What follows belongs to an exercise in optimizing a design on an open flow for a short achievable clock period and few clock cycles per item; a production flow would make more cautious choices.
RTL that was checked went through simulation tests only; none was proved equivalent to the original.
The series may have gaps, and a smaller design here may also do less where the tests do not look.
For run 2, only the layout was checked, not whether the RTL still works.
Power and IR-drop figures of this design are not reliable: the tool's default activity estimate is inflated in some of its runs.

<file path="flow/design.v">
`timescale 1ns / 1ps
module multiplier(
    input wire CLK,
    input wire[31:0] A,
    input wire[31:0] B,
    output wire[63:0] P
    );
    integer i;
    reg[63:0] buffer[0:5];
    wire[63:0] res = A * B;
    always @(posedge CLK) begin
        buffer[5] <= res;
        for(i=0; i<5; i=i+1) begin
            buffer[i] <= buffer[i+1];
        end
    end
    assign P = buffer[0];
endmodule
module divider(
    input wire aclk,
    input wire s_axis_dividend_tvalid,
    input wire[31:0] s_axis_dividend_tdata,
    input wire s_axis_divisor_tvalid,
    input wire[31:0] s_axis_divisor_tdata,
    output wire m_axis_dout_tvalid,
    output wire[63:0] m_axis_dout_tdata
    );
    integer i;
    reg[63:0] buffer[0:22];
    reg valid[0:22];
    wire[31:0] quo = (s_axis_divisor_tdata == 32'd0) ? 32'hFFFF_FFFF :
                     s_axis_dividend_tdata / s_axis_divisor_tdata;
    wire[31:0] rem = (s_axis_divisor_tdata == 32'd0) ? s_axis_dividend_tdata :
                     s_axis_dividend_tdata % s_axis_divisor_tdata;
    wire[63:0] res = {quo, rem};
    always @(posedge aclk) begin
        buffer[22] <= res;
        valid[22] <= s_axis_dividend_tvalid & s_axis_divisor_tvalid;
        for(i=0; i<22; i=i+1) begin
            buffer[i] <= buffer[i+1];
            valid[i] <= valid[i+1];
        end
    end
    assign m_axis_dout_tvalid = valid[0];
    assign m_axis_dout_tdata = buffer[0];
endmodule
`timescale 1ns / 1ps
module add_32(    input [31:0] a, 
				  input [31:0] b, 
				  output [31:0]c
    );
    assign c=a+b;
endmodule
`timescale 1ns / 1ps
module MUX2T1_32(input[31:0]I0,
				 input[31:0]I1,
				 input s,
				 output[31:0]o
    );
    assign o = s ? I1 : I0;
endmodule
`timescale 1ns / 1ps
module MUX8T1_32(
    input [2:0]s,
    input [31:0]I0, I1, I2, I3, I4, I5, I6, I7, 
    output [31:0]o
    );
    wire s0 = s == 3'b000;
    wire s1 = s == 3'b001;
    wire s2 = s == 3'b010;
    wire s3 = s == 3'b011;
    wire s4 = s == 3'b100;
    wire s5 = s == 3'b101;
    wire s6 = s == 3'b110;
    wire s7 = s == 3'b111;
    assign o  = {32{s0}} & I0 |
                {32{s1}} & I1 |
                {32{s2}} & I2 |
                {32{s3}} & I3 |
                {32{s4}} & I4 |
                {32{s5}} & I5 |
                {32{s6}} & I6 |
                {32{s7}} & I7;
endmodule
`timescale 1ns / 1ps
module cmp_32(  input [31:0] a,
                input [31:0] b,
                input [2:0] ctrl,
                output c
    );
    localparam cmp_EQ  = 3'b001;
    localparam cmp_NE  = 3'b010;
    localparam cmp_LT  = 3'b011;
    localparam cmp_LTU = 3'b100;
    localparam cmp_GE  = 3'b101;
    localparam cmp_GEU = 3'b110;
    wire res_EQ  = a == b;
    wire res_NE  = ~res_EQ;
    wire res_LT  = (a[31] & ~b[31]) || (~(a[31] ^ b[31]) && a < b);
    wire res_LTU = a < b;
    wire res_GE  = ~res_LT;
    wire res_GEU = ~res_LTU;
    wire EQ  = ctrl == cmp_EQ ; 
    wire NE  = ctrl == cmp_NE ; 
    wire LT  = ctrl == cmp_LT ; 
    wire LTU = ctrl == cmp_LTU;
    wire GE  = ctrl == cmp_GE ; 
    wire GEU = ctrl == cmp_GEU;
    assign c = EQ  & res_EQ  |
               NE  & res_NE  |
               LT  & res_LT  |
               LTU & res_LTU |
               GE  & res_GE  |
               GEU & res_GEU ;
endmodule
`timescale 1ns / 1ps
module REG32(
                    input clk,
					input rst,
					input CE,
					input [31:0]D,
					output reg[31:0]Q
					);
	always @(posedge clk or posedge rst)
		if (rst)  Q <= 32'h00000000;
		else if (CE) Q <= D;
endmodule
`timescale 1ns / 1ps
module    REG_ID(input clk,                                       
                    input rst,
                    input EN,                                        
                    input flush,                                     
                    input [31:0] PCOUT,                              
                    input [31:0] IR,                                 
                    output reg[31:0] IR_ID,                          
                    output reg[31:0] PCurrent_ID,                    
                    output reg valid
                );
    always @(posedge clk or posedge rst) begin
        if(rst) begin
            IR_ID <= 32'h00000013;                             
            PCurrent_ID <= 32'h00000000;                      
            valid <= 0;
        end
        else if(flush) begin
            PCurrent_ID <= PCOUT;                        
            IR_ID <= 32'h00000013;               
            valid <= 0;
        end
        else if(EN)begin
            IR_ID <= IR;                        
            PCurrent_ID <= PCOUT;              
            valid <= 1;
        end
    end
endmodule
`timescale 1ns / 1ps
module ImmGen(
            input  wire [2:0] ImmSel,
            input  wire [31:0] inst_field,
            output[31:0] Imm_out
    );
    parameter Imm_type_I = 3'b001;
    parameter Imm_type_B = 3'b010;
    parameter Imm_type_J = 3'b011;
    parameter Imm_type_S = 3'b100;
    parameter Imm_type_U = 3'b101;
    wire I = ImmSel == Imm_type_I;
    wire B = ImmSel == Imm_type_B;
    wire J = ImmSel == Imm_type_J;
    wire S = ImmSel == Imm_type_S;
    wire U = ImmSel == Imm_type_U;
    wire[31:0] Imm_I = {{20{inst_field[31]}}, inst_field[31:20]};
    wire[31:0] Imm_B = {{20{inst_field[31]}}, inst_field[7], inst_field[30:25], inst_field[11:8], 1'b0};
    wire[31:0] Imm_J = {{12{inst_field[31]}}, inst_field[19:12], inst_field[20], inst_field[30:21],1'b0};
    wire[31:0] Imm_S = {{20{inst_field[31]}}, inst_field[31:25], inst_field[11:7]};
    wire[31:0] Imm_U = {inst_field[31:12], 12'b0};
    assign Imm_out = {32{I}} & Imm_I |
                     {32{B}} & Imm_B |
                     {32{J}} & Imm_J |
                     {32{S}} & Imm_S |
                     {32{U}} & Imm_U ;
endmodule
`timescale 1ns / 1ps
module     Regs(input clk,
				input rst,
				input [4:0] R_addr_A, 
				input [4:0] R_addr_B, 
				input [4:0] Wt_addr, 
				input [31:0]Wt_data, 
				input L_S, 
				output [31:0] rdata_A, 
				output [31:0] rdata_B,
				input [4:0] Debug_addr,          
				output[31:0] Debug_regs         
			  );
reg [31:0] register [1:31]; 				 
integer i;
	assign rdata_A = (R_addr_A == 0)? 0 : register[R_addr_A]; 	  
	assign rdata_B = (R_addr_B == 0)? 0 : register[R_addr_B];     
	always @(negedge clk or posedge rst) 
      begin
		if (rst) 	 begin 			 
		    for (i=1; i<32; i=i+1)
		    register[i] <= 0;	 
		end 
		else begin
		     if ((Wt_addr != 0) && (L_S == 1)) 	 
		     register[Wt_addr] <= Wt_data;
		end
	end
    assign Debug_regs = (Debug_addr == 0) ? 0 : register[Debug_addr];                
endmodule
`timescale 1ns / 1ps
module FU_ALU(
    input clk, EN,
    input[3:0] ALUControl,
    input[31:0] ALUA, ALUB,
    output[31:0] res,
    output zero, overflow
);
    reg state;
    reg[3:0] Control;
    reg[31:0] A, B;
    reg[31:0] res_reg;
    wire[31:0] res_wire;
    always@(posedge clk) begin  
        if(EN) begin  
            Control <= ALUControl;  
            A <= ALUA;  
            B <= ALUB;
            state <= 1;  
        end
        else state <= 0;
        res_reg <= res_wire;
    end
    localparam ALU_ADD  = 4'b0001;
    localparam ALU_SUB  = 4'b0010;
    localparam ALU_AND  = 4'b0011;
    localparam ALU_OR   = 4'b0100;
    localparam ALU_XOR  = 4'b0101;
    localparam ALU_SLL  = 4'b0110;
    localparam ALU_SRL  = 4'b0111;
    localparam ALU_SLT  = 4'b1000;
    localparam ALU_SLTU = 4'b1001;
    localparam ALU_SRA  = 4'b1010;
    localparam ALU_Ap4  = 4'b1011;
    localparam ALU_Bout = 4'b1100;
    wire[4:0] shamt = B[4:0];  
    wire[32:0] res_subu = {1'b0,A} - {1'b0,B};
    wire[31:0] res_ADD  = A + B;
    wire[31:0] res_SUB  = A - B;
    wire[31:0] res_AND  = A & B;
    wire[31:0] res_OR   = A | B;
    wire[31:0] res_XOR  = A ^ B;
    wire[31:0] res_SLL  = A << shamt;
    wire[31:0] res_SRL  = A >> shamt;
    wire add_of = A[31] & B[31] & ~res_ADD[31] |  
                  ~A[31] & ~B[31] & res_ADD[31];  
    wire sub_of = ~A[31] & B[31] & res_SUB[31] |  
                  A[31] & ~B[31] & ~res_SUB[31];  
    wire[31:0] res_SLT  = {31'b0, res_SUB[31] ^ sub_of};
    wire[31:0] res_SLTU = {31'b0, res_subu[32]};
    wire[31:0] res_SRA  = {{32{A[31]}}, A} >> shamt;
    wire[31:0] res_Ap4  = A + 4;
    wire[31:0] res_Bout = B;
    wire ADD  = Control == ALU_ADD ;
    wire SUB  = Control == ALU_SUB ;
    wire AND  = Control == ALU_AND ;
    wire OR   = Control == ALU_OR  ;
    wire XOR  = Control == ALU_XOR ;
    wire SLL  = Control == ALU_SLL ;
    wire SRL  = Control == ALU_SRL ;
    wire SLT  = Control == ALU_SLT ;
    wire SLTU = Control == ALU_SLTU;
    wire SRA  = Control == ALU_SRA ;
    wire Ap4  = Control == ALU_Ap4 ;
    wire Bout = Control == ALU_Bout;
    assign zero = ~|res_wire;
    assign overflow = (Control == ALU_ADD && add_of) | 
                    (Control == ALU_SUB && sub_of);
    assign res_wire = {32{ADD }} & res_ADD  |
                 {32{SUB }} & res_SUB  |
                 {32{AND }} & res_AND  |
                 {32{OR  }} & res_OR   |
                 {32{XOR }} & res_XOR  |
                 {32{SLL }} & res_SLL  |
                 {32{SRL }} & res_SRL  |
                 {32{SLT }} & res_SLT  |
                 {32{SLTU}} & res_SLTU |
                 {32{SRA }} & res_SRA  |
                 {32{Ap4 }} & res_Ap4  |
                 {32{Bout}} & res_Bout ;
    assign res = res_reg;
endmodule
`timescale 1ns / 1ps
module FU_mem(
    input clk, EN, mem_w,
    input[2:0] bhw,
    input[31:0] rs1_data, rs2_data, imm,
    output[31:0] mem_data,
    output dmem_en,
    output dmem_we,
    output[31:0] dmem_addr,
    output[31:0] dmem_wdata,
    input[31:0] dmem_rdata
);
    reg state;
    reg mem_w_reg;
    reg[2:0] bhw_reg;
    reg[31:0] rs1_data_reg, rs2_data_reg, imm_reg,addr;
    reg [31:0] mem_data_reg;
    reg access;
    always@(posedge clk) begin
        if(EN & ~|state) begin  
            mem_w_reg <= mem_w;
            bhw_reg <= bhw;
            rs1_data_reg <= rs1_data;
            rs2_data_reg <= rs2_data;
            imm_reg <= imm;
            state <= 1'b1;
        end
        else begin
            addr <= rs1_data_reg + imm_reg;
            state <= 1'b0;
        end
        access <= state;
        mem_data_reg <= (access & ~mem_w_reg) ? dmem_rdata : 32'b0;
    end
    assign dmem_en = access;
    assign dmem_we = access & mem_w_reg;
    assign dmem_addr = addr;
    assign dmem_wdata = rs2_data_reg;
    assign mem_data = mem_data_reg;
endmodule
`timescale 1ns / 1ps
module FU_mul(
    input clk, EN,
    input[31:0] A, B,
    output[31:0] res
);
    reg[6:0] state;  
    reg[31:0] A_reg, B_reg;
    always@(posedge clk) begin
        if(EN) begin  
            A_reg <= A;
            B_reg <= B;
            state <= 7'b1000000;  
        end
        else state <= {1'b0, {state[6:1]}}; 
    end
    wire [63:0] mulres;
    multiplier mul(.CLK(clk),.A(A_reg),.B(B_reg),.P(mulres));
    assign res = mulres[31:0];  
endmodule
`timescale 1ns / 1ps
module FU_div(
    input clk, EN,
    input[31:0] A, B,
    output[31:0] res
);
    wire res_valid;
    wire[63:0] divres;
    reg [23:0] state;  
    reg A_valid, B_valid;
    reg[31:0] A_reg, B_reg;
    always@(posedge clk) begin
        if(EN) begin  
            A_reg <= A;
            B_reg <= B;
            A_valid <= 1'b1;
            B_valid <= 1'b1;
            state <= 24'b1 << 23;  
        end
        else if(res_valid) begin
            A_valid <= 0;
            B_valid <= 0;
            state <= 0;
        end
        else state <= {1'b0, {state[23:1]}};
    end
    divider div(.aclk(clk),
        .s_axis_dividend_tvalid(A_valid),
        .s_axis_dividend_tdata(A_reg),
        .s_axis_divisor_tvalid(B_valid), 
        .s_axis_divisor_tdata(B_reg),
        .m_axis_dout_tvalid(res_valid), 
        .m_axis_dout_tdata(divres)
    );
    assign res = divres[63:32];  
endmodule
`timescale 1ns / 1ps
module FU_jump(
	input clk, EN, JALR,
	input[2:0] cmp_ctrl,
	input[31:0] rs1_data, rs2_data, imm, PC,
	output[31:0] PC_jump, PC_wb,
	output cmp_res
);
    reg state; 
	reg JALR_reg;
	reg[2:0] cmp_ctrl_reg;
	reg[31:0] rs1_data_reg, rs2_data_reg, imm_reg, PC_reg;
	always@(posedge clk) begin
        if(EN & ~state) begin
            JALR_reg <= JALR;
            cmp_ctrl_reg <= cmp_ctrl;
            rs1_data_reg <= rs1_data;
            rs2_data_reg <= rs2_data;
            imm_reg <= imm;
            PC_reg <= PC;
            state <= 1;
        end
        else state <= 0;
    end
    cmp_32 cmp(.a(rs1_data_reg), .b(rs2_data_reg), .ctrl(cmp_ctrl_reg), .c(cmp_res));
    add_32 add(.a(JALR_reg? rs1_data_reg : PC_reg), .b(imm_reg), .c(PC_jump)); 
    add_32 add2(.a(PC_reg), .b(32'h4), .c(PC_wb));
endmodule
`timescale 1ns / 1ps
module CtrlUnit(
    input clk,
    input rst,
    input[31:0] inst,
    input valid_ID,
    input cmp_res_FU,
    output reg_IF_en, branch_ctrl,
    output reg_ID_en, reg_ID_flush,
    output[2:0] ImmSel,
    output ALU_en, MEM_en, MUL_en, DIV_en, JUMP_en,
    output[3:0] JUMP_op,
    output[3:0] ALU_op,
    output ALUSrcA,
    output ALUSrcB,
    output MEM_we,
    output reg[2:0] write_sel,
    output reg[4:0] rd_ctrl,
    output reg reg_write
);
    wire[6:0] funct7 = inst[31:25];
    wire[2:0] funct3 = inst[14:12];
    wire[6:0] opcode = inst[6:0];
    wire[4:0] rd = inst[11:7];
    wire[4:0] rs1 = inst[19:15];
    wire[4:0] rs2 = inst[24:20];
    wire Rop = opcode == 7'b0110011;
    wire Iop = opcode == 7'b0010011;
    wire Bop = opcode == 7'b1100011;
    wire Lop = opcode == 7'b0000011;
    wire Sop = opcode == 7'b0100011;
    wire funct7_0  = funct7 == 7'h0;
    wire funct7_1  = funct7 == 7'h1;
    wire funct7_32 = funct7 == 7'h20;
    wire funct3_0 = funct3 == 3'h0;
    wire funct3_1 = funct3 == 3'h1;
    wire funct3_2 = funct3 == 3'h2;
    wire funct3_3 = funct3 == 3'h3;
    wire funct3_4 = funct3 == 3'h4;
    wire funct3_5 = funct3 == 3'h5;
    wire funct3_6 = funct3 == 3'h6;
    wire funct3_7 = funct3 == 3'h7;
    wire ADD  = Rop & funct3_0 & funct7_0;
    wire SUB  = Rop & funct3_0 & funct7_32;
    wire SLL  = Rop & funct3_1 & funct7_0;
    wire SLT  = Rop & funct3_2 & funct7_0;
    wire SLTU = Rop & funct3_3 & funct7_0;
    wire XOR  = Rop & funct3_4 & funct7_0;
    wire SRL  = Rop & funct3_5 & funct7_0;
    wire SRA  = Rop & funct3_5 & funct7_32;
    wire OR   = Rop & funct3_6 & funct7_0;
    wire AND  = Rop & funct3_7 & funct7_0;
    wire MUL    = Rop & funct3_0 & funct7_1;
    wire MULH   = Rop & funct3_1 & funct7_1;
    wire MULHSU = Rop & funct3_2 & funct7_1;
    wire MULHU  = Rop & funct3_3 & funct7_1;
    wire DIV    = Rop & funct3_4 & funct7_1;
    wire DIVU   = Rop & funct3_5 & funct7_1;
    wire REM    = Rop & funct3_6 & funct7_1;
    wire REMU    = Rop & funct3_7 & funct7_1;
    wire ADDI  = Iop & funct3_0;	
    wire SLTI  = Iop & funct3_2;
    wire SLTIU = Iop & funct3_3;
    wire XORI  = Iop & funct3_4;
    wire ORI   = Iop & funct3_6;
    wire ANDI  = Iop & funct3_7;
    wire SLLI  = Iop & funct3_1 & funct7_0;
    wire SRLI  = Iop & funct3_5 & funct7_0;
    wire SRAI  = Iop & funct3_5 & funct7_32;
    wire BEQ = Bop & funct3_0;
    wire BNE = Bop & funct3_1;
    wire BLT = Bop & funct3_4;
    wire BGE = Bop & funct3_5;
    wire BLTU = Bop & funct3_6;
    wire BGEU = Bop & funct3_7;
    wire LB =  Lop & funct3_0;
    wire LH =  Lop & funct3_1;
    wire LW =  Lop & funct3_2;
    wire LBU = Lop & funct3_4;
    wire LHU = Lop & funct3_5;
    wire SB = Sop & funct3_0;
    wire SH = Sop & funct3_1;
    wire SW = Sop & funct3_2;
    wire LUI   = opcode == 7'b0110111;
    wire AUIPC = opcode == 7'b0010111;
    wire JAL  =  opcode == 7'b1101111;
    wire JALR = (opcode == 7'b1100111) && funct3_0;
    wire R_valid = AND | OR | ADD | XOR | SLL | SRL | SRA | SUB | SLT | SLTU 
        | MUL | MULH | MULHSU | MULHU | DIV | DIVU | REM | REMU;
    wire I_valid = ANDI | ORI | ADDI | XORI | SLLI | SRLI | SRAI | SLTI | SLTIU;
    wire B_valid = BEQ | BNE | BLT | BGE | BLTU | BGEU;
    wire L_valid = LW | LH | LB | LHU | LBU;
    wire S_valid = SW | SH | SB;
    wire rd_used = R_valid | I_valid | JAL | JALR | L_valid | LUI | AUIPC;
    wire use_ALU = AND | OR | ADD | XOR | SLL | SRL | SRA | SUB | SLT | SLTU
        | I_valid | LUI | AUIPC;
    wire use_MEM = L_valid | S_valid;
    wire use_MUL = MUL | MULH | MULHSU | MULHU;
    wire use_DIV = DIV | DIVU | REM | REMU;
    wire use_JUMP = B_valid | JAL | JALR;
    wire[2:0] use_FU =  {3{use_ALU}}  & 3'd1 |
                        {3{use_MEM}}  & 3'd2 |
                        {3{use_MUL}}  & 3'd3 |
                        {3{use_DIV}}  & 3'd4 |
                        {3{use_JUMP}} & 3'd5 ;
    reg B_in_FU, J_in_FU;  
    reg[5:0] FU_status;  
    reg[2:0] reservation_reg [0:31];  
    reg[4:0] FU_write_to [5:0];  
    reg[5:0] FU_writeback_en;  
    reg[4:0] FU_delay_cycles [5:0];  
    reg reg_ID_flush_next;
    integer i;
    wire [4:0] latency [5:0];
    assign latency[1] = reservation_reg[0] == 3'd1 ? 0 :
                 reservation_reg[1] == 3'd1 ? 1 :
                 reservation_reg[2] == 3'd1 ? 2 :
                 reservation_reg[3] == 3'd1 ? 3 :
                 reservation_reg[4] == 3'd1 ? 4 :
                 reservation_reg[5] == 3'd1 ? 5 :
                 reservation_reg[6] == 3'd1 ? 6 :
                 reservation_reg[7] == 3'd1 ? 7 :
                 reservation_reg[8] == 3'd1 ? 8 :
                 reservation_reg[9] == 3'd1 ? 9 :
                 reservation_reg[10] == 3'd1 ? 10 :
                 reservation_reg[11] == 3'd1 ? 11 :
                 reservation_reg[12] == 3'd1 ? 12 :
                 reservation_reg[13] == 3'd1 ? 13 :
                 reservation_reg[14] == 3'd1 ? 14 :
                 reservation_reg[15] == 3'd1 ? 15 :
                 reservation_reg[16] == 3'd1 ? 16 :
                 reservation_reg[17] == 3'd1 ? 17 :
                 reservation_reg[18] == 3'd1 ? 18 :
                 reservation_reg[19] == 3'd1 ? 19 :
                 reservation_reg[20] == 3'd1 ? 20 :
                 reservation_reg[21] == 3'd1 ? 21 :
                 reservation_reg[22] == 3'd1 ? 22 :
                 reservation_reg[23] == 3'd1 ? 23 :
                 reservation_reg[24] == 3'd1 ? 24 :
                 reservation_reg[25] == 3'd1 ? 25 :
                 reservation_reg[26] == 3'd1 ? 26 :
                 reservation_reg[27] == 3'd1 ? 27 :
                 reservation_reg[28] == 3'd1 ? 28 :
                 reservation_reg[29] == 3'd1 ? 29 :
                 reservation_reg[30] == 3'd1 ? 30 :
                 reservation_reg[31] == 3'd1 ? 31 : 0;
    assign latency[2] = reservation_reg[0] == 3'd2 ? 0 :
                 reservation_reg[1] == 3'd2 ? 1 :
                 reservation_reg[2] == 3'd2 ? 2 :
                 reservation_reg[3] == 3'd2 ? 3 :
                 reservation_reg[4] == 3'd2 ? 4 :
                 reservation_reg[5] == 3'd2 ? 5 :
                 reservation_reg[6] == 3'd2 ? 6 :
                 reservation_reg[7] == 3'd2 ? 7 :
                 reservation_reg[8] == 3'd2 ? 8 :
                 reservation_reg[9] == 3'd2 ? 9 :
                 reservation_reg[10] == 3'd2 ? 10 :
                 reservation_reg[11] == 3'd2 ? 11 :
                 reservation_reg[12] == 3'd2 ? 12 :
                 reservation_reg[13] == 3'd2 ? 13 :
                 reservation_reg[14] == 3'd2 ? 14 :
                 reservation_reg[15] == 3'd2 ? 15 :
                 reservation_reg[16] == 3'd2 ? 16 :
                 reservation_reg[17] == 3'd2 ? 17 :
                 reservation_reg[18] == 3'd2 ? 18 :
                 reservation_reg[19] == 3'd2 ? 19 :
                 reservation_reg[20] == 3'd2 ? 20 :
                 reservation_reg[21] == 3'd2 ? 21 :
                 reservation_reg[22] == 3'd2 ? 22 :
                 reservation_reg[23] == 3'd2 ? 23 :
                 reservation_reg[24] == 3'd2 ? 24 :
                 reservation_reg[25] == 3'd2 ? 25 :
                 reservation_reg[26] == 3'd2 ? 26 :
                 reservation_reg[27] == 3'd2 ? 27 :
                 reservation_reg[28] == 3'd2 ? 28 :
                 reservation_reg[29] == 3'd2 ? 29 :
                 reservation_reg[30] == 3'd2 ? 30 :
                 reservation_reg[31] == 3'd2 ? 31 : 0;
    assign latency[3] = reservation_reg[0] == 3'd3 ? 0 :
                 reservation_reg[1] == 3'd3 ? 1 :
                 reservation_reg[2] == 3'd3 ? 2 :
                 reservation_reg[3] == 3'd3 ? 3 :
                 reservation_reg[4] == 3'd3 ? 4 :
                 reservation_reg[5] == 3'd3 ? 5 :
                 reservation_reg[6] == 3'd3 ? 6 :
                 reservation_reg[7] == 3'd3 ? 7 :
                 reservation_reg[8] == 3'd3 ? 8 :
                 reservation_reg[9] == 3'd3 ? 9 :
                 reservation_reg[10] == 3'd3 ? 10 :
                 reservation_reg[11] == 3'd3 ? 11 :
                 reservation_reg[12] == 3'd3 ? 12 :
                 reservation_reg[13] == 3'd3 ? 13 :
                 reservation_reg[14] == 3'd3 ? 14 :
                 reservation_reg[15] == 3'd3 ? 15 :
                 reservation_reg[16] == 3'd3 ? 16 :
                 reservation_reg[17] == 3'd3 ? 17 :
                 reservation_reg[18] == 3'd3 ? 18 :
                 reservation_reg[19] == 3'd3 ? 19 :
                 reservation_reg[20] == 3'd3 ? 20 :
                 reservation_reg[21] == 3'd3 ? 21 :
                 reservation_reg[22] == 3'd3 ? 22 :
                 reservation_reg[23] == 3'd3 ? 23 :
                 reservation_reg[24] == 3'd3 ? 24 :
                 reservation_reg[25] == 3'd3 ? 25 :
                 reservation_reg[26] == 3'd3 ? 26 :
                 reservation_reg[27] == 3'd3 ? 27 :
                 reservation_reg[28] == 3'd3 ? 28 :
                 reservation_reg[29] == 3'd3 ? 29 :
                 reservation_reg[30] == 3'd3 ? 30 :
                 reservation_reg[31] == 3'd3 ? 31 : 0;
    assign latency[4] = reservation_reg[0] == 3'd4 ? 0 :
                 reservation_reg[1] == 3'd4 ? 1 :
                 reservation_reg[2] == 3'd4 ? 2 :
                 reservation_reg[3] == 3'd4 ? 3 :
                 reservation_reg[4] == 3'd4 ? 4 :
                 reservation_reg[5] == 3'd4 ? 5 :
                 reservation_reg[6] == 3'd4 ? 6 :
                 reservation_reg[7] == 3'd4 ? 7 :
                 reservation_reg[8] == 3'd4 ? 8 :
                 reservation_reg[9] == 3'd4 ? 9 :
                 reservation_reg[10] == 3'd4 ? 10 :
                 reservation_reg[11] == 3'd4 ? 11 :
                 reservation_reg[12] == 3'd4 ? 12 :
                 reservation_reg[13] == 3'd4 ? 13 :
                 reservation_reg[14] == 3'd4 ? 14 :
                 reservation_reg[15] == 3'd4 ? 15 :
                 reservation_reg[16] == 3'd4 ? 16 :
                 reservation_reg[17] == 3'd4 ? 17 :
                 reservation_reg[18] == 3'd4 ? 18 :
                 reservation_reg[19] == 3'd4 ? 19 :
                 reservation_reg[20] == 3'd4 ? 20 :
                 reservation_reg[21] == 3'd4 ? 21 :
                 reservation_reg[22] == 3'd4 ? 22 :
                 reservation_reg[23] == 3'd4 ? 23 :
                 reservation_reg[24] == 3'd4 ? 24 :
                 reservation_reg[25] == 3'd4 ? 25 :
                 reservation_reg[26] == 3'd4 ? 26 :
                 reservation_reg[27] == 3'd4 ? 27 :
                 reservation_reg[28] == 3'd4 ? 28 :
                 reservation_reg[29] == 3'd4 ? 29 :
                 reservation_reg[30] == 3'd4 ? 30 :
                 reservation_reg[31] == 3'd4 ? 31 : 0;
    assign latency[5] = reservation_reg[0] == 3'd5 ? 0 :
                 reservation_reg[1] == 3'd5 ? 1 :
                 reservation_reg[2] == 3'd5 ? 2 :
                 reservation_reg[3] == 3'd5 ? 3 :
                 reservation_reg[4] == 3'd5 ? 4 :
                 reservation_reg[5] == 3'd5 ? 5 :
                 reservation_reg[6] == 3'd5 ? 6 :
                 reservation_reg[7] == 3'd5 ? 7 :
                 reservation_reg[8] == 3'd5 ? 8 :
                 reservation_reg[9] == 3'd5 ? 9 :
                 reservation_reg[10] == 3'd5 ? 10 :
                 reservation_reg[11] == 3'd5 ? 11 :
                 reservation_reg[12] == 3'd5 ? 12 :
                 reservation_reg[13] == 3'd5 ? 13 :
                 reservation_reg[14] == 3'd5 ? 14 :
                 reservation_reg[15] == 3'd5 ? 15 :
                 reservation_reg[16] == 3'd5 ? 16 :
                 reservation_reg[17] == 3'd5 ? 17 :
                 reservation_reg[18] == 3'd5 ? 18 :
                 reservation_reg[19] == 3'd5 ? 19 :
                 reservation_reg[20] == 3'd5 ? 20 :
                 reservation_reg[21] == 3'd5 ? 21 :
                 reservation_reg[22] == 3'd5 ? 22 :
                 reservation_reg[23] == 3'd5 ? 23 :
                 reservation_reg[24] == 3'd5 ? 24 :
                 reservation_reg[25] == 3'd5 ? 25 :
                 reservation_reg[26] == 3'd5 ? 26 :
                 reservation_reg[27] == 3'd5 ? 27 :
                 reservation_reg[28] == 3'd5 ? 28 :
                 reservation_reg[29] == 3'd5 ? 29 :
                 reservation_reg[30] == 3'd5 ? 30 :
                 reservation_reg[31] == 3'd5 ? 31 : 0;
    wire WAW = (FU_status[1] & rd != 5'b0 & rd_used & rd == FU_write_to[1] & FU_delay_cycles[use_FU] < latency[1])|
               (FU_status[2] & rd != 5'b0 & rd_used & rd == FU_write_to[2] & FU_delay_cycles[use_FU] < latency[2])|
               (FU_status[3] & rd != 5'b0 & rd_used & rd == FU_write_to[3] & FU_delay_cycles[use_FU] < latency[3])|
               (FU_status[4] & rd != 5'b0 & rd_used & rd == FU_write_to[4] & FU_delay_cycles[use_FU] < latency[4])|
               (FU_status[5] & rd != 5'b0 & rd_used & rd == FU_write_to[5] & FU_delay_cycles[use_FU] < latency[5]);
    wire RAW_rs1 = (FU_status[1] & rs1 != 5'b0 & rs1 == FU_write_to[1])| 
                   (FU_status[2] & rs1 != 5'b0 & rs1 == FU_write_to[2])|
                   (FU_status[3] & rs1 != 5'b0 & rs1 == FU_write_to[3])|
                   (FU_status[4] & rs1 != 5'b0 & rs1 == FU_write_to[4])|
                   (FU_status[5] & rs1 != 5'b0 & rs1 == FU_write_to[5]);
    wire RAW_rs2 = (FU_status[1] & rs2 != 5'b0 & rs2 == FU_write_to[1])|
                   (FU_status[2] & rs2 != 5'b0 & rs2 == FU_write_to[2])|
                   (FU_status[3] & rs2 != 5'b0 & rs2 == FU_write_to[3])|
                   (FU_status[4] & rs2 != 5'b0 & rs2 == FU_write_to[4])|
                   (FU_status[5] & rs2 != 5'b0 & rs2 == FU_write_to[5]);
    wire WB_structure_hazard = |reservation_reg[(FU_delay_cycles[use_FU])];
    wire FU_structure_hazard = FU_status[use_FU] & (reservation_reg[0]!=use_FU);
    wire FU_hazard = WAW|RAW_rs1|RAW_rs2|WB_structure_hazard|FU_structure_hazard;
    always @(posedge clk or posedge rst) begin
        if(rst) begin
            B_in_FU <= 0;
            J_in_FU <= 0;
            FU_status <= 6'b0;
            FU_writeback_en <= 6'b0;
            for (i=0; i<32; i=i+1)
                reservation_reg[i] <= 0;
            for (i=0; i<6; i=i+1)
                FU_write_to[i] <= 0;
            FU_delay_cycles[1] <= 5'd1;          
            FU_delay_cycles[2] <= 5'd2;          
            FU_delay_cycles[3] <= 5'd7;          
            FU_delay_cycles[4] <= 5'd24;         
            FU_delay_cycles[5] <= 5'd2;          
            reg_write <= 0;
            rd_ctrl <= 0;
            write_sel <= 0;
        end
        else begin  
            reg_write <= FU_writeback_en[reservation_reg[0]];
            rd_ctrl <= FU_write_to[reservation_reg[0]];
            write_sel <= reservation_reg[0];
            if (reservation_reg[0] != 0) begin   
                FU_writeback_en[reservation_reg[0]] <= 1'b0;  
                FU_status[reservation_reg[0]] <= 1'b0;  
                FU_write_to[reservation_reg[0]] <= 5'b0;  
            end
            if (use_FU == 3'b0 | reg_ID_flush_next | FU_hazard  | reg_ID_flush) begin
                for (i=0; i<31; i=i+1)
                    reservation_reg[i] <= reservation_reg[i+1];
                reservation_reg[31] <= 32'b0;
                B_in_FU <= 0;
                J_in_FU <= 0;
            end
            else if(valid_ID) begin   
                for (i=0; i<31; i=i+1)
                    reservation_reg[i] <= reservation_reg[i+1];
                reservation_reg[31] <= 32'b0;
                FU_status[use_FU] <= 1'b1;  
                reservation_reg[FU_delay_cycles[use_FU]-1] <= use_FU;  
                if(rd_used)begin
                    FU_write_to[use_FU] <= rd;
                    FU_writeback_en[use_FU] <= 1'b1;
                end
                B_in_FU <= B_valid;
                J_in_FU <= JAL | JALR;
            end
        end
    end
    assign reg_IF_en = ~FU_hazard | branch_ctrl;
    assign reg_ID_en = reg_IF_en;
    assign branch_ctrl = (B_in_FU & cmp_res_FU) |  J_in_FU;
    always @ (posedge clk or posedge rst) begin
        if (rst) begin
            reg_ID_flush_next <= 0;
        end
        else begin
            reg_ID_flush_next <= branch_ctrl;
        end
    end
    assign reg_ID_flush = branch_ctrl;
    localparam Imm_type_I = 3'b001;
    localparam Imm_type_B = 3'b010;
    localparam Imm_type_J = 3'b011;
    localparam Imm_type_S = 3'b100;
    localparam Imm_type_U = 3'b101;
    assign ImmSel = {3{JALR | L_valid | I_valid}} & Imm_type_I |
                    {3{B_valid}}                  & Imm_type_B |
                    {3{JAL}}                      & Imm_type_J |
                    {3{S_valid}}                  & Imm_type_S |
                    {3{LUI | AUIPC}}              & Imm_type_U ;
    assign ALU_en = reg_IF_en & use_ALU & valid_ID & ~reg_ID_flush;
    assign MEM_en = reg_IF_en & use_MEM & valid_ID & ~reg_ID_flush;
    assign MUL_en = reg_IF_en & use_MUL & valid_ID & ~reg_ID_flush;
    assign DIV_en = reg_IF_en & use_DIV & valid_ID & ~reg_ID_flush;
    assign JUMP_en = reg_IF_en & use_JUMP & valid_ID & ~reg_ID_flush;
    localparam JUMP_BEQ  = 4'b0_001;
    localparam JUMP_BNE  = 4'b0_010;
    localparam JUMP_BLT  = 4'b0_011;
    localparam JUMP_BGE  = 4'b0_101;
    localparam JUMP_BLTU = 4'b0_100;
    localparam JUMP_BGEU = 4'b0_110;
    localparam JUMP_JAL  = 4'b0_000;
    localparam JUMP_JALR = 4'b1_000;
    assign JUMP_op ={4{BEQ}}  & JUMP_BEQ  |
                    {4{BNE}}  & JUMP_BNE  |
                    {4{BLT}}  & JUMP_BLT  |
                    {4{BGE}}  & JUMP_BGE  |
                    {4{BLTU}} & JUMP_BLTU |
                    {4{BGEU}} & JUMP_BGEU |
                    {4{JAL}}  & JUMP_JAL  |
                    {4{JALR}} & JUMP_JALR ;
    localparam ALU_ADD  = 4'b0001;
    localparam ALU_SUB  = 4'b0010;
    localparam ALU_AND  = 4'b0011;
    localparam ALU_OR   = 4'b0100;
    localparam ALU_XOR  = 4'b0101;
    localparam ALU_SLL  = 4'b0110;
    localparam ALU_SRL  = 4'b0111;
    localparam ALU_SLT  = 4'b1000;
    localparam ALU_SLTU = 4'b1001;
    localparam ALU_SRA  = 4'b1010;
    localparam ALU_Ap4  = 4'b1011;
    localparam ALU_Bout = 4'b1100;
    assign ALU_op = {4{ADD | ADDI | AUIPC}} & ALU_ADD  |
                    {4{SUB}}                & ALU_SUB  |
                    {4{AND | ANDI}}         & ALU_AND  |
                    {4{OR | ORI}}           & ALU_OR   |
                    {4{XOR | XORI}}         & ALU_XOR  |
                    {4{SLL | SLLI}}         & ALU_SLL  |
                    {4{SRL | SRLI}}         & ALU_SRL  |
                    {4{SLT | SLTI}}         & ALU_SLT  |
                    {4{SLTU | SLTIU}}       & ALU_SLTU |
                    {4{SRA | SRAI}}         & ALU_SRA  |
                    {4{LUI}}                & ALU_Bout ;
    assign ALUSrcA = AUIPC;
    assign ALUSrcB = I_valid | LUI | AUIPC;
    assign MEM_we = S_valid;
endmodule
`timescale 1ns / 1ps
module  RV32core(
        input clk,   
        input rst,   
        output[31:0] imem_addr,
        input[31:0] imem_data,
        output dmem_en,
        output dmem_we,
        output[31:0] dmem_addr,
        output[31:0] dmem_wdata,
        input[31:0] dmem_rdata,
        output wb_en,
        output[4:0] wb_rd,
        output[31:0] wb_data
    );
    wire debug_clk = clk;
    wire[4:0] debug_addr = 5'b0;
    wire[31:0] debug_regs;
        wire [31:0] PC_IF, next_PC_IF, PC_4_IF, inst_IF;
        REG32 REG_PC(.clk(debug_clk),.rst(rst),.CE(reg_IF_EN),.D(next_PC_IF),.Q(PC_IF));
        add_32 add_IF(.a(PC_IF),.b(32'd4),.c(PC_4_IF));
        MUX2T1_32 mux_IF(.I0(PC_4_IF),.I1(PC_jump_FU),.s(branch_ctrl),.o(next_PC_IF));
        assign imem_addr = PC_IF;
        assign inst_IF = imem_data;
    wire valid_ID;
    wire[31:0]inst_ID, PC_ID, Imm_out_ID, rs1_data_ID, rs2_data_ID, ALUA_ID, ALUB_ID;
    REG_ID reg_ID(.clk(debug_clk),.rst(rst),.EN(reg_ID_EN),
        .flush(reg_ID_flush),.PCOUT(PC_IF),.IR(inst_IF),
        .IR_ID(inst_ID),.PCurrent_ID(PC_ID),.valid(valid_ID));
            wire reg_IF_EN, reg_ID_EN, reg_ID_flush, FU_ALU_EN, FU_mem_EN, FU_mul_EN, FU_div_EN, FU_jump_EN;
            wire RegWrite_ctrl, ALUSrcA_ctrl, ALUSrcB_ctrl, mem_w_ctrl, branch_ctrl;
            wire[2:0] ImmSel_ctrl, DatatoReg_ctrl;
            wire[3:0] ALUControl_ctrl, Jump_ctrl;
            wire[4:0] rd_ctrl;
            CtrlUnit ctrl(
                .clk(debug_clk),
                .rst(rst),
                .inst(inst_ID),
                .valid_ID(valid_ID),
                .cmp_res_FU(cmp_res_FU),
                .reg_IF_en(reg_IF_EN),
                .branch_ctrl(branch_ctrl),
                .reg_ID_en(reg_ID_EN),
                .reg_ID_flush(reg_ID_flush),
                .ImmSel(ImmSel_ctrl),
                .ALU_en(FU_ALU_EN),
                .MEM_en(FU_mem_EN),
                .MUL_en(FU_mul_EN),
                .DIV_en(FU_div_EN),
                .JUMP_en(FU_jump_EN),
                .JUMP_op(Jump_ctrl),
                .ALU_op(ALUControl_ctrl),
                .MEM_we(mem_w_ctrl),
                .ALUSrcA(ALUSrcA_ctrl),
                .ALUSrcB(ALUSrcB_ctrl),
                .write_sel(DatatoReg_ctrl),
                .reg_write(RegWrite_ctrl),
                .rd_ctrl(rd_ctrl));
        ImmGen imm_gen(.ImmSel(ImmSel_ctrl), .inst_field(inst_ID), .Imm_out(Imm_out_ID));
        Regs register(
            .clk(debug_clk),.rst(rst),
            .R_addr_A(inst_ID[19:15]),.rdata_A(rs1_data_ID),
            .R_addr_B(inst_ID[24:20]),.rdata_B(rs2_data_ID),
            .L_S(RegWrite_ctrl),.Wt_addr(rd_ctrl),.Wt_data(wt_data_WB),
            .Debug_addr(debug_addr[4:0]),.Debug_regs(debug_regs));
        MUX2T1_32 mux_imm_ALU_ID_A(.I0(rs1_data_ID),.I1(PC_ID),.s(ALUSrcA_ctrl),.o(ALUA_ID));       
        MUX2T1_32 mux_imm_ALU_ID_B(.I0(rs2_data_ID),.I1(Imm_out_ID),.s(ALUSrcB_ctrl),.o(ALUB_ID));  
    wire cmp_res_FU;
    wire[31:0]ALUout_FU, mem_data_FU, mulres_FU, divres_FU, PC_jump_FU, PC_wb_FU;
    FU_ALU alu(.clk(debug_clk),.EN(FU_ALU_EN),
        .ALUControl(ALUControl_ctrl),.ALUA(ALUA_ID),.ALUB(ALUB_ID),.res(ALUout_FU),
        .zero(),.overflow());
    FU_mem mem(.clk(debug_clk),.EN(FU_mem_EN),
        .mem_w(mem_w_ctrl),.bhw(inst_ID[14:12]),.rs1_data(rs1_data_ID),.rs2_data(rs2_data_ID),
        .imm(Imm_out_ID),.mem_data(mem_data_FU),
        .dmem_en(dmem_en),.dmem_we(dmem_we),.dmem_addr(dmem_addr),
        .dmem_wdata(dmem_wdata),.dmem_rdata(dmem_rdata));
    FU_mul mu(.clk(debug_clk),.EN(FU_mul_EN),
        .A(rs1_data_ID),.B(rs2_data_ID),.res(mulres_FU));
    FU_div du(.clk(debug_clk),.EN(FU_div_EN),
        .A(rs1_data_ID),.B(rs2_data_ID),.res(divres_FU));
    FU_jump ju(.clk(debug_clk),.EN(FU_jump_EN),
        .JALR(Jump_ctrl[3]),.cmp_ctrl(Jump_ctrl[2:0]),.rs1_data(rs1_data_ID),.rs2_data(rs2_data_ID),
        .imm(Imm_out_ID),.PC(PC_ID),.PC_jump(PC_jump_FU),.PC_wb(PC_wb_FU),.cmp_res(cmp_res_FU));
    wire[31:0]ALUout_WB, mem_data_WB, mulres_WB, divres_WB, PC_wb_WB, wt_data_WB;
        MUX8T1_32 mux_DtR(
        .s(DatatoReg_ctrl),
        .I0(32'h0000_0000),
        .I1(ALUout_FU),
        .I2(mem_data_FU),
        .I3(mulres_FU),
        .I4(divres_FU),
        .I5(PC_wb_FU),
        .I6(32'h0000_0000),
        .I7(32'h0000_0000),
        .o(wt_data_WB));
    assign wb_en = RegWrite_ctrl;
    assign wb_rd = rd_ctrl;
    assign wb_data = wt_data_WB;
endmodule
</file>
<file path="flow/run.sh">
#!/bin/bash
# synth_recipe.tcl (not shown) runs the flow's synth.tcl, then flattens the netlist and writes it again
# the make line also repeats each setting of config.mk as NAME=value (left out here)
make -C /OpenROAD-flow-scripts/flow DESIGN_CONFIG=/design/flow/config.mk WORK_HOME=/design/flow/orfs CLKGATE_MAP_FILE= SYNTH_SCRIPT=/design/flow/synth_recipe.tcl finish
</file>
<file path="flow/config.mk">
export PLATFORM = sky130hd
export DESIGN_NAME = RV32core
export DESIGN_NICKNAME = RV32core
export VERILOG_FILES = /design/flow/design.v
export SDC_FILE = /design/flow/constraint.sdc
export NUM_CORES = 4
export LEC_CHECK = 0
export CAP_MARGIN = 20
export CORE_MARGIN = 2
export CORE_UTILIZATION = 30
export PLACE_DENSITY = 0.5
export SLEW_MARGIN = 20
</file>
<file path="flow/constraint.sdc">
create_clock -name core_clock -period 100.0 [get_ports {clk}]
set_input_delay 20.0000 -clock core_clock [delete_from_list [all_inputs] [get_ports {clk}]]
set_output_delay 20.0000 -clock core_clock [all_outputs]
set_load 0.01 [all_outputs]
</file>
### The whole layout, all layers, run 1

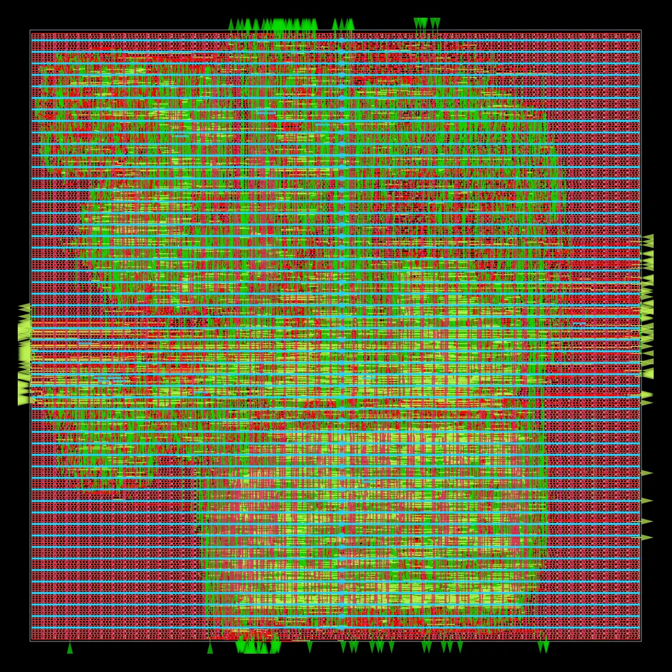
Post-Route Utilization: 34.3%
Cell Rows: 263
Post-Route WL: 712000 um
die area: 522000 um2

### Cells colored by class, run 1

Drawn at 1 px/um. Fill, decap, tap and diode cells in gray.
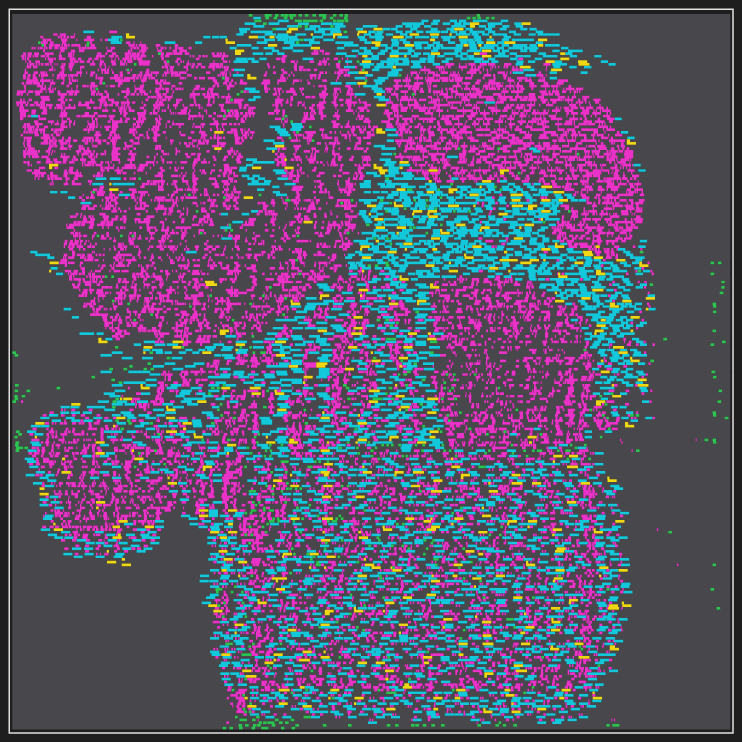
Cyan is sequential cells, cells 2691. Yellow is clock drivers and dummy loads, cells 538. Green is remaining buffers and delay cells, cells 570. Magenta is combinational and other logic, cells 12936.

### Register map, names as in the netlist, run 1

Drawn at 1 px/um. Other sequential cells in the stronger gray, the rest of the logic in the fainter gray.
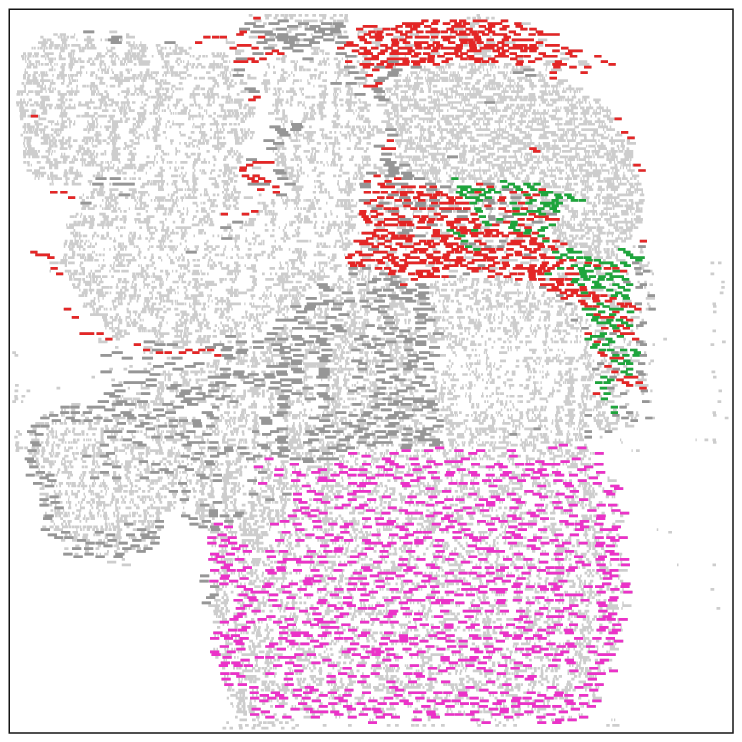
Green is `mu.mul.buffer`, placed flops 192. Red is `du.div.buffer`, placed flops 736. Magenta is `register.register`, placed flops 992.
Another 771 sequential cells are not colored.

==> impl_results.md, run 1 <==
* RSZ-0062 raised after global routing: false
* Die X at ~720 um
* Status: finished clean
* Buffers and inverters on the worst path at 24
* Clock root buffer master: clkbuf_16
* Largest Register: register.register
* CTS tree: built
* Hold Buf Count CTS at 0
* WP depth at just over 300
* Mapped Cells at 16620
* Synth top area share at about 16%
* Max FFs per register at about 990
* Crit-path max FO at 42
* Worst R2R Setup Slack at between 10000 and 15000 ps
* Place WS at roughly 14000 ps
* Final Hold Vio Count at 0
* Clock tree buffer depth at 4
* Worst path slowest cell: o21ai_0
* Die Y at between 700 and 800 um
* IO Pins at roughly 200
* GR Overflow Total at 0
* Initial core utilization at 30.1%
* Reg2reg start: du.B_reg[31]
* Hold Path Cell Cnt at 0
* Hold_sp: du.div.buffer[15][57]
* Max incr delay on CP at 810 ps
* Area post-placement at roughly 170000 um2
* Top Registers: register.register: 992 flops, du.div.buffer: 736 flops, mu.mul.buffer: 192 flops
* Async SR Flop Fraction at between 40% and 50%
* Area of the core at around 510000 um2
* Top cells by area, synth: dfrtn_1 (16%), dfxtp_1 (13%), edfxtp_1 (8.9%), ha_1 (7.1%), fa_1 (5.3%)
* Max Cap Violations at 0
* Largest net degree at the start of global routing at between 150 and 200
* Final std cells w/o fill at around 24000
* Critical path origin: du.B_reg[31]
* Post-CTS Setup Bufs at 0
Testbench counts for the RTL of run 1, summed over its fixed seeds: cycles 86,881, instrs 35,431.
[run 1: area by class of cell]
type                    count  area [um2]
fillers                 52611      337000
multi-input cells       12044       84400
flip-flops and latches   2691       64700
well taps                6757        8450
clock buffers             405        8420
repair buffers            570        4940
inverters                 892        3350
clock inverters           133        1620
diodes                    104         260
[run 1: cells in the final DEF, fill, tap and decap left out, drive strengths merged, types with 405 or more instances in the layout]
cell type,n
nand2,1784
nor2,1481
a21oi,1323
o21ai,1066
dfxtp,995
dfrtn,992
inv,911
ha,883
edfxtp,457
a22oi,416
xnor2,416
fa,412
clkbuf,405
[run 1: kinds of logic after synthesis]
| family | after synthesis | synth area share, % |
|---|---|---|
| flops | 2691 | 41.8 |
| mux | 382 | 2.74 |
| fa+ha+maj | 1295 | 12.5 |
| simple gates | 5048 | 15.0 |
| buf+inv | 1885 | 4.62 |
| xor+xnor | 645 | 3.65 |
| compound gates | 4674 | 19.8 |
[run 1: metal layers]
metal  global-route usage [%]  vias up  routed length [um]
li1                         -    59114                   -
met1                     36.8    66681              305000
met2                     37.6     7389              291000
met3                     7.08     1501               77000
met4                     12.5       24               38000
met5                        0        -                 163
==> run 2: a larger rewrite; changed files in full <==
==> flow/design.v <==
`timescale 1ns / 1ps
module FU_div(
    input clk,
    input rst,
    input start,             
    input[4:0] start_rd,
    input[63:0] start_ra,    
    input[31:0] start_d,     
    input[1:0] start_cnt,    
    output reg busy,
    output fin,              
    output reg[4:0] rd,
    output[31:0] q
);
    reg[63:0] ra;
    reg[31:0] d;
    reg[1:0] cnt;
    reg[63:0] t;
    reg[32:0] r33;
    reg[33:0] diff;
    integer i;
    always @* begin
        t = ra;
        for (i = 0; i < 8; i = i + 1) begin
            r33 = t[63:31];
            diff = {1'b0, r33} - {2'b0, d};
            if (!diff[33]) t = {diff[31:0], t[30:0], 1'b1};
            else t = {t[62:0], 1'b0};
        end
    end
    assign fin = busy & (cnt == 2'd0);
    assign q = t[31:0];
    always @(posedge clk or posedge rst) begin
        if (rst) begin
            busy <= 1'b0;
            cnt <= 2'd0;
            rd <= 5'd0;
        end else if (start) begin
            busy <= 1'b1;
            cnt <= start_cnt;
            rd <= start_rd;
        end else begin
            if (fin) busy <= 1'b0;
            cnt <= cnt - 2'd1;
        end
    end
    always @(posedge clk) begin
        if (start) begin
            ra <= start_ra;
            d <= start_d;
        end else begin
            ra <= t;
        end
    end
endmodule
`timescale 1ns / 1ps
module  RV32core(
        input clk,   
        input rst,   
        output[31:0] imem_addr,
        input[31:0] imem_data,
        output dmem_en,
        output dmem_we,
        output[31:0] dmem_addr,
        output[31:0] dmem_wdata,
        input[31:0] dmem_rdata,
        output wb_en,
        output[4:0] wb_rd,
        output[31:0] wb_data
    );
    reg[31:0] pc;            
    reg[31:0] ir, ir_pc;     
    reg ir_v;
    reg p1_wen, p1_load;     
    reg[4:0] p1_rd;
    reg[31:0] p1_data;
    reg m_en, m_we;          
    reg[31:0] m_addr, m_wdata;
    reg w_en;                
    reg[4:0] w_rd;
    reg[31:0] w_data;
    reg[31:0] rf[1:31];
    assign imem_addr = pc;
    assign dmem_en = m_en;
    assign dmem_we = m_we;
    assign dmem_addr = m_addr;
    assign dmem_wdata = m_wdata;
    assign wb_en = w_en;
    assign wb_rd = w_rd;
    assign wb_data = w_data;
    wire[6:0] op = ir[6:0];
    wire[2:0] f3 = ir[14:12];
    wire[4:0] rd = ir[11:7];
    wire[4:0] rs1 = ir[19:15];
    wire[4:0] rs2 = ir[24:20];
    wire is_op    = op == 7'b0110011;
    wire is_opi   = op == 7'b0010011;
    wire is_lui   = op == 7'b0110111;
    wire is_auipc = op == 7'b0010111;
    wire is_load  = op == 7'b0000011;
    wire is_store = op == 7'b0100011;
    wire is_br    = op == 7'b1100011;
    wire is_jal   = op == 7'b1101111;
    wire is_jalr  = op == 7'b1100111;
    wire is_m     = is_op & ir[25];
    wire is_div   = is_m & f3[2];
    wire is_mul   = is_m & ~f3[2];
    wire use1 = is_op | is_opi | is_load | is_store | is_br | is_jalr;
    wire use2 = is_op | is_store | is_br;
    wire wrd  = (is_op | is_opi | is_lui | is_auipc | is_load | is_jal | is_jalr) & (rd != 5'd0);
    wire[31:0] imm_i = {{20{ir[31]}}, ir[31:20]};
    wire[31:0] imm_s = {{20{ir[31]}}, ir[31:25], ir[11:7]};
    wire[31:0] imm_b = {{20{ir[31]}}, ir[7], ir[30:25], ir[11:8], 1'b0};
    wire[31:0] imm_j = {{12{ir[31]}}, ir[19:12], ir[20], ir[30:21], 1'b0};
    wire[31:0] imm_u = {ir[31:12], 12'b0};
    wire[31:0] rf1 = (rs1 == 5'd0) ? 32'd0 : rf[rs1];
    wire[31:0] rf2 = (rs2 == 5'd0) ? 32'd0 : rf[rs2];
    wire[31:0] a = (p1_wen & (p1_rd == rs1)) ? p1_data :
                   (w_en & (w_rd == rs1)) ? w_data : rf1;
    wire[31:0] b = (p1_wen & (p1_rd == rs2)) ? p1_data :
                   (w_en & (w_rd == rs2)) ? w_data : rf2;
    wire d_busy, d_fin;
    wire[4:0] d_rd;
    wire[31:0] d_q;
    wire lu_haz = p1_wen & p1_load & ((use1 & (rs1 == p1_rd)) | (use2 & (rs2 == p1_rd)));
    wire d_wen = d_rd != 5'd0;
    wire dv_haz = d_busy & d_wen & ((use1 & (rs1 == d_rd)) | (use2 & (rs2 == d_rd)) | (wrd & (rd == d_rd)));
    wire ds_haz = is_div & d_busy & ~d_fin;
    wire dp_haz = d_fin & d_wen & wrd;
    wire stall = lu_haz | dv_haz | ds_haz | dp_haz;
    wire go = ir_v & ~stall;
    wire[31:0] opb = is_op ? b : imm_i;
    wire[4:0] sh = opb[4:0];
    wire sub = is_op & ir[30];
    wire[31:0] sum = sub ? a - opb : a + opb;
    wire lts = $signed(a) < $signed(opb);
    wire ltu = a < opb;
    reg[31:0] alu;
    always @* begin
        case (f3)
            3'd0: alu = sum;
            3'd1: alu = a << sh;
            3'd2: alu = {31'd0, lts};
            3'd3: alu = {31'd0, ltu};
            3'd4: alu = a ^ opb;
            3'd5: alu = ir[30] ? $unsigned($signed(a) >>> sh) : a >> sh;
            3'd6: alu = a | opb;
            default: alu = a & opb;
        endcase
    end
    wire[31:0] mul = a * b;
    function [5:0] clz(input [31:0] v);
        integer k;
        begin
            clz = 6'd32;
            for (k = 0; k < 32; k = k + 1)
                if (v[k]) clz = 6'd31 - k;
        end
    endfunction
    wire dz = b == 32'd0;
    wire dlt = a < b;
    wire div_long = ~dz & ~dlt;
    wire[5:0] clz_a = clz(a);
    wire[5:0] clz_b = clz(b);
    wire[4:0] dsteps = clz_b[4:0] - clz_a[4:0];        
    wire[1:0] dcnt = dsteps[4:3];
    wire[63:0] dra = {32'd0, a} << {~dcnt, 3'b000};
    wire[31:0] div_imm = dz ? 32'hFFFF_FFFF : 32'd0;
    reg br_c;
    always @* begin
        case (f3)
            3'd0: br_c = a == b;
            3'd1: br_c = a != b;
            3'd4: br_c = $signed(a) < $signed(b);
            3'd5: br_c = $signed(a) >= $signed(b);
            3'd6: br_c = a < b;
            default: br_c = a >= b;
        endcase
    end
    wire taken = is_jal | is_jalr | (is_br & br_c);
    wire[31:0] jalr_t = a + imm_i;
    wire[31:0] target = is_jalr ? {jalr_t[31:1], 1'b0} : ir_pc + (is_jal ? imm_j : imm_b);
    wire[31:0] pc4 = ir_pc + 32'd4;
    reg[31:0] res;
    always @* begin
        if (is_lui) res = imm_u;
        else if (is_auipc) res = ir_pc + imm_u;
        else if (is_jal | is_jalr) res = pc4;
        else if (is_mul) res = mul;
        else if (is_div) res = div_imm;
        else res = alu;
    end
    wire[31:0] ea = a + (is_store ? imm_s : imm_i);
    FU_div du(.clk(clk), .rst(rst),
        .start(go & is_div & div_long), .start_rd(rd), .start_ra(dra), .start_d(b),
        .start_cnt(dcnt),
        .busy(d_busy), .fin(d_fin), .rd(d_rd), .q(d_q));
    always @(posedge clk or posedge rst) begin
        if (rst) begin
            pc <= 32'd0;
            ir_v <= 1'b0;
            p1_wen <= 1'b0;
            p1_load <= 1'b0;
            m_en <= 1'b0;
            m_we <= 1'b0;
            w_en <= 1'b0;
        end else begin
            if (go & taken) begin
                pc <= target;
                ir_v <= 1'b0;
            end else if (~(ir_v & stall)) begin
                pc <= pc + 32'd4;
                ir_v <= 1'b1;
            end
            if (d_fin & d_wen) begin
                p1_wen <= 1'b1;
                p1_load <= 1'b0;
            end else begin
                p1_wen <= go & wrd & ~(is_div & div_long);
                p1_load <= is_load;
            end
            m_en <= go & (is_load | is_store);
            m_we <= go & is_store;
            w_en <= p1_wen;
        end
    end
    always @(posedge clk) begin
        if (~(ir_v & stall)) begin
            ir <= imem_data;
            ir_pc <= pc;
        end
        if (d_fin & d_wen) begin
            p1_rd <= d_rd;
            p1_data <= d_q;
        end else begin
            p1_rd <= rd;
            p1_data <= res;
        end
        m_addr <= ea;
        m_wdata <= b;
        w_rd <= p1_rd;
        w_data <= p1_load ? dmem_rdata : p1_data;
    end
    integer i;
    always @(posedge clk or posedge rst) begin
        if (rst) begin
            for (i = 1; i < 32; i = i + 1)
                rf[i] <= 32'd0;
        end else if (w_en) begin
            rf[w_rd] <= w_data;
        end
    end
endmodule
### IR drop over the die, run 2

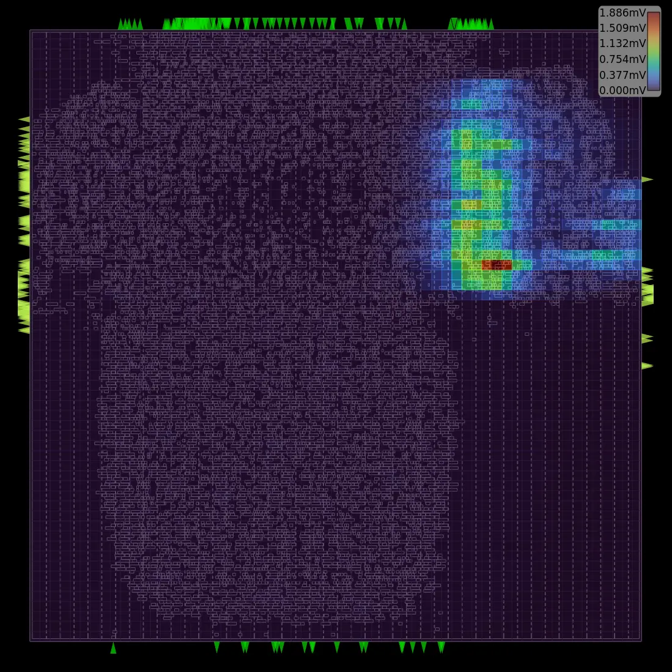

### Cells colored by class, run 2

Drawn at 1 px/um. Fill, decap, tap and diode cells in gray.
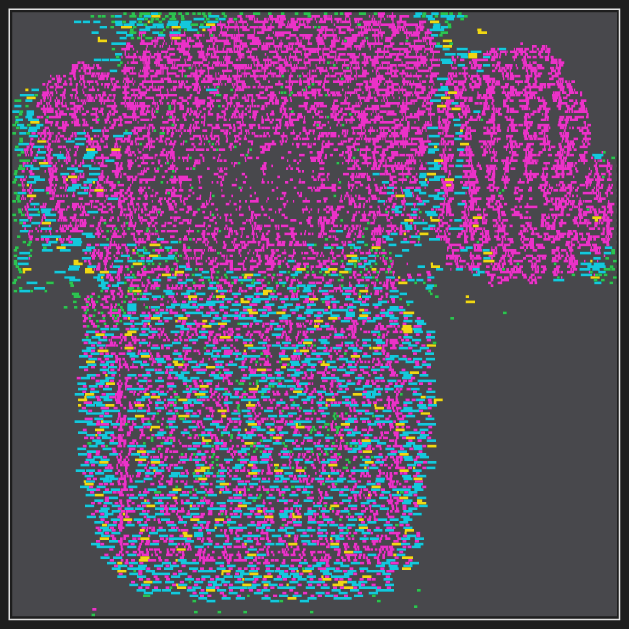
area of the core: 365000 um2
design area: 125000 um2
Seq area share: 26.4%
Cell Rows: 222

==> run 2 against run 1 <==
Register-to-register slack improved by 53000 ps. Sequential share of layout area down 10 points. Synthesized area fell by 29%.
==> impl_results.md, run 2 <==
* Status: finished clean (unchanged)
* Xor and xnor area share after synthesis at 3.72% (was 3.65%)
* Critical path origin: du.d[1] (was du.B_reg[31])
* Adder-cell area share of the yosys netlist at 14.7% (was 12.5%)
* Hold_sp: p1_rd[2] (was du.div.buffer[15][57])
* # Taps at 4816 (was 6757)
* GR Overflow Total at 0 (unchanged)
* Reg2reg start: du.d[1] (was du.B_reg[31])
* ClkCell Share at 4.57% (was 5.70%)
* Die X at 609 um (was 722 um)
* Final min period at 34210 ps (was 87130 ps)
* Most common cell after layout, fill and taps aside: mux2_2 (was nand2_1)
* Worst path slowest cell: a2111oi_0 (was o21ai_0)
* Mapped Cells at 11930 (was 16620)
* Hold Buf Count CTS at 0 (unchanged)
* FFs & Latches at 1336 (was 2691)
* Post-Route Utilization at 34.2% (was 34.3%)
* Post-CTS Setup Bufs at 0 (unchanged)
* Number of clock buffers in the layout at 239 (was 405)
* N_diodes at 48 (was 104)
* Buffers and inverters on the worst path at 10 (was 24)
* Place WS at 65780 ps (was 14330 ps)
* IO Pins at 202 (unchanged)
* Compound-gate portion of the synthesized area at 18.4% (was 19.8%)
* Async SR Flop Fraction at 77.7% (was 46.0%)
* Crit-path max FO at 41 (was 42)
* Clock tree buffer depth at 4 (unchanged)
* Top cells by area, synth: dfrtp_1 (24%), mux2_2 (12%), fa_1 (7.7%), ha_1 (7.0%), a22oi_1 (4.4%) (was dfrtn_1 (16%), dfxtp_1 (13%), edfxtp_1 (8.9%), ha_1 (7.1%), fa_1 (5.3%))
* Non-clk buf share at 4.21% (was 2.80%)
* Clock root buffer master: clkbuf_16 (unchanged)
* Invs w/o clock at 847 (was 892)
* Max FFs per register at 992 (unchanged)
* Synth top area share at 23.7% (was 16.0%)
* Largest Register: rf (was register.register)
* Largest family of logic cells by synthesized area: compound AO/OA/AOI/OAI gates (unchanged)
* Worst R2R Setup Slack at 65790 ps (was 12870 ps)
* Die area at 371000 um2 (was 522000 um2)
* Top Registers: rf: 992 flops, du.ra: 64 flops (was register.register: 992 flops, du.div.buffer: 736 flops, mu.mul.buffer: 192 flops)
* RSZ-0062 raised after global routing: false (unchanged)
* Reg area at 32900 um2 (was 64700 um2)
* Post-synthesis mux area share at 14.2% (was 2.74%)
* Comb_multi_in at 8892 (was 12044)
* Fraction of area in multi-input gates at 57.3% (was 47.9%)
### Close-up of the layout, run 2

Window x 137 to 167, y 442 to 472 um. Cells in gray, sequential cells in the stronger gray; small squares are vias.
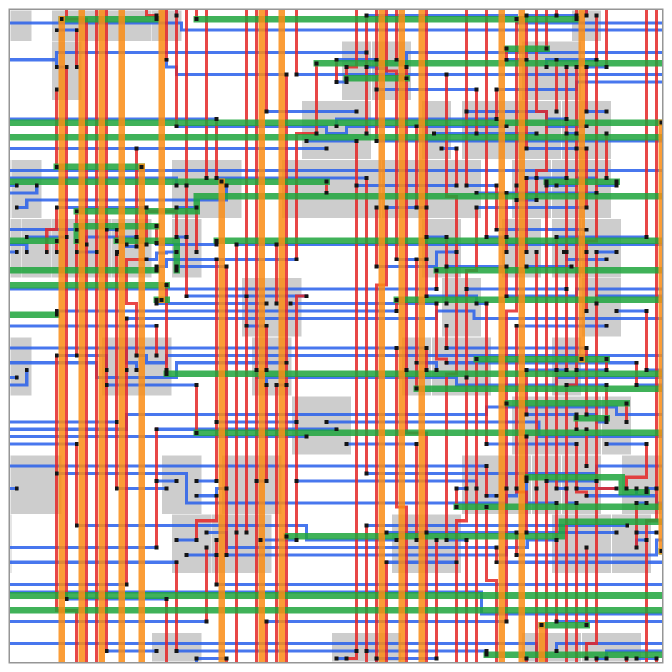
Blue is metal 1. Orange is metal 4. Green is metal 3. Red is metal 2.
53 logic cells have their middle in the window. Most frequent: a21oi_1 (8), nor2_1 (7). Sequential cells in the window: 0.

[run 2: per-layer routing]
metal / part of all wire, % / vias up / global-route usage [%]
met5: 0.055 / - / 0
met4: 8.4 / 36 / 21.4
met3: 13 / 2001 / 10.9
met2: 39 / 7715 / 42.7
met1: 40 / 52939 / 40.5
li1: - / 42976 / -
[run 2: how the worst min path moves through the flow]
| stage | endpoint | depth (start not counted) |
|---|---|---|
| floorplan | w_rd[0] | 0 |
| global placement | w_rd[3] | 0 |
| detailed placement | w_rd[3] | 0 |
| CTS | w_rd[0] | 0 |
| global route | w_rd[3] | 0 |
| finish | w_rd[2] | 0 |
[run 2: stage by stage]
| stage | instances |
|---|---|
| 3_5_place_dp | 16515 |
| 5_1_grt | 16821 |
| 3_3_place_gp | 16514 |
| 6_report | 16865 |
| 4_1_cts | 16817 |
| 2_1_floorplan | 11930 |
[run 2: logic make-up after synthesis]
logic type,count (synthesis)
AND/OR/NAND/NOR,3027
AO/OA/AOI/OAI,2968
buffers and inverters,1702
multiplexers,1397
flip-flops,1336
adder cells (fa/ha/maj),1036
XOR/XNOR,464
--- run 3 (changed files replaced; the others as in run 2) ---
==> flow/design.v <==
`timescale 1ns / 1ps
module FU_div #(parameter LK = 2)(
    input clk,
    input rst,
    input start,             
    input[4:0] start_rd,
    input[63:0] start_ra,    
    input[31:0] start_d,     
    input[4-LK:0] start_cnt,    
    output reg busy,
    output fin,              
    output reg[4:0] rd,
    output[31:0] q
);
    reg[63:0] ra;
    reg[31:0] d;
    reg[4-LK:0] cnt;
    reg[63:0] t;
    reg[32:0] r33;
    reg[33:0] diff;
    integer i;
    always @* begin
        t = ra;
        for (i = 0; i < (1 << LK); i = i + 1) begin
            r33 = t[63:31];
            diff = {1'b0, r33} - {2'b0, d};
            if (!diff[33]) t = {diff[31:0], t[30:0], 1'b1};
            else t = {t[62:0], 1'b0};
        end
    end
    assign fin = busy & (cnt == 0);
    assign q = t[31:0];
    always @(posedge clk or posedge rst) begin
        if (rst) begin
            busy <= 1'b0;
            cnt <= 0;
            rd <= 5'd0;
        end else if (start) begin
            busy <= 1'b1;
            cnt <= start_cnt;
            rd <= start_rd;
        end else begin
            if (fin) busy <= 1'b0;
            cnt <= cnt - 1'b1;
        end
    end
    always @(posedge clk) begin
        if (start) begin
            ra <= start_ra;
            d <= start_d;
        end else begin
            ra <= t;
        end
    end
endmodule
`timescale 1ns / 1ps
module  RV32core(
        input clk,   
        input rst,   
        output[31:0] imem_addr,
        input[31:0] imem_data,
        output dmem_en,
        output dmem_we,
        output[31:0] dmem_addr,
        output[31:0] dmem_wdata,
        input[31:0] dmem_rdata,
        output wb_en,
        output[4:0] wb_rd,
        output[31:0] wb_data
    );
    reg[31:0] pc;            
    reg[31:0] ir, ir_pc;     
    reg ir_v;
    reg ir_pred;             
    reg p1_wen, p1_load;     
    reg[4:0] p1_rd;
    reg[31:0] p1_data;
    reg m_en, m_we;          
    reg[31:0] m_addr, m_wdata;
    reg w_en;                
    reg[4:0] w_rd;           
    reg[31:0] w_data;        
    reg[4:0] wi_rd;
    reg[31:0] wi_data;
    reg[31:0] pc_o;          
    reg[31:0] rf[1:31];      
    reg[31:1] rf_ok;
    assign imem_addr = pc_o;
    assign dmem_en = m_en;
    assign dmem_we = m_we;
    assign dmem_addr = m_addr;
    assign dmem_wdata = m_wdata;
    assign wb_en = w_en;
    assign wb_rd = w_rd;
    assign wb_data = w_data;
    wire[6:0] op = ir[6:0];
    wire[2:0] f3 = ir[14:12];
    wire[4:0] rd = ir[11:7];
    wire[4:0] rs1 = ir[19:15];
    wire[4:0] rs2 = ir[24:20];
    wire is_op    = op == 7'b0110011;
    wire is_opi   = op == 7'b0010011;
    wire is_lui   = op == 7'b0110111;
    wire is_auipc = op == 7'b0010111;
    wire is_load  = op == 7'b0000011;
    wire is_store = op == 7'b0100011;
    wire is_br    = op == 7'b1100011;
    wire is_jal   = op == 7'b1101111;
    wire is_jalr  = op == 7'b1100111;
    wire is_m     = is_op & ir[25];
    wire is_div   = is_m & f3[2];
    wire is_mul   = is_m & ~f3[2];
    wire use1 = is_op | is_opi | is_load | is_store | is_br | is_jalr;
    wire use2 = is_op | is_store | is_br;
    wire wrd  = (is_op | is_opi | is_lui | is_auipc | is_load | is_jal | is_jalr) & (rd != 5'd0);
    wire[31:0] imm_i = {{20{ir[31]}}, ir[31:20]};
    wire[31:0] imm_s = {{20{ir[31]}}, ir[31:25], ir[11:7]};
    wire[31:0] imm_b = {{20{ir[31]}}, ir[7], ir[30:25], ir[11:8], 1'b0};
    wire[31:0] imm_j = {{12{ir[31]}}, ir[19:12], ir[20], ir[30:21], 1'b0};
    wire[31:0] imm_u = {ir[31:12], 12'b0};
    wire[31:0] rf1 = ((rs1 == 5'd0) | ~rf_ok[rs1]) ? 32'd0 : rf[rs1];
    wire[31:0] rf2 = ((rs2 == 5'd0) | ~rf_ok[rs2]) ? 32'd0 : rf[rs2];
    wire[31:0] a = (p1_wen & (p1_rd == rs1)) ? p1_data :
                   (w_en & (wi_rd == rs1)) ? wi_data : rf1;
    wire[31:0] b = (p1_wen & (p1_rd == rs2)) ? p1_data :
                   (w_en & (wi_rd == rs2)) ? wi_data : rf2;
    wire d_busy, d_fin;
    wire[4:0] d_rd;
    wire[31:0] d_q;
    wire lu_haz = p1_wen & p1_load & ((use1 & (rs1 == p1_rd)) | (use2 & (rs2 == p1_rd)));
    wire d_wen = d_rd != 5'd0;
    wire dv_haz = d_busy & d_wen & ((use1 & (rs1 == d_rd)) | (use2 & (rs2 == d_rd)) | (wrd & (rd == d_rd)));
    wire ds_haz = is_div & d_busy & ~d_fin;
    wire dp_haz = d_fin & d_wen & wrd;
    wire stall = lu_haz | dv_haz | ds_haz | dp_haz;
    wire go = ir_v & ~stall;
    wire[31:0] opb = is_op ? b : imm_i;
    wire[4:0] sh = opb[4:0];
    wire sub = is_op & ir[30];
    wire[31:0] sum = sub ? a - opb : a + opb;
    wire ltu = a < opb;
    wire lts = (a[31] ^ opb[31]) ? a[31] : ltu;
    wire[63:0] sra = {{32{ir[30] & a[31]}}, a} >> sh;
    reg[31:0] alu;
    always @* begin
        case (f3)
            3'd0: alu = sum;
            3'd1: alu = a << sh;
            3'd2: alu = {31'd0, lts};
            3'd3: alu = {31'd0, ltu};
            3'd4: alu = a ^ opb;
            3'd5: alu = sra[31:0];
            3'd6: alu = a | opb;
            default: alu = a & opb;
        endcase
    end
    wire[31:0] mul = a * b;
    function [5:0] clz(input [31:0] v);
        integer k;
        begin
            clz = 6'd32;
            for (k = 0; k < 32; k = k + 1)
                if (v[k]) clz = 6'd31 - k;
        end
    endfunction
    wire dz = b == 32'd0;
    wire dlt = a < b;
    wire div_long = ~dz & ~dlt;
    wire[5:0] clz_a = clz(a);
    wire[5:0] clz_b = clz(b);
    wire[4:0] dsteps = clz_b[4:0] - clz_a[4:0];        
    localparam LK = 2;                                 
    wire[4-LK:0] dcnt = dsteps[4:LK];
    wire[4:0] dskip = {~dcnt, {LK{1'b0}}};             
    wire[63:0] dra = {32'd0, a} << dskip;
    wire[31:0] div_imm = dz ? 32'hFFFF_FFFF : 32'd0;
    wire b_ltu = a < b;
    wire b_lts = (a[31] ^ b[31]) ? a[31] : b_ltu;
    reg br_c;
    always @* begin
        case (f3)
            3'd0: br_c = a == b;
            3'd1: br_c = a != b;
            3'd4: br_c = b_lts;
            3'd5: br_c = ~b_lts;
            3'd6: br_c = b_ltu;
            default: br_c = ~b_ltu;
        endcase
    end
    wire taken = is_jal | is_jalr | (is_br & br_c);
    wire x_redir = go & (ir_pred ? (is_br & ~br_c) : taken);
    wire[31:0] jalr_t = a + imm_i;
    wire[31:0] target = is_jalr ? {jalr_t[31:1], 1'b0} : ir_pc + (is_jal ? imm_j : imm_b);
    wire[31:0] pc4 = ir_pc + 32'd4;
    wire[31:0] x_target = ir_pred ? pc4 : target;
    wire fetch_ok = ~x_redir & ~(ir_v & stall);
    wire[31:0] pc_early = x_redir ? x_target : fetch_ok ? pc + 32'd4 : pc;
    wire f_pred;
    wire[31:0] pc_next;
    FetchPD fpd(.fi(imem_data), .pc(pc), .pc_early(pc_early), .en(fetch_ok),
        .pc_next(pc_next), .pred(f_pred));
    reg[31:0] res;
    always @* begin
        if (is_lui) res = imm_u;
        else if (is_auipc) res = ir_pc + imm_u;
        else if (is_jal | is_jalr) res = pc4;
        else if (is_mul) res = mul;
        else if (is_div) res = div_imm;
        else res = alu;
    end
    wire[31:0] ea = a + (is_store ? imm_s : imm_i);
    wire x_wen = go & wrd & ~(is_div & div_long);
    wire d_out = d_fin & d_wen;
    wire ent_v = x_wen | d_out;
    wire ent_load = x_wen & is_load;
    wire[4:0] ent_rd = x_wen ? rd : d_rd;
    wire[31:0] ent_data = x_wen ? res : d_q;
    FU_div #(.LK(LK)) du(.clk(clk), .rst(rst),
        .start(go & is_div & div_long), .start_rd(rd), .start_ra(dra), .start_d(b),
        .start_cnt(dcnt),
        .busy(d_busy), .fin(d_fin), .rd(d_rd), .q(d_q));
    wire w_en_n = p1_wen | (ent_v & ~ent_load);
    wire[4:0] w_rd_n = p1_wen ? p1_rd : ent_rd;
    wire[31:0] w_data_n = (p1_wen & p1_load) ? dmem_rdata : p1_wen ? p1_data : ent_data;
    always @(posedge clk or posedge rst) begin
        if (rst) begin
            pc_o <= 32'd0;
            ir_v <= 1'b0;
            ir_pred <= 1'b0;
            p1_wen <= 1'b0;
            p1_load <= 1'b0;
            m_en <= 1'b0;
            m_we <= 1'b0;
            w_en <= 1'b0;
        end else begin
            pc_o <= pc_next;
            if (x_redir) begin
                ir_v <= 1'b0;
                ir_pred <= 1'b0;
            end else if (~(ir_v & stall)) begin
                ir_v <= 1'b1;
                ir_pred <= f_pred;
            end
            if (p1_wen | ent_load) begin
                p1_wen <= ent_v;
                p1_load <= ent_load;
            end else begin
                p1_wen <= 1'b0;
                p1_load <= 1'b0;
            end
            m_en <= go & (is_load | is_store);
            m_we <= go & is_store;
            w_en <= w_en_n;
        end
    end
    always @(posedge clk) begin
        pc <= rst ? 32'd0 : pc_next;
    end
    always @(posedge clk) begin
        if (~(ir_v & stall)) begin
            ir <= imem_data;
            ir_pc <= pc;
        end
        p1_rd <= ent_rd;
        p1_data <= ent_data;
        m_addr <= ea;
        m_wdata <= b;
        w_rd <= w_rd_n;
        w_data <= w_data_n;
        if (w_en_n) begin
            wi_rd <= w_rd_n;
            wi_data <= w_data_n;
        end
    end
    always @(posedge clk or posedge rst) begin
        if (rst) rf_ok <= 31'd0;
        else if (w_en) rf_ok[wi_rd] <= 1'b1;
    end
    always @(posedge clk) begin
        if (w_en) rf[wi_rd] <= wi_data;
    end
endmodule
module FetchPD(
    input[31:0] fi,          
    input[31:0] pc,          
    input[31:0] pc_early,    
    input en,                
    output[31:0] pc_next,
    output pred
);
    wire f_jal = fi[6:0] == 7'b1101111;
    wire f_jalr0 = (fi[6:0] == 7'b1100111) & (fi[19:15] == 5'd0);
    wire f_br = fi[6:0] == 7'b1100011;
    wire[11:1] imm_j = {fi[20], fi[30:21]};                  
    wire[11:1] imm_b = {fi[7], fi[30:25], fi[11:8]};         
    wire j_short = fi[19:12] == {8{fi[31]}};                 
    wire[11:0] sj = {1'b0, pc[11:1]} + {1'b0, imm_j};
    wire[11:0] sb = {1'b0, pc[11:1]} + {1'b0, imm_b};
    wire j_ok = j_short & (sj[11] == fi[31]);
    wire b_ok = sb[11] == fi[31];
    assign pred = (f_jal & j_ok) | f_jalr0 | (f_br & fi[31] & b_ok);
    wire[31:0] ta = {{20{fi[31]}}, fi[31:21], 1'b0};
    wire[31:0] target = f_jalr0 ? ta : {pc[31:12], f_jal ? sj[10:0] : sb[10:0], 1'b0};
    assign pc_next = (en & pred) ? target : pc_early;
endmodule
==> flow/config.mk <==
export PLATFORM = sky130hd
export DESIGN_NAME = RV32core
export DESIGN_NICKNAME = RV32core
export VERILOG_FILES = /design/flow/design.v
export SDC_FILE = /design/flow/constraint.sdc
export NUM_CORES = 4
export LEC_CHECK = 0
export CAP_MARGIN = 20
export CORE_MARGIN = 2
export CORE_UTILIZATION = 30
export PLACE_DENSITY = 0.5
export SLEW_MARGIN = 20
export SYNTH_HIERARCHICAL = 1
### Close-up of the layout, run 3

Window x 136 to 166, y 439 to 469 um. Cells in gray, sequential cells in the stronger gray; small squares are vias.
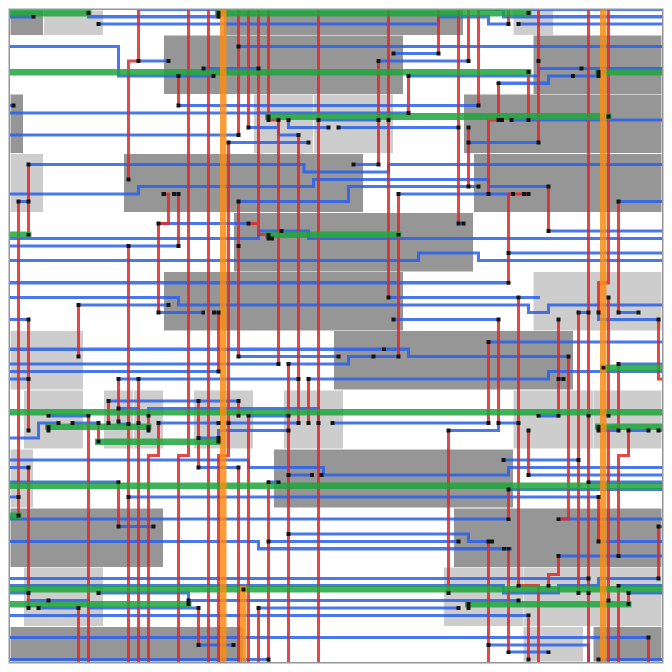
Orange is metal 4. Blue is metal 1. Green is metal 3. Red is metal 2.
Sequential cells in the window: 12. Most frequent: edfxtp_1 (12), mux2i_1 (4). 25 logic cells have their middle in the window. Netlist names of flops here include `rf` (12).

### The whole layout, all layers, run 3

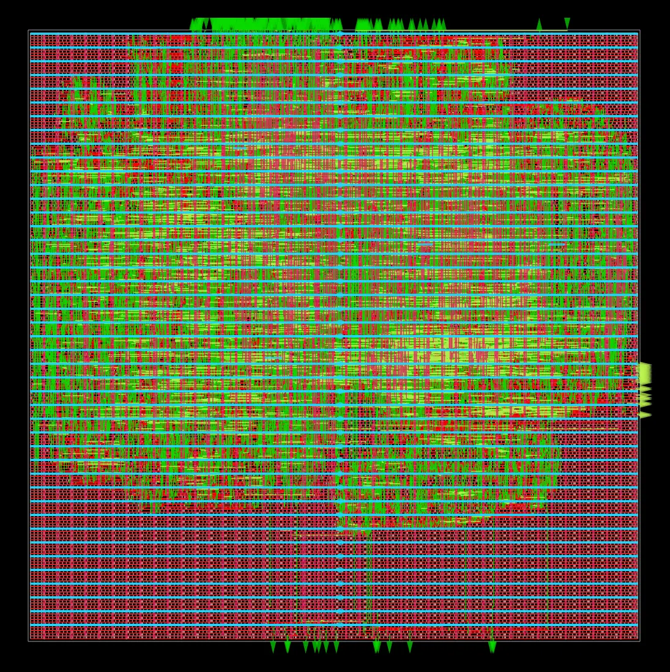
Die X: 605 um
design area: 122000 um2

==> run 3 against run 2 <==
Still clean. Setup slack gained 11000 ps. Synthesized area shrank 1.3%. Worst hold slack gained 79 ps. Routed wire length shrank 12%. Critical path depth shrank 108. Sequential share of layout area grew 6.8 points. Die area shrank 1.3%. Clock-buffer cell count shrank 16. Critical path type is now primary input to flop.
==> impl_results.md, run 3 <==
* Die area at 366000 um2 (was 371000 um2)
* Most common cell after layout, fill and taps aside: edfxtp_1 (was mux2_2)
* WP depth at 10 (was 118)
* Cell Rows at 220 (was 222)
* Plain + repair buffers at 571 (was 624)
* Clock tree buffer depth at 4 (unchanged)
* Buffers and inverters on the worst path at 2 (was 10)
* Worst R2R Setup Slack at 83650 ps (was 65790 ps)
* Top Registers: rf: 992 flops, du.ra: 64 flops (unchanged)
* Seq area share at 33.2% (was 26.4%)
* Met3 wire length at 48600 um (was 77000 um)
* Final Hold Vio Count at 0 (unchanged)
* Comb_multi_in at 7474 (was 8892)
* Max FFs per register at 992 (unchanged)
* Met2 Track Usage GR at 43.0% (was 42.7%)
* Status: finished clean (unchanged)
* Worst path slowest cell: ha_1 (was a2111oi_0)
* Initial core utilization at 30.2% (was 30.1%)
* Synth top area share at 31.2% (was 23.7%)
* Reg2reg start: du.d[1] (unchanged)
* Wl on met1 at 208000 um (was 237000 um)
* Number of clock buffers in the layout at 223 (was 239)
* Post-Route WL at 524000 um (was 598000 um)
* Clock root buffer master: clkbuf_16 (unchanged)
* Largest Register: rf (unchanged)
* FFs & Latches at 1448 (was 1336)
* Post-CTS Setup Bufs at 0 (unchanged)
Testbench counts for the RTL of run 3, summed over its fixed seeds: cycles 38,698, instrs 35,431.
### IR drop over the die, run 3

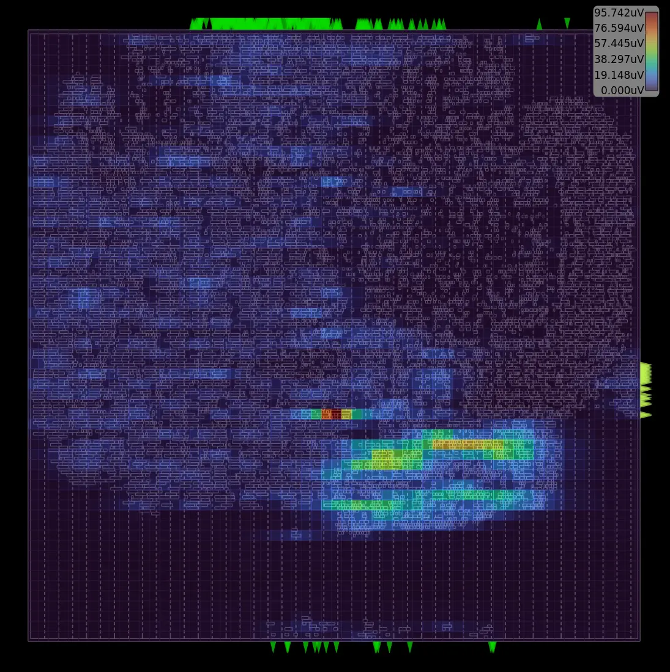

[run 3: cell count changes in the layout (fill, tap and decap cells not counted), moves of 121 or more]
| cell | change |
|---|---|
| mux4_2 | +353 |
| inv_1 | -121 |
| mux2i_1 | +336 |
| and3_1 | -127 |
| dfrtp_1 | -960 |
| a22oi_1 | -528 |
| nor2_1 | +157 |
| mux2_2 | -1061 |
| edfxtp_1 | +1029 |
[run 3: worst min-delay path by stage]
stage	startpoint	to	slack, ps
6_report	pc[0]	ir_pc[0]	470
5_1_grt	pc[0]	ir_pc[0]	480
4_1_cts	pc[0]	ir_pc[0]	460
3_5_place_dp	pc[0]	ir_pc[0]	450
3_3_place_gp	pc[0]	ir_pc[0]	470
2_1_floorplan	pc[0]	ir_pc[0]	410
[run 3: kinds of logic (layout without fill, tap and decap cells)]
logic type / count (synthesis) / after routing / synth area share [%]
and+or+nand+nor: 2692 / 2692 / 11.3
AOI/OAI and AO/OA: 2404 / 2404 / 14.7
DFF: 1448 / 1448 / 37.5
buffers and inverters: 1438 / 1632 / 5.47
muxes: 1031 / 1031 / 13.9
adders and majority gates: 937 / 937 / 13.7
xor gates and xnor gates: 406 / 406 / 3.34
other: 1 / 19 / 0.00346

[static timing again, ports no longer ideal]
No port has a modelled driver above. Below, the same layouts with a new extraction and two added sets of constraints. Step 1 assumes that a clkbuf_16 drives the clock port and a buf_2 every other input. Step 2 times the ports against the registers' clock, not the clock port: input delays grow and output delays shrink by t, the midpoint of the rising clock arrivals with the driver on. Three values: ideal ports, drivers, drivers and shift; two values: the first two.
run	shift t [ns]	setup WS [ns]	worst hold slack (ns)	latest minus earliest clock arrival (ns)	slew at the worst register clock pin (ns)
run 2	0.980	65.793 / 65.793 / 65.793	0.392 / 0.392 / 0.392	0.129 / 0.129	0.08 / 0.08
run 3	0.972	77.116 / 77.150 / 76.178	0.471 / 0.471 / 0.471	0.086 / 0.086	0.07 / 0.07
After both steps setup and hold are still met in every run listed. For run 3, which loses most, drivers alone change the setup slack by +0.034 ns; drivers and shift together by -0.938 ns.
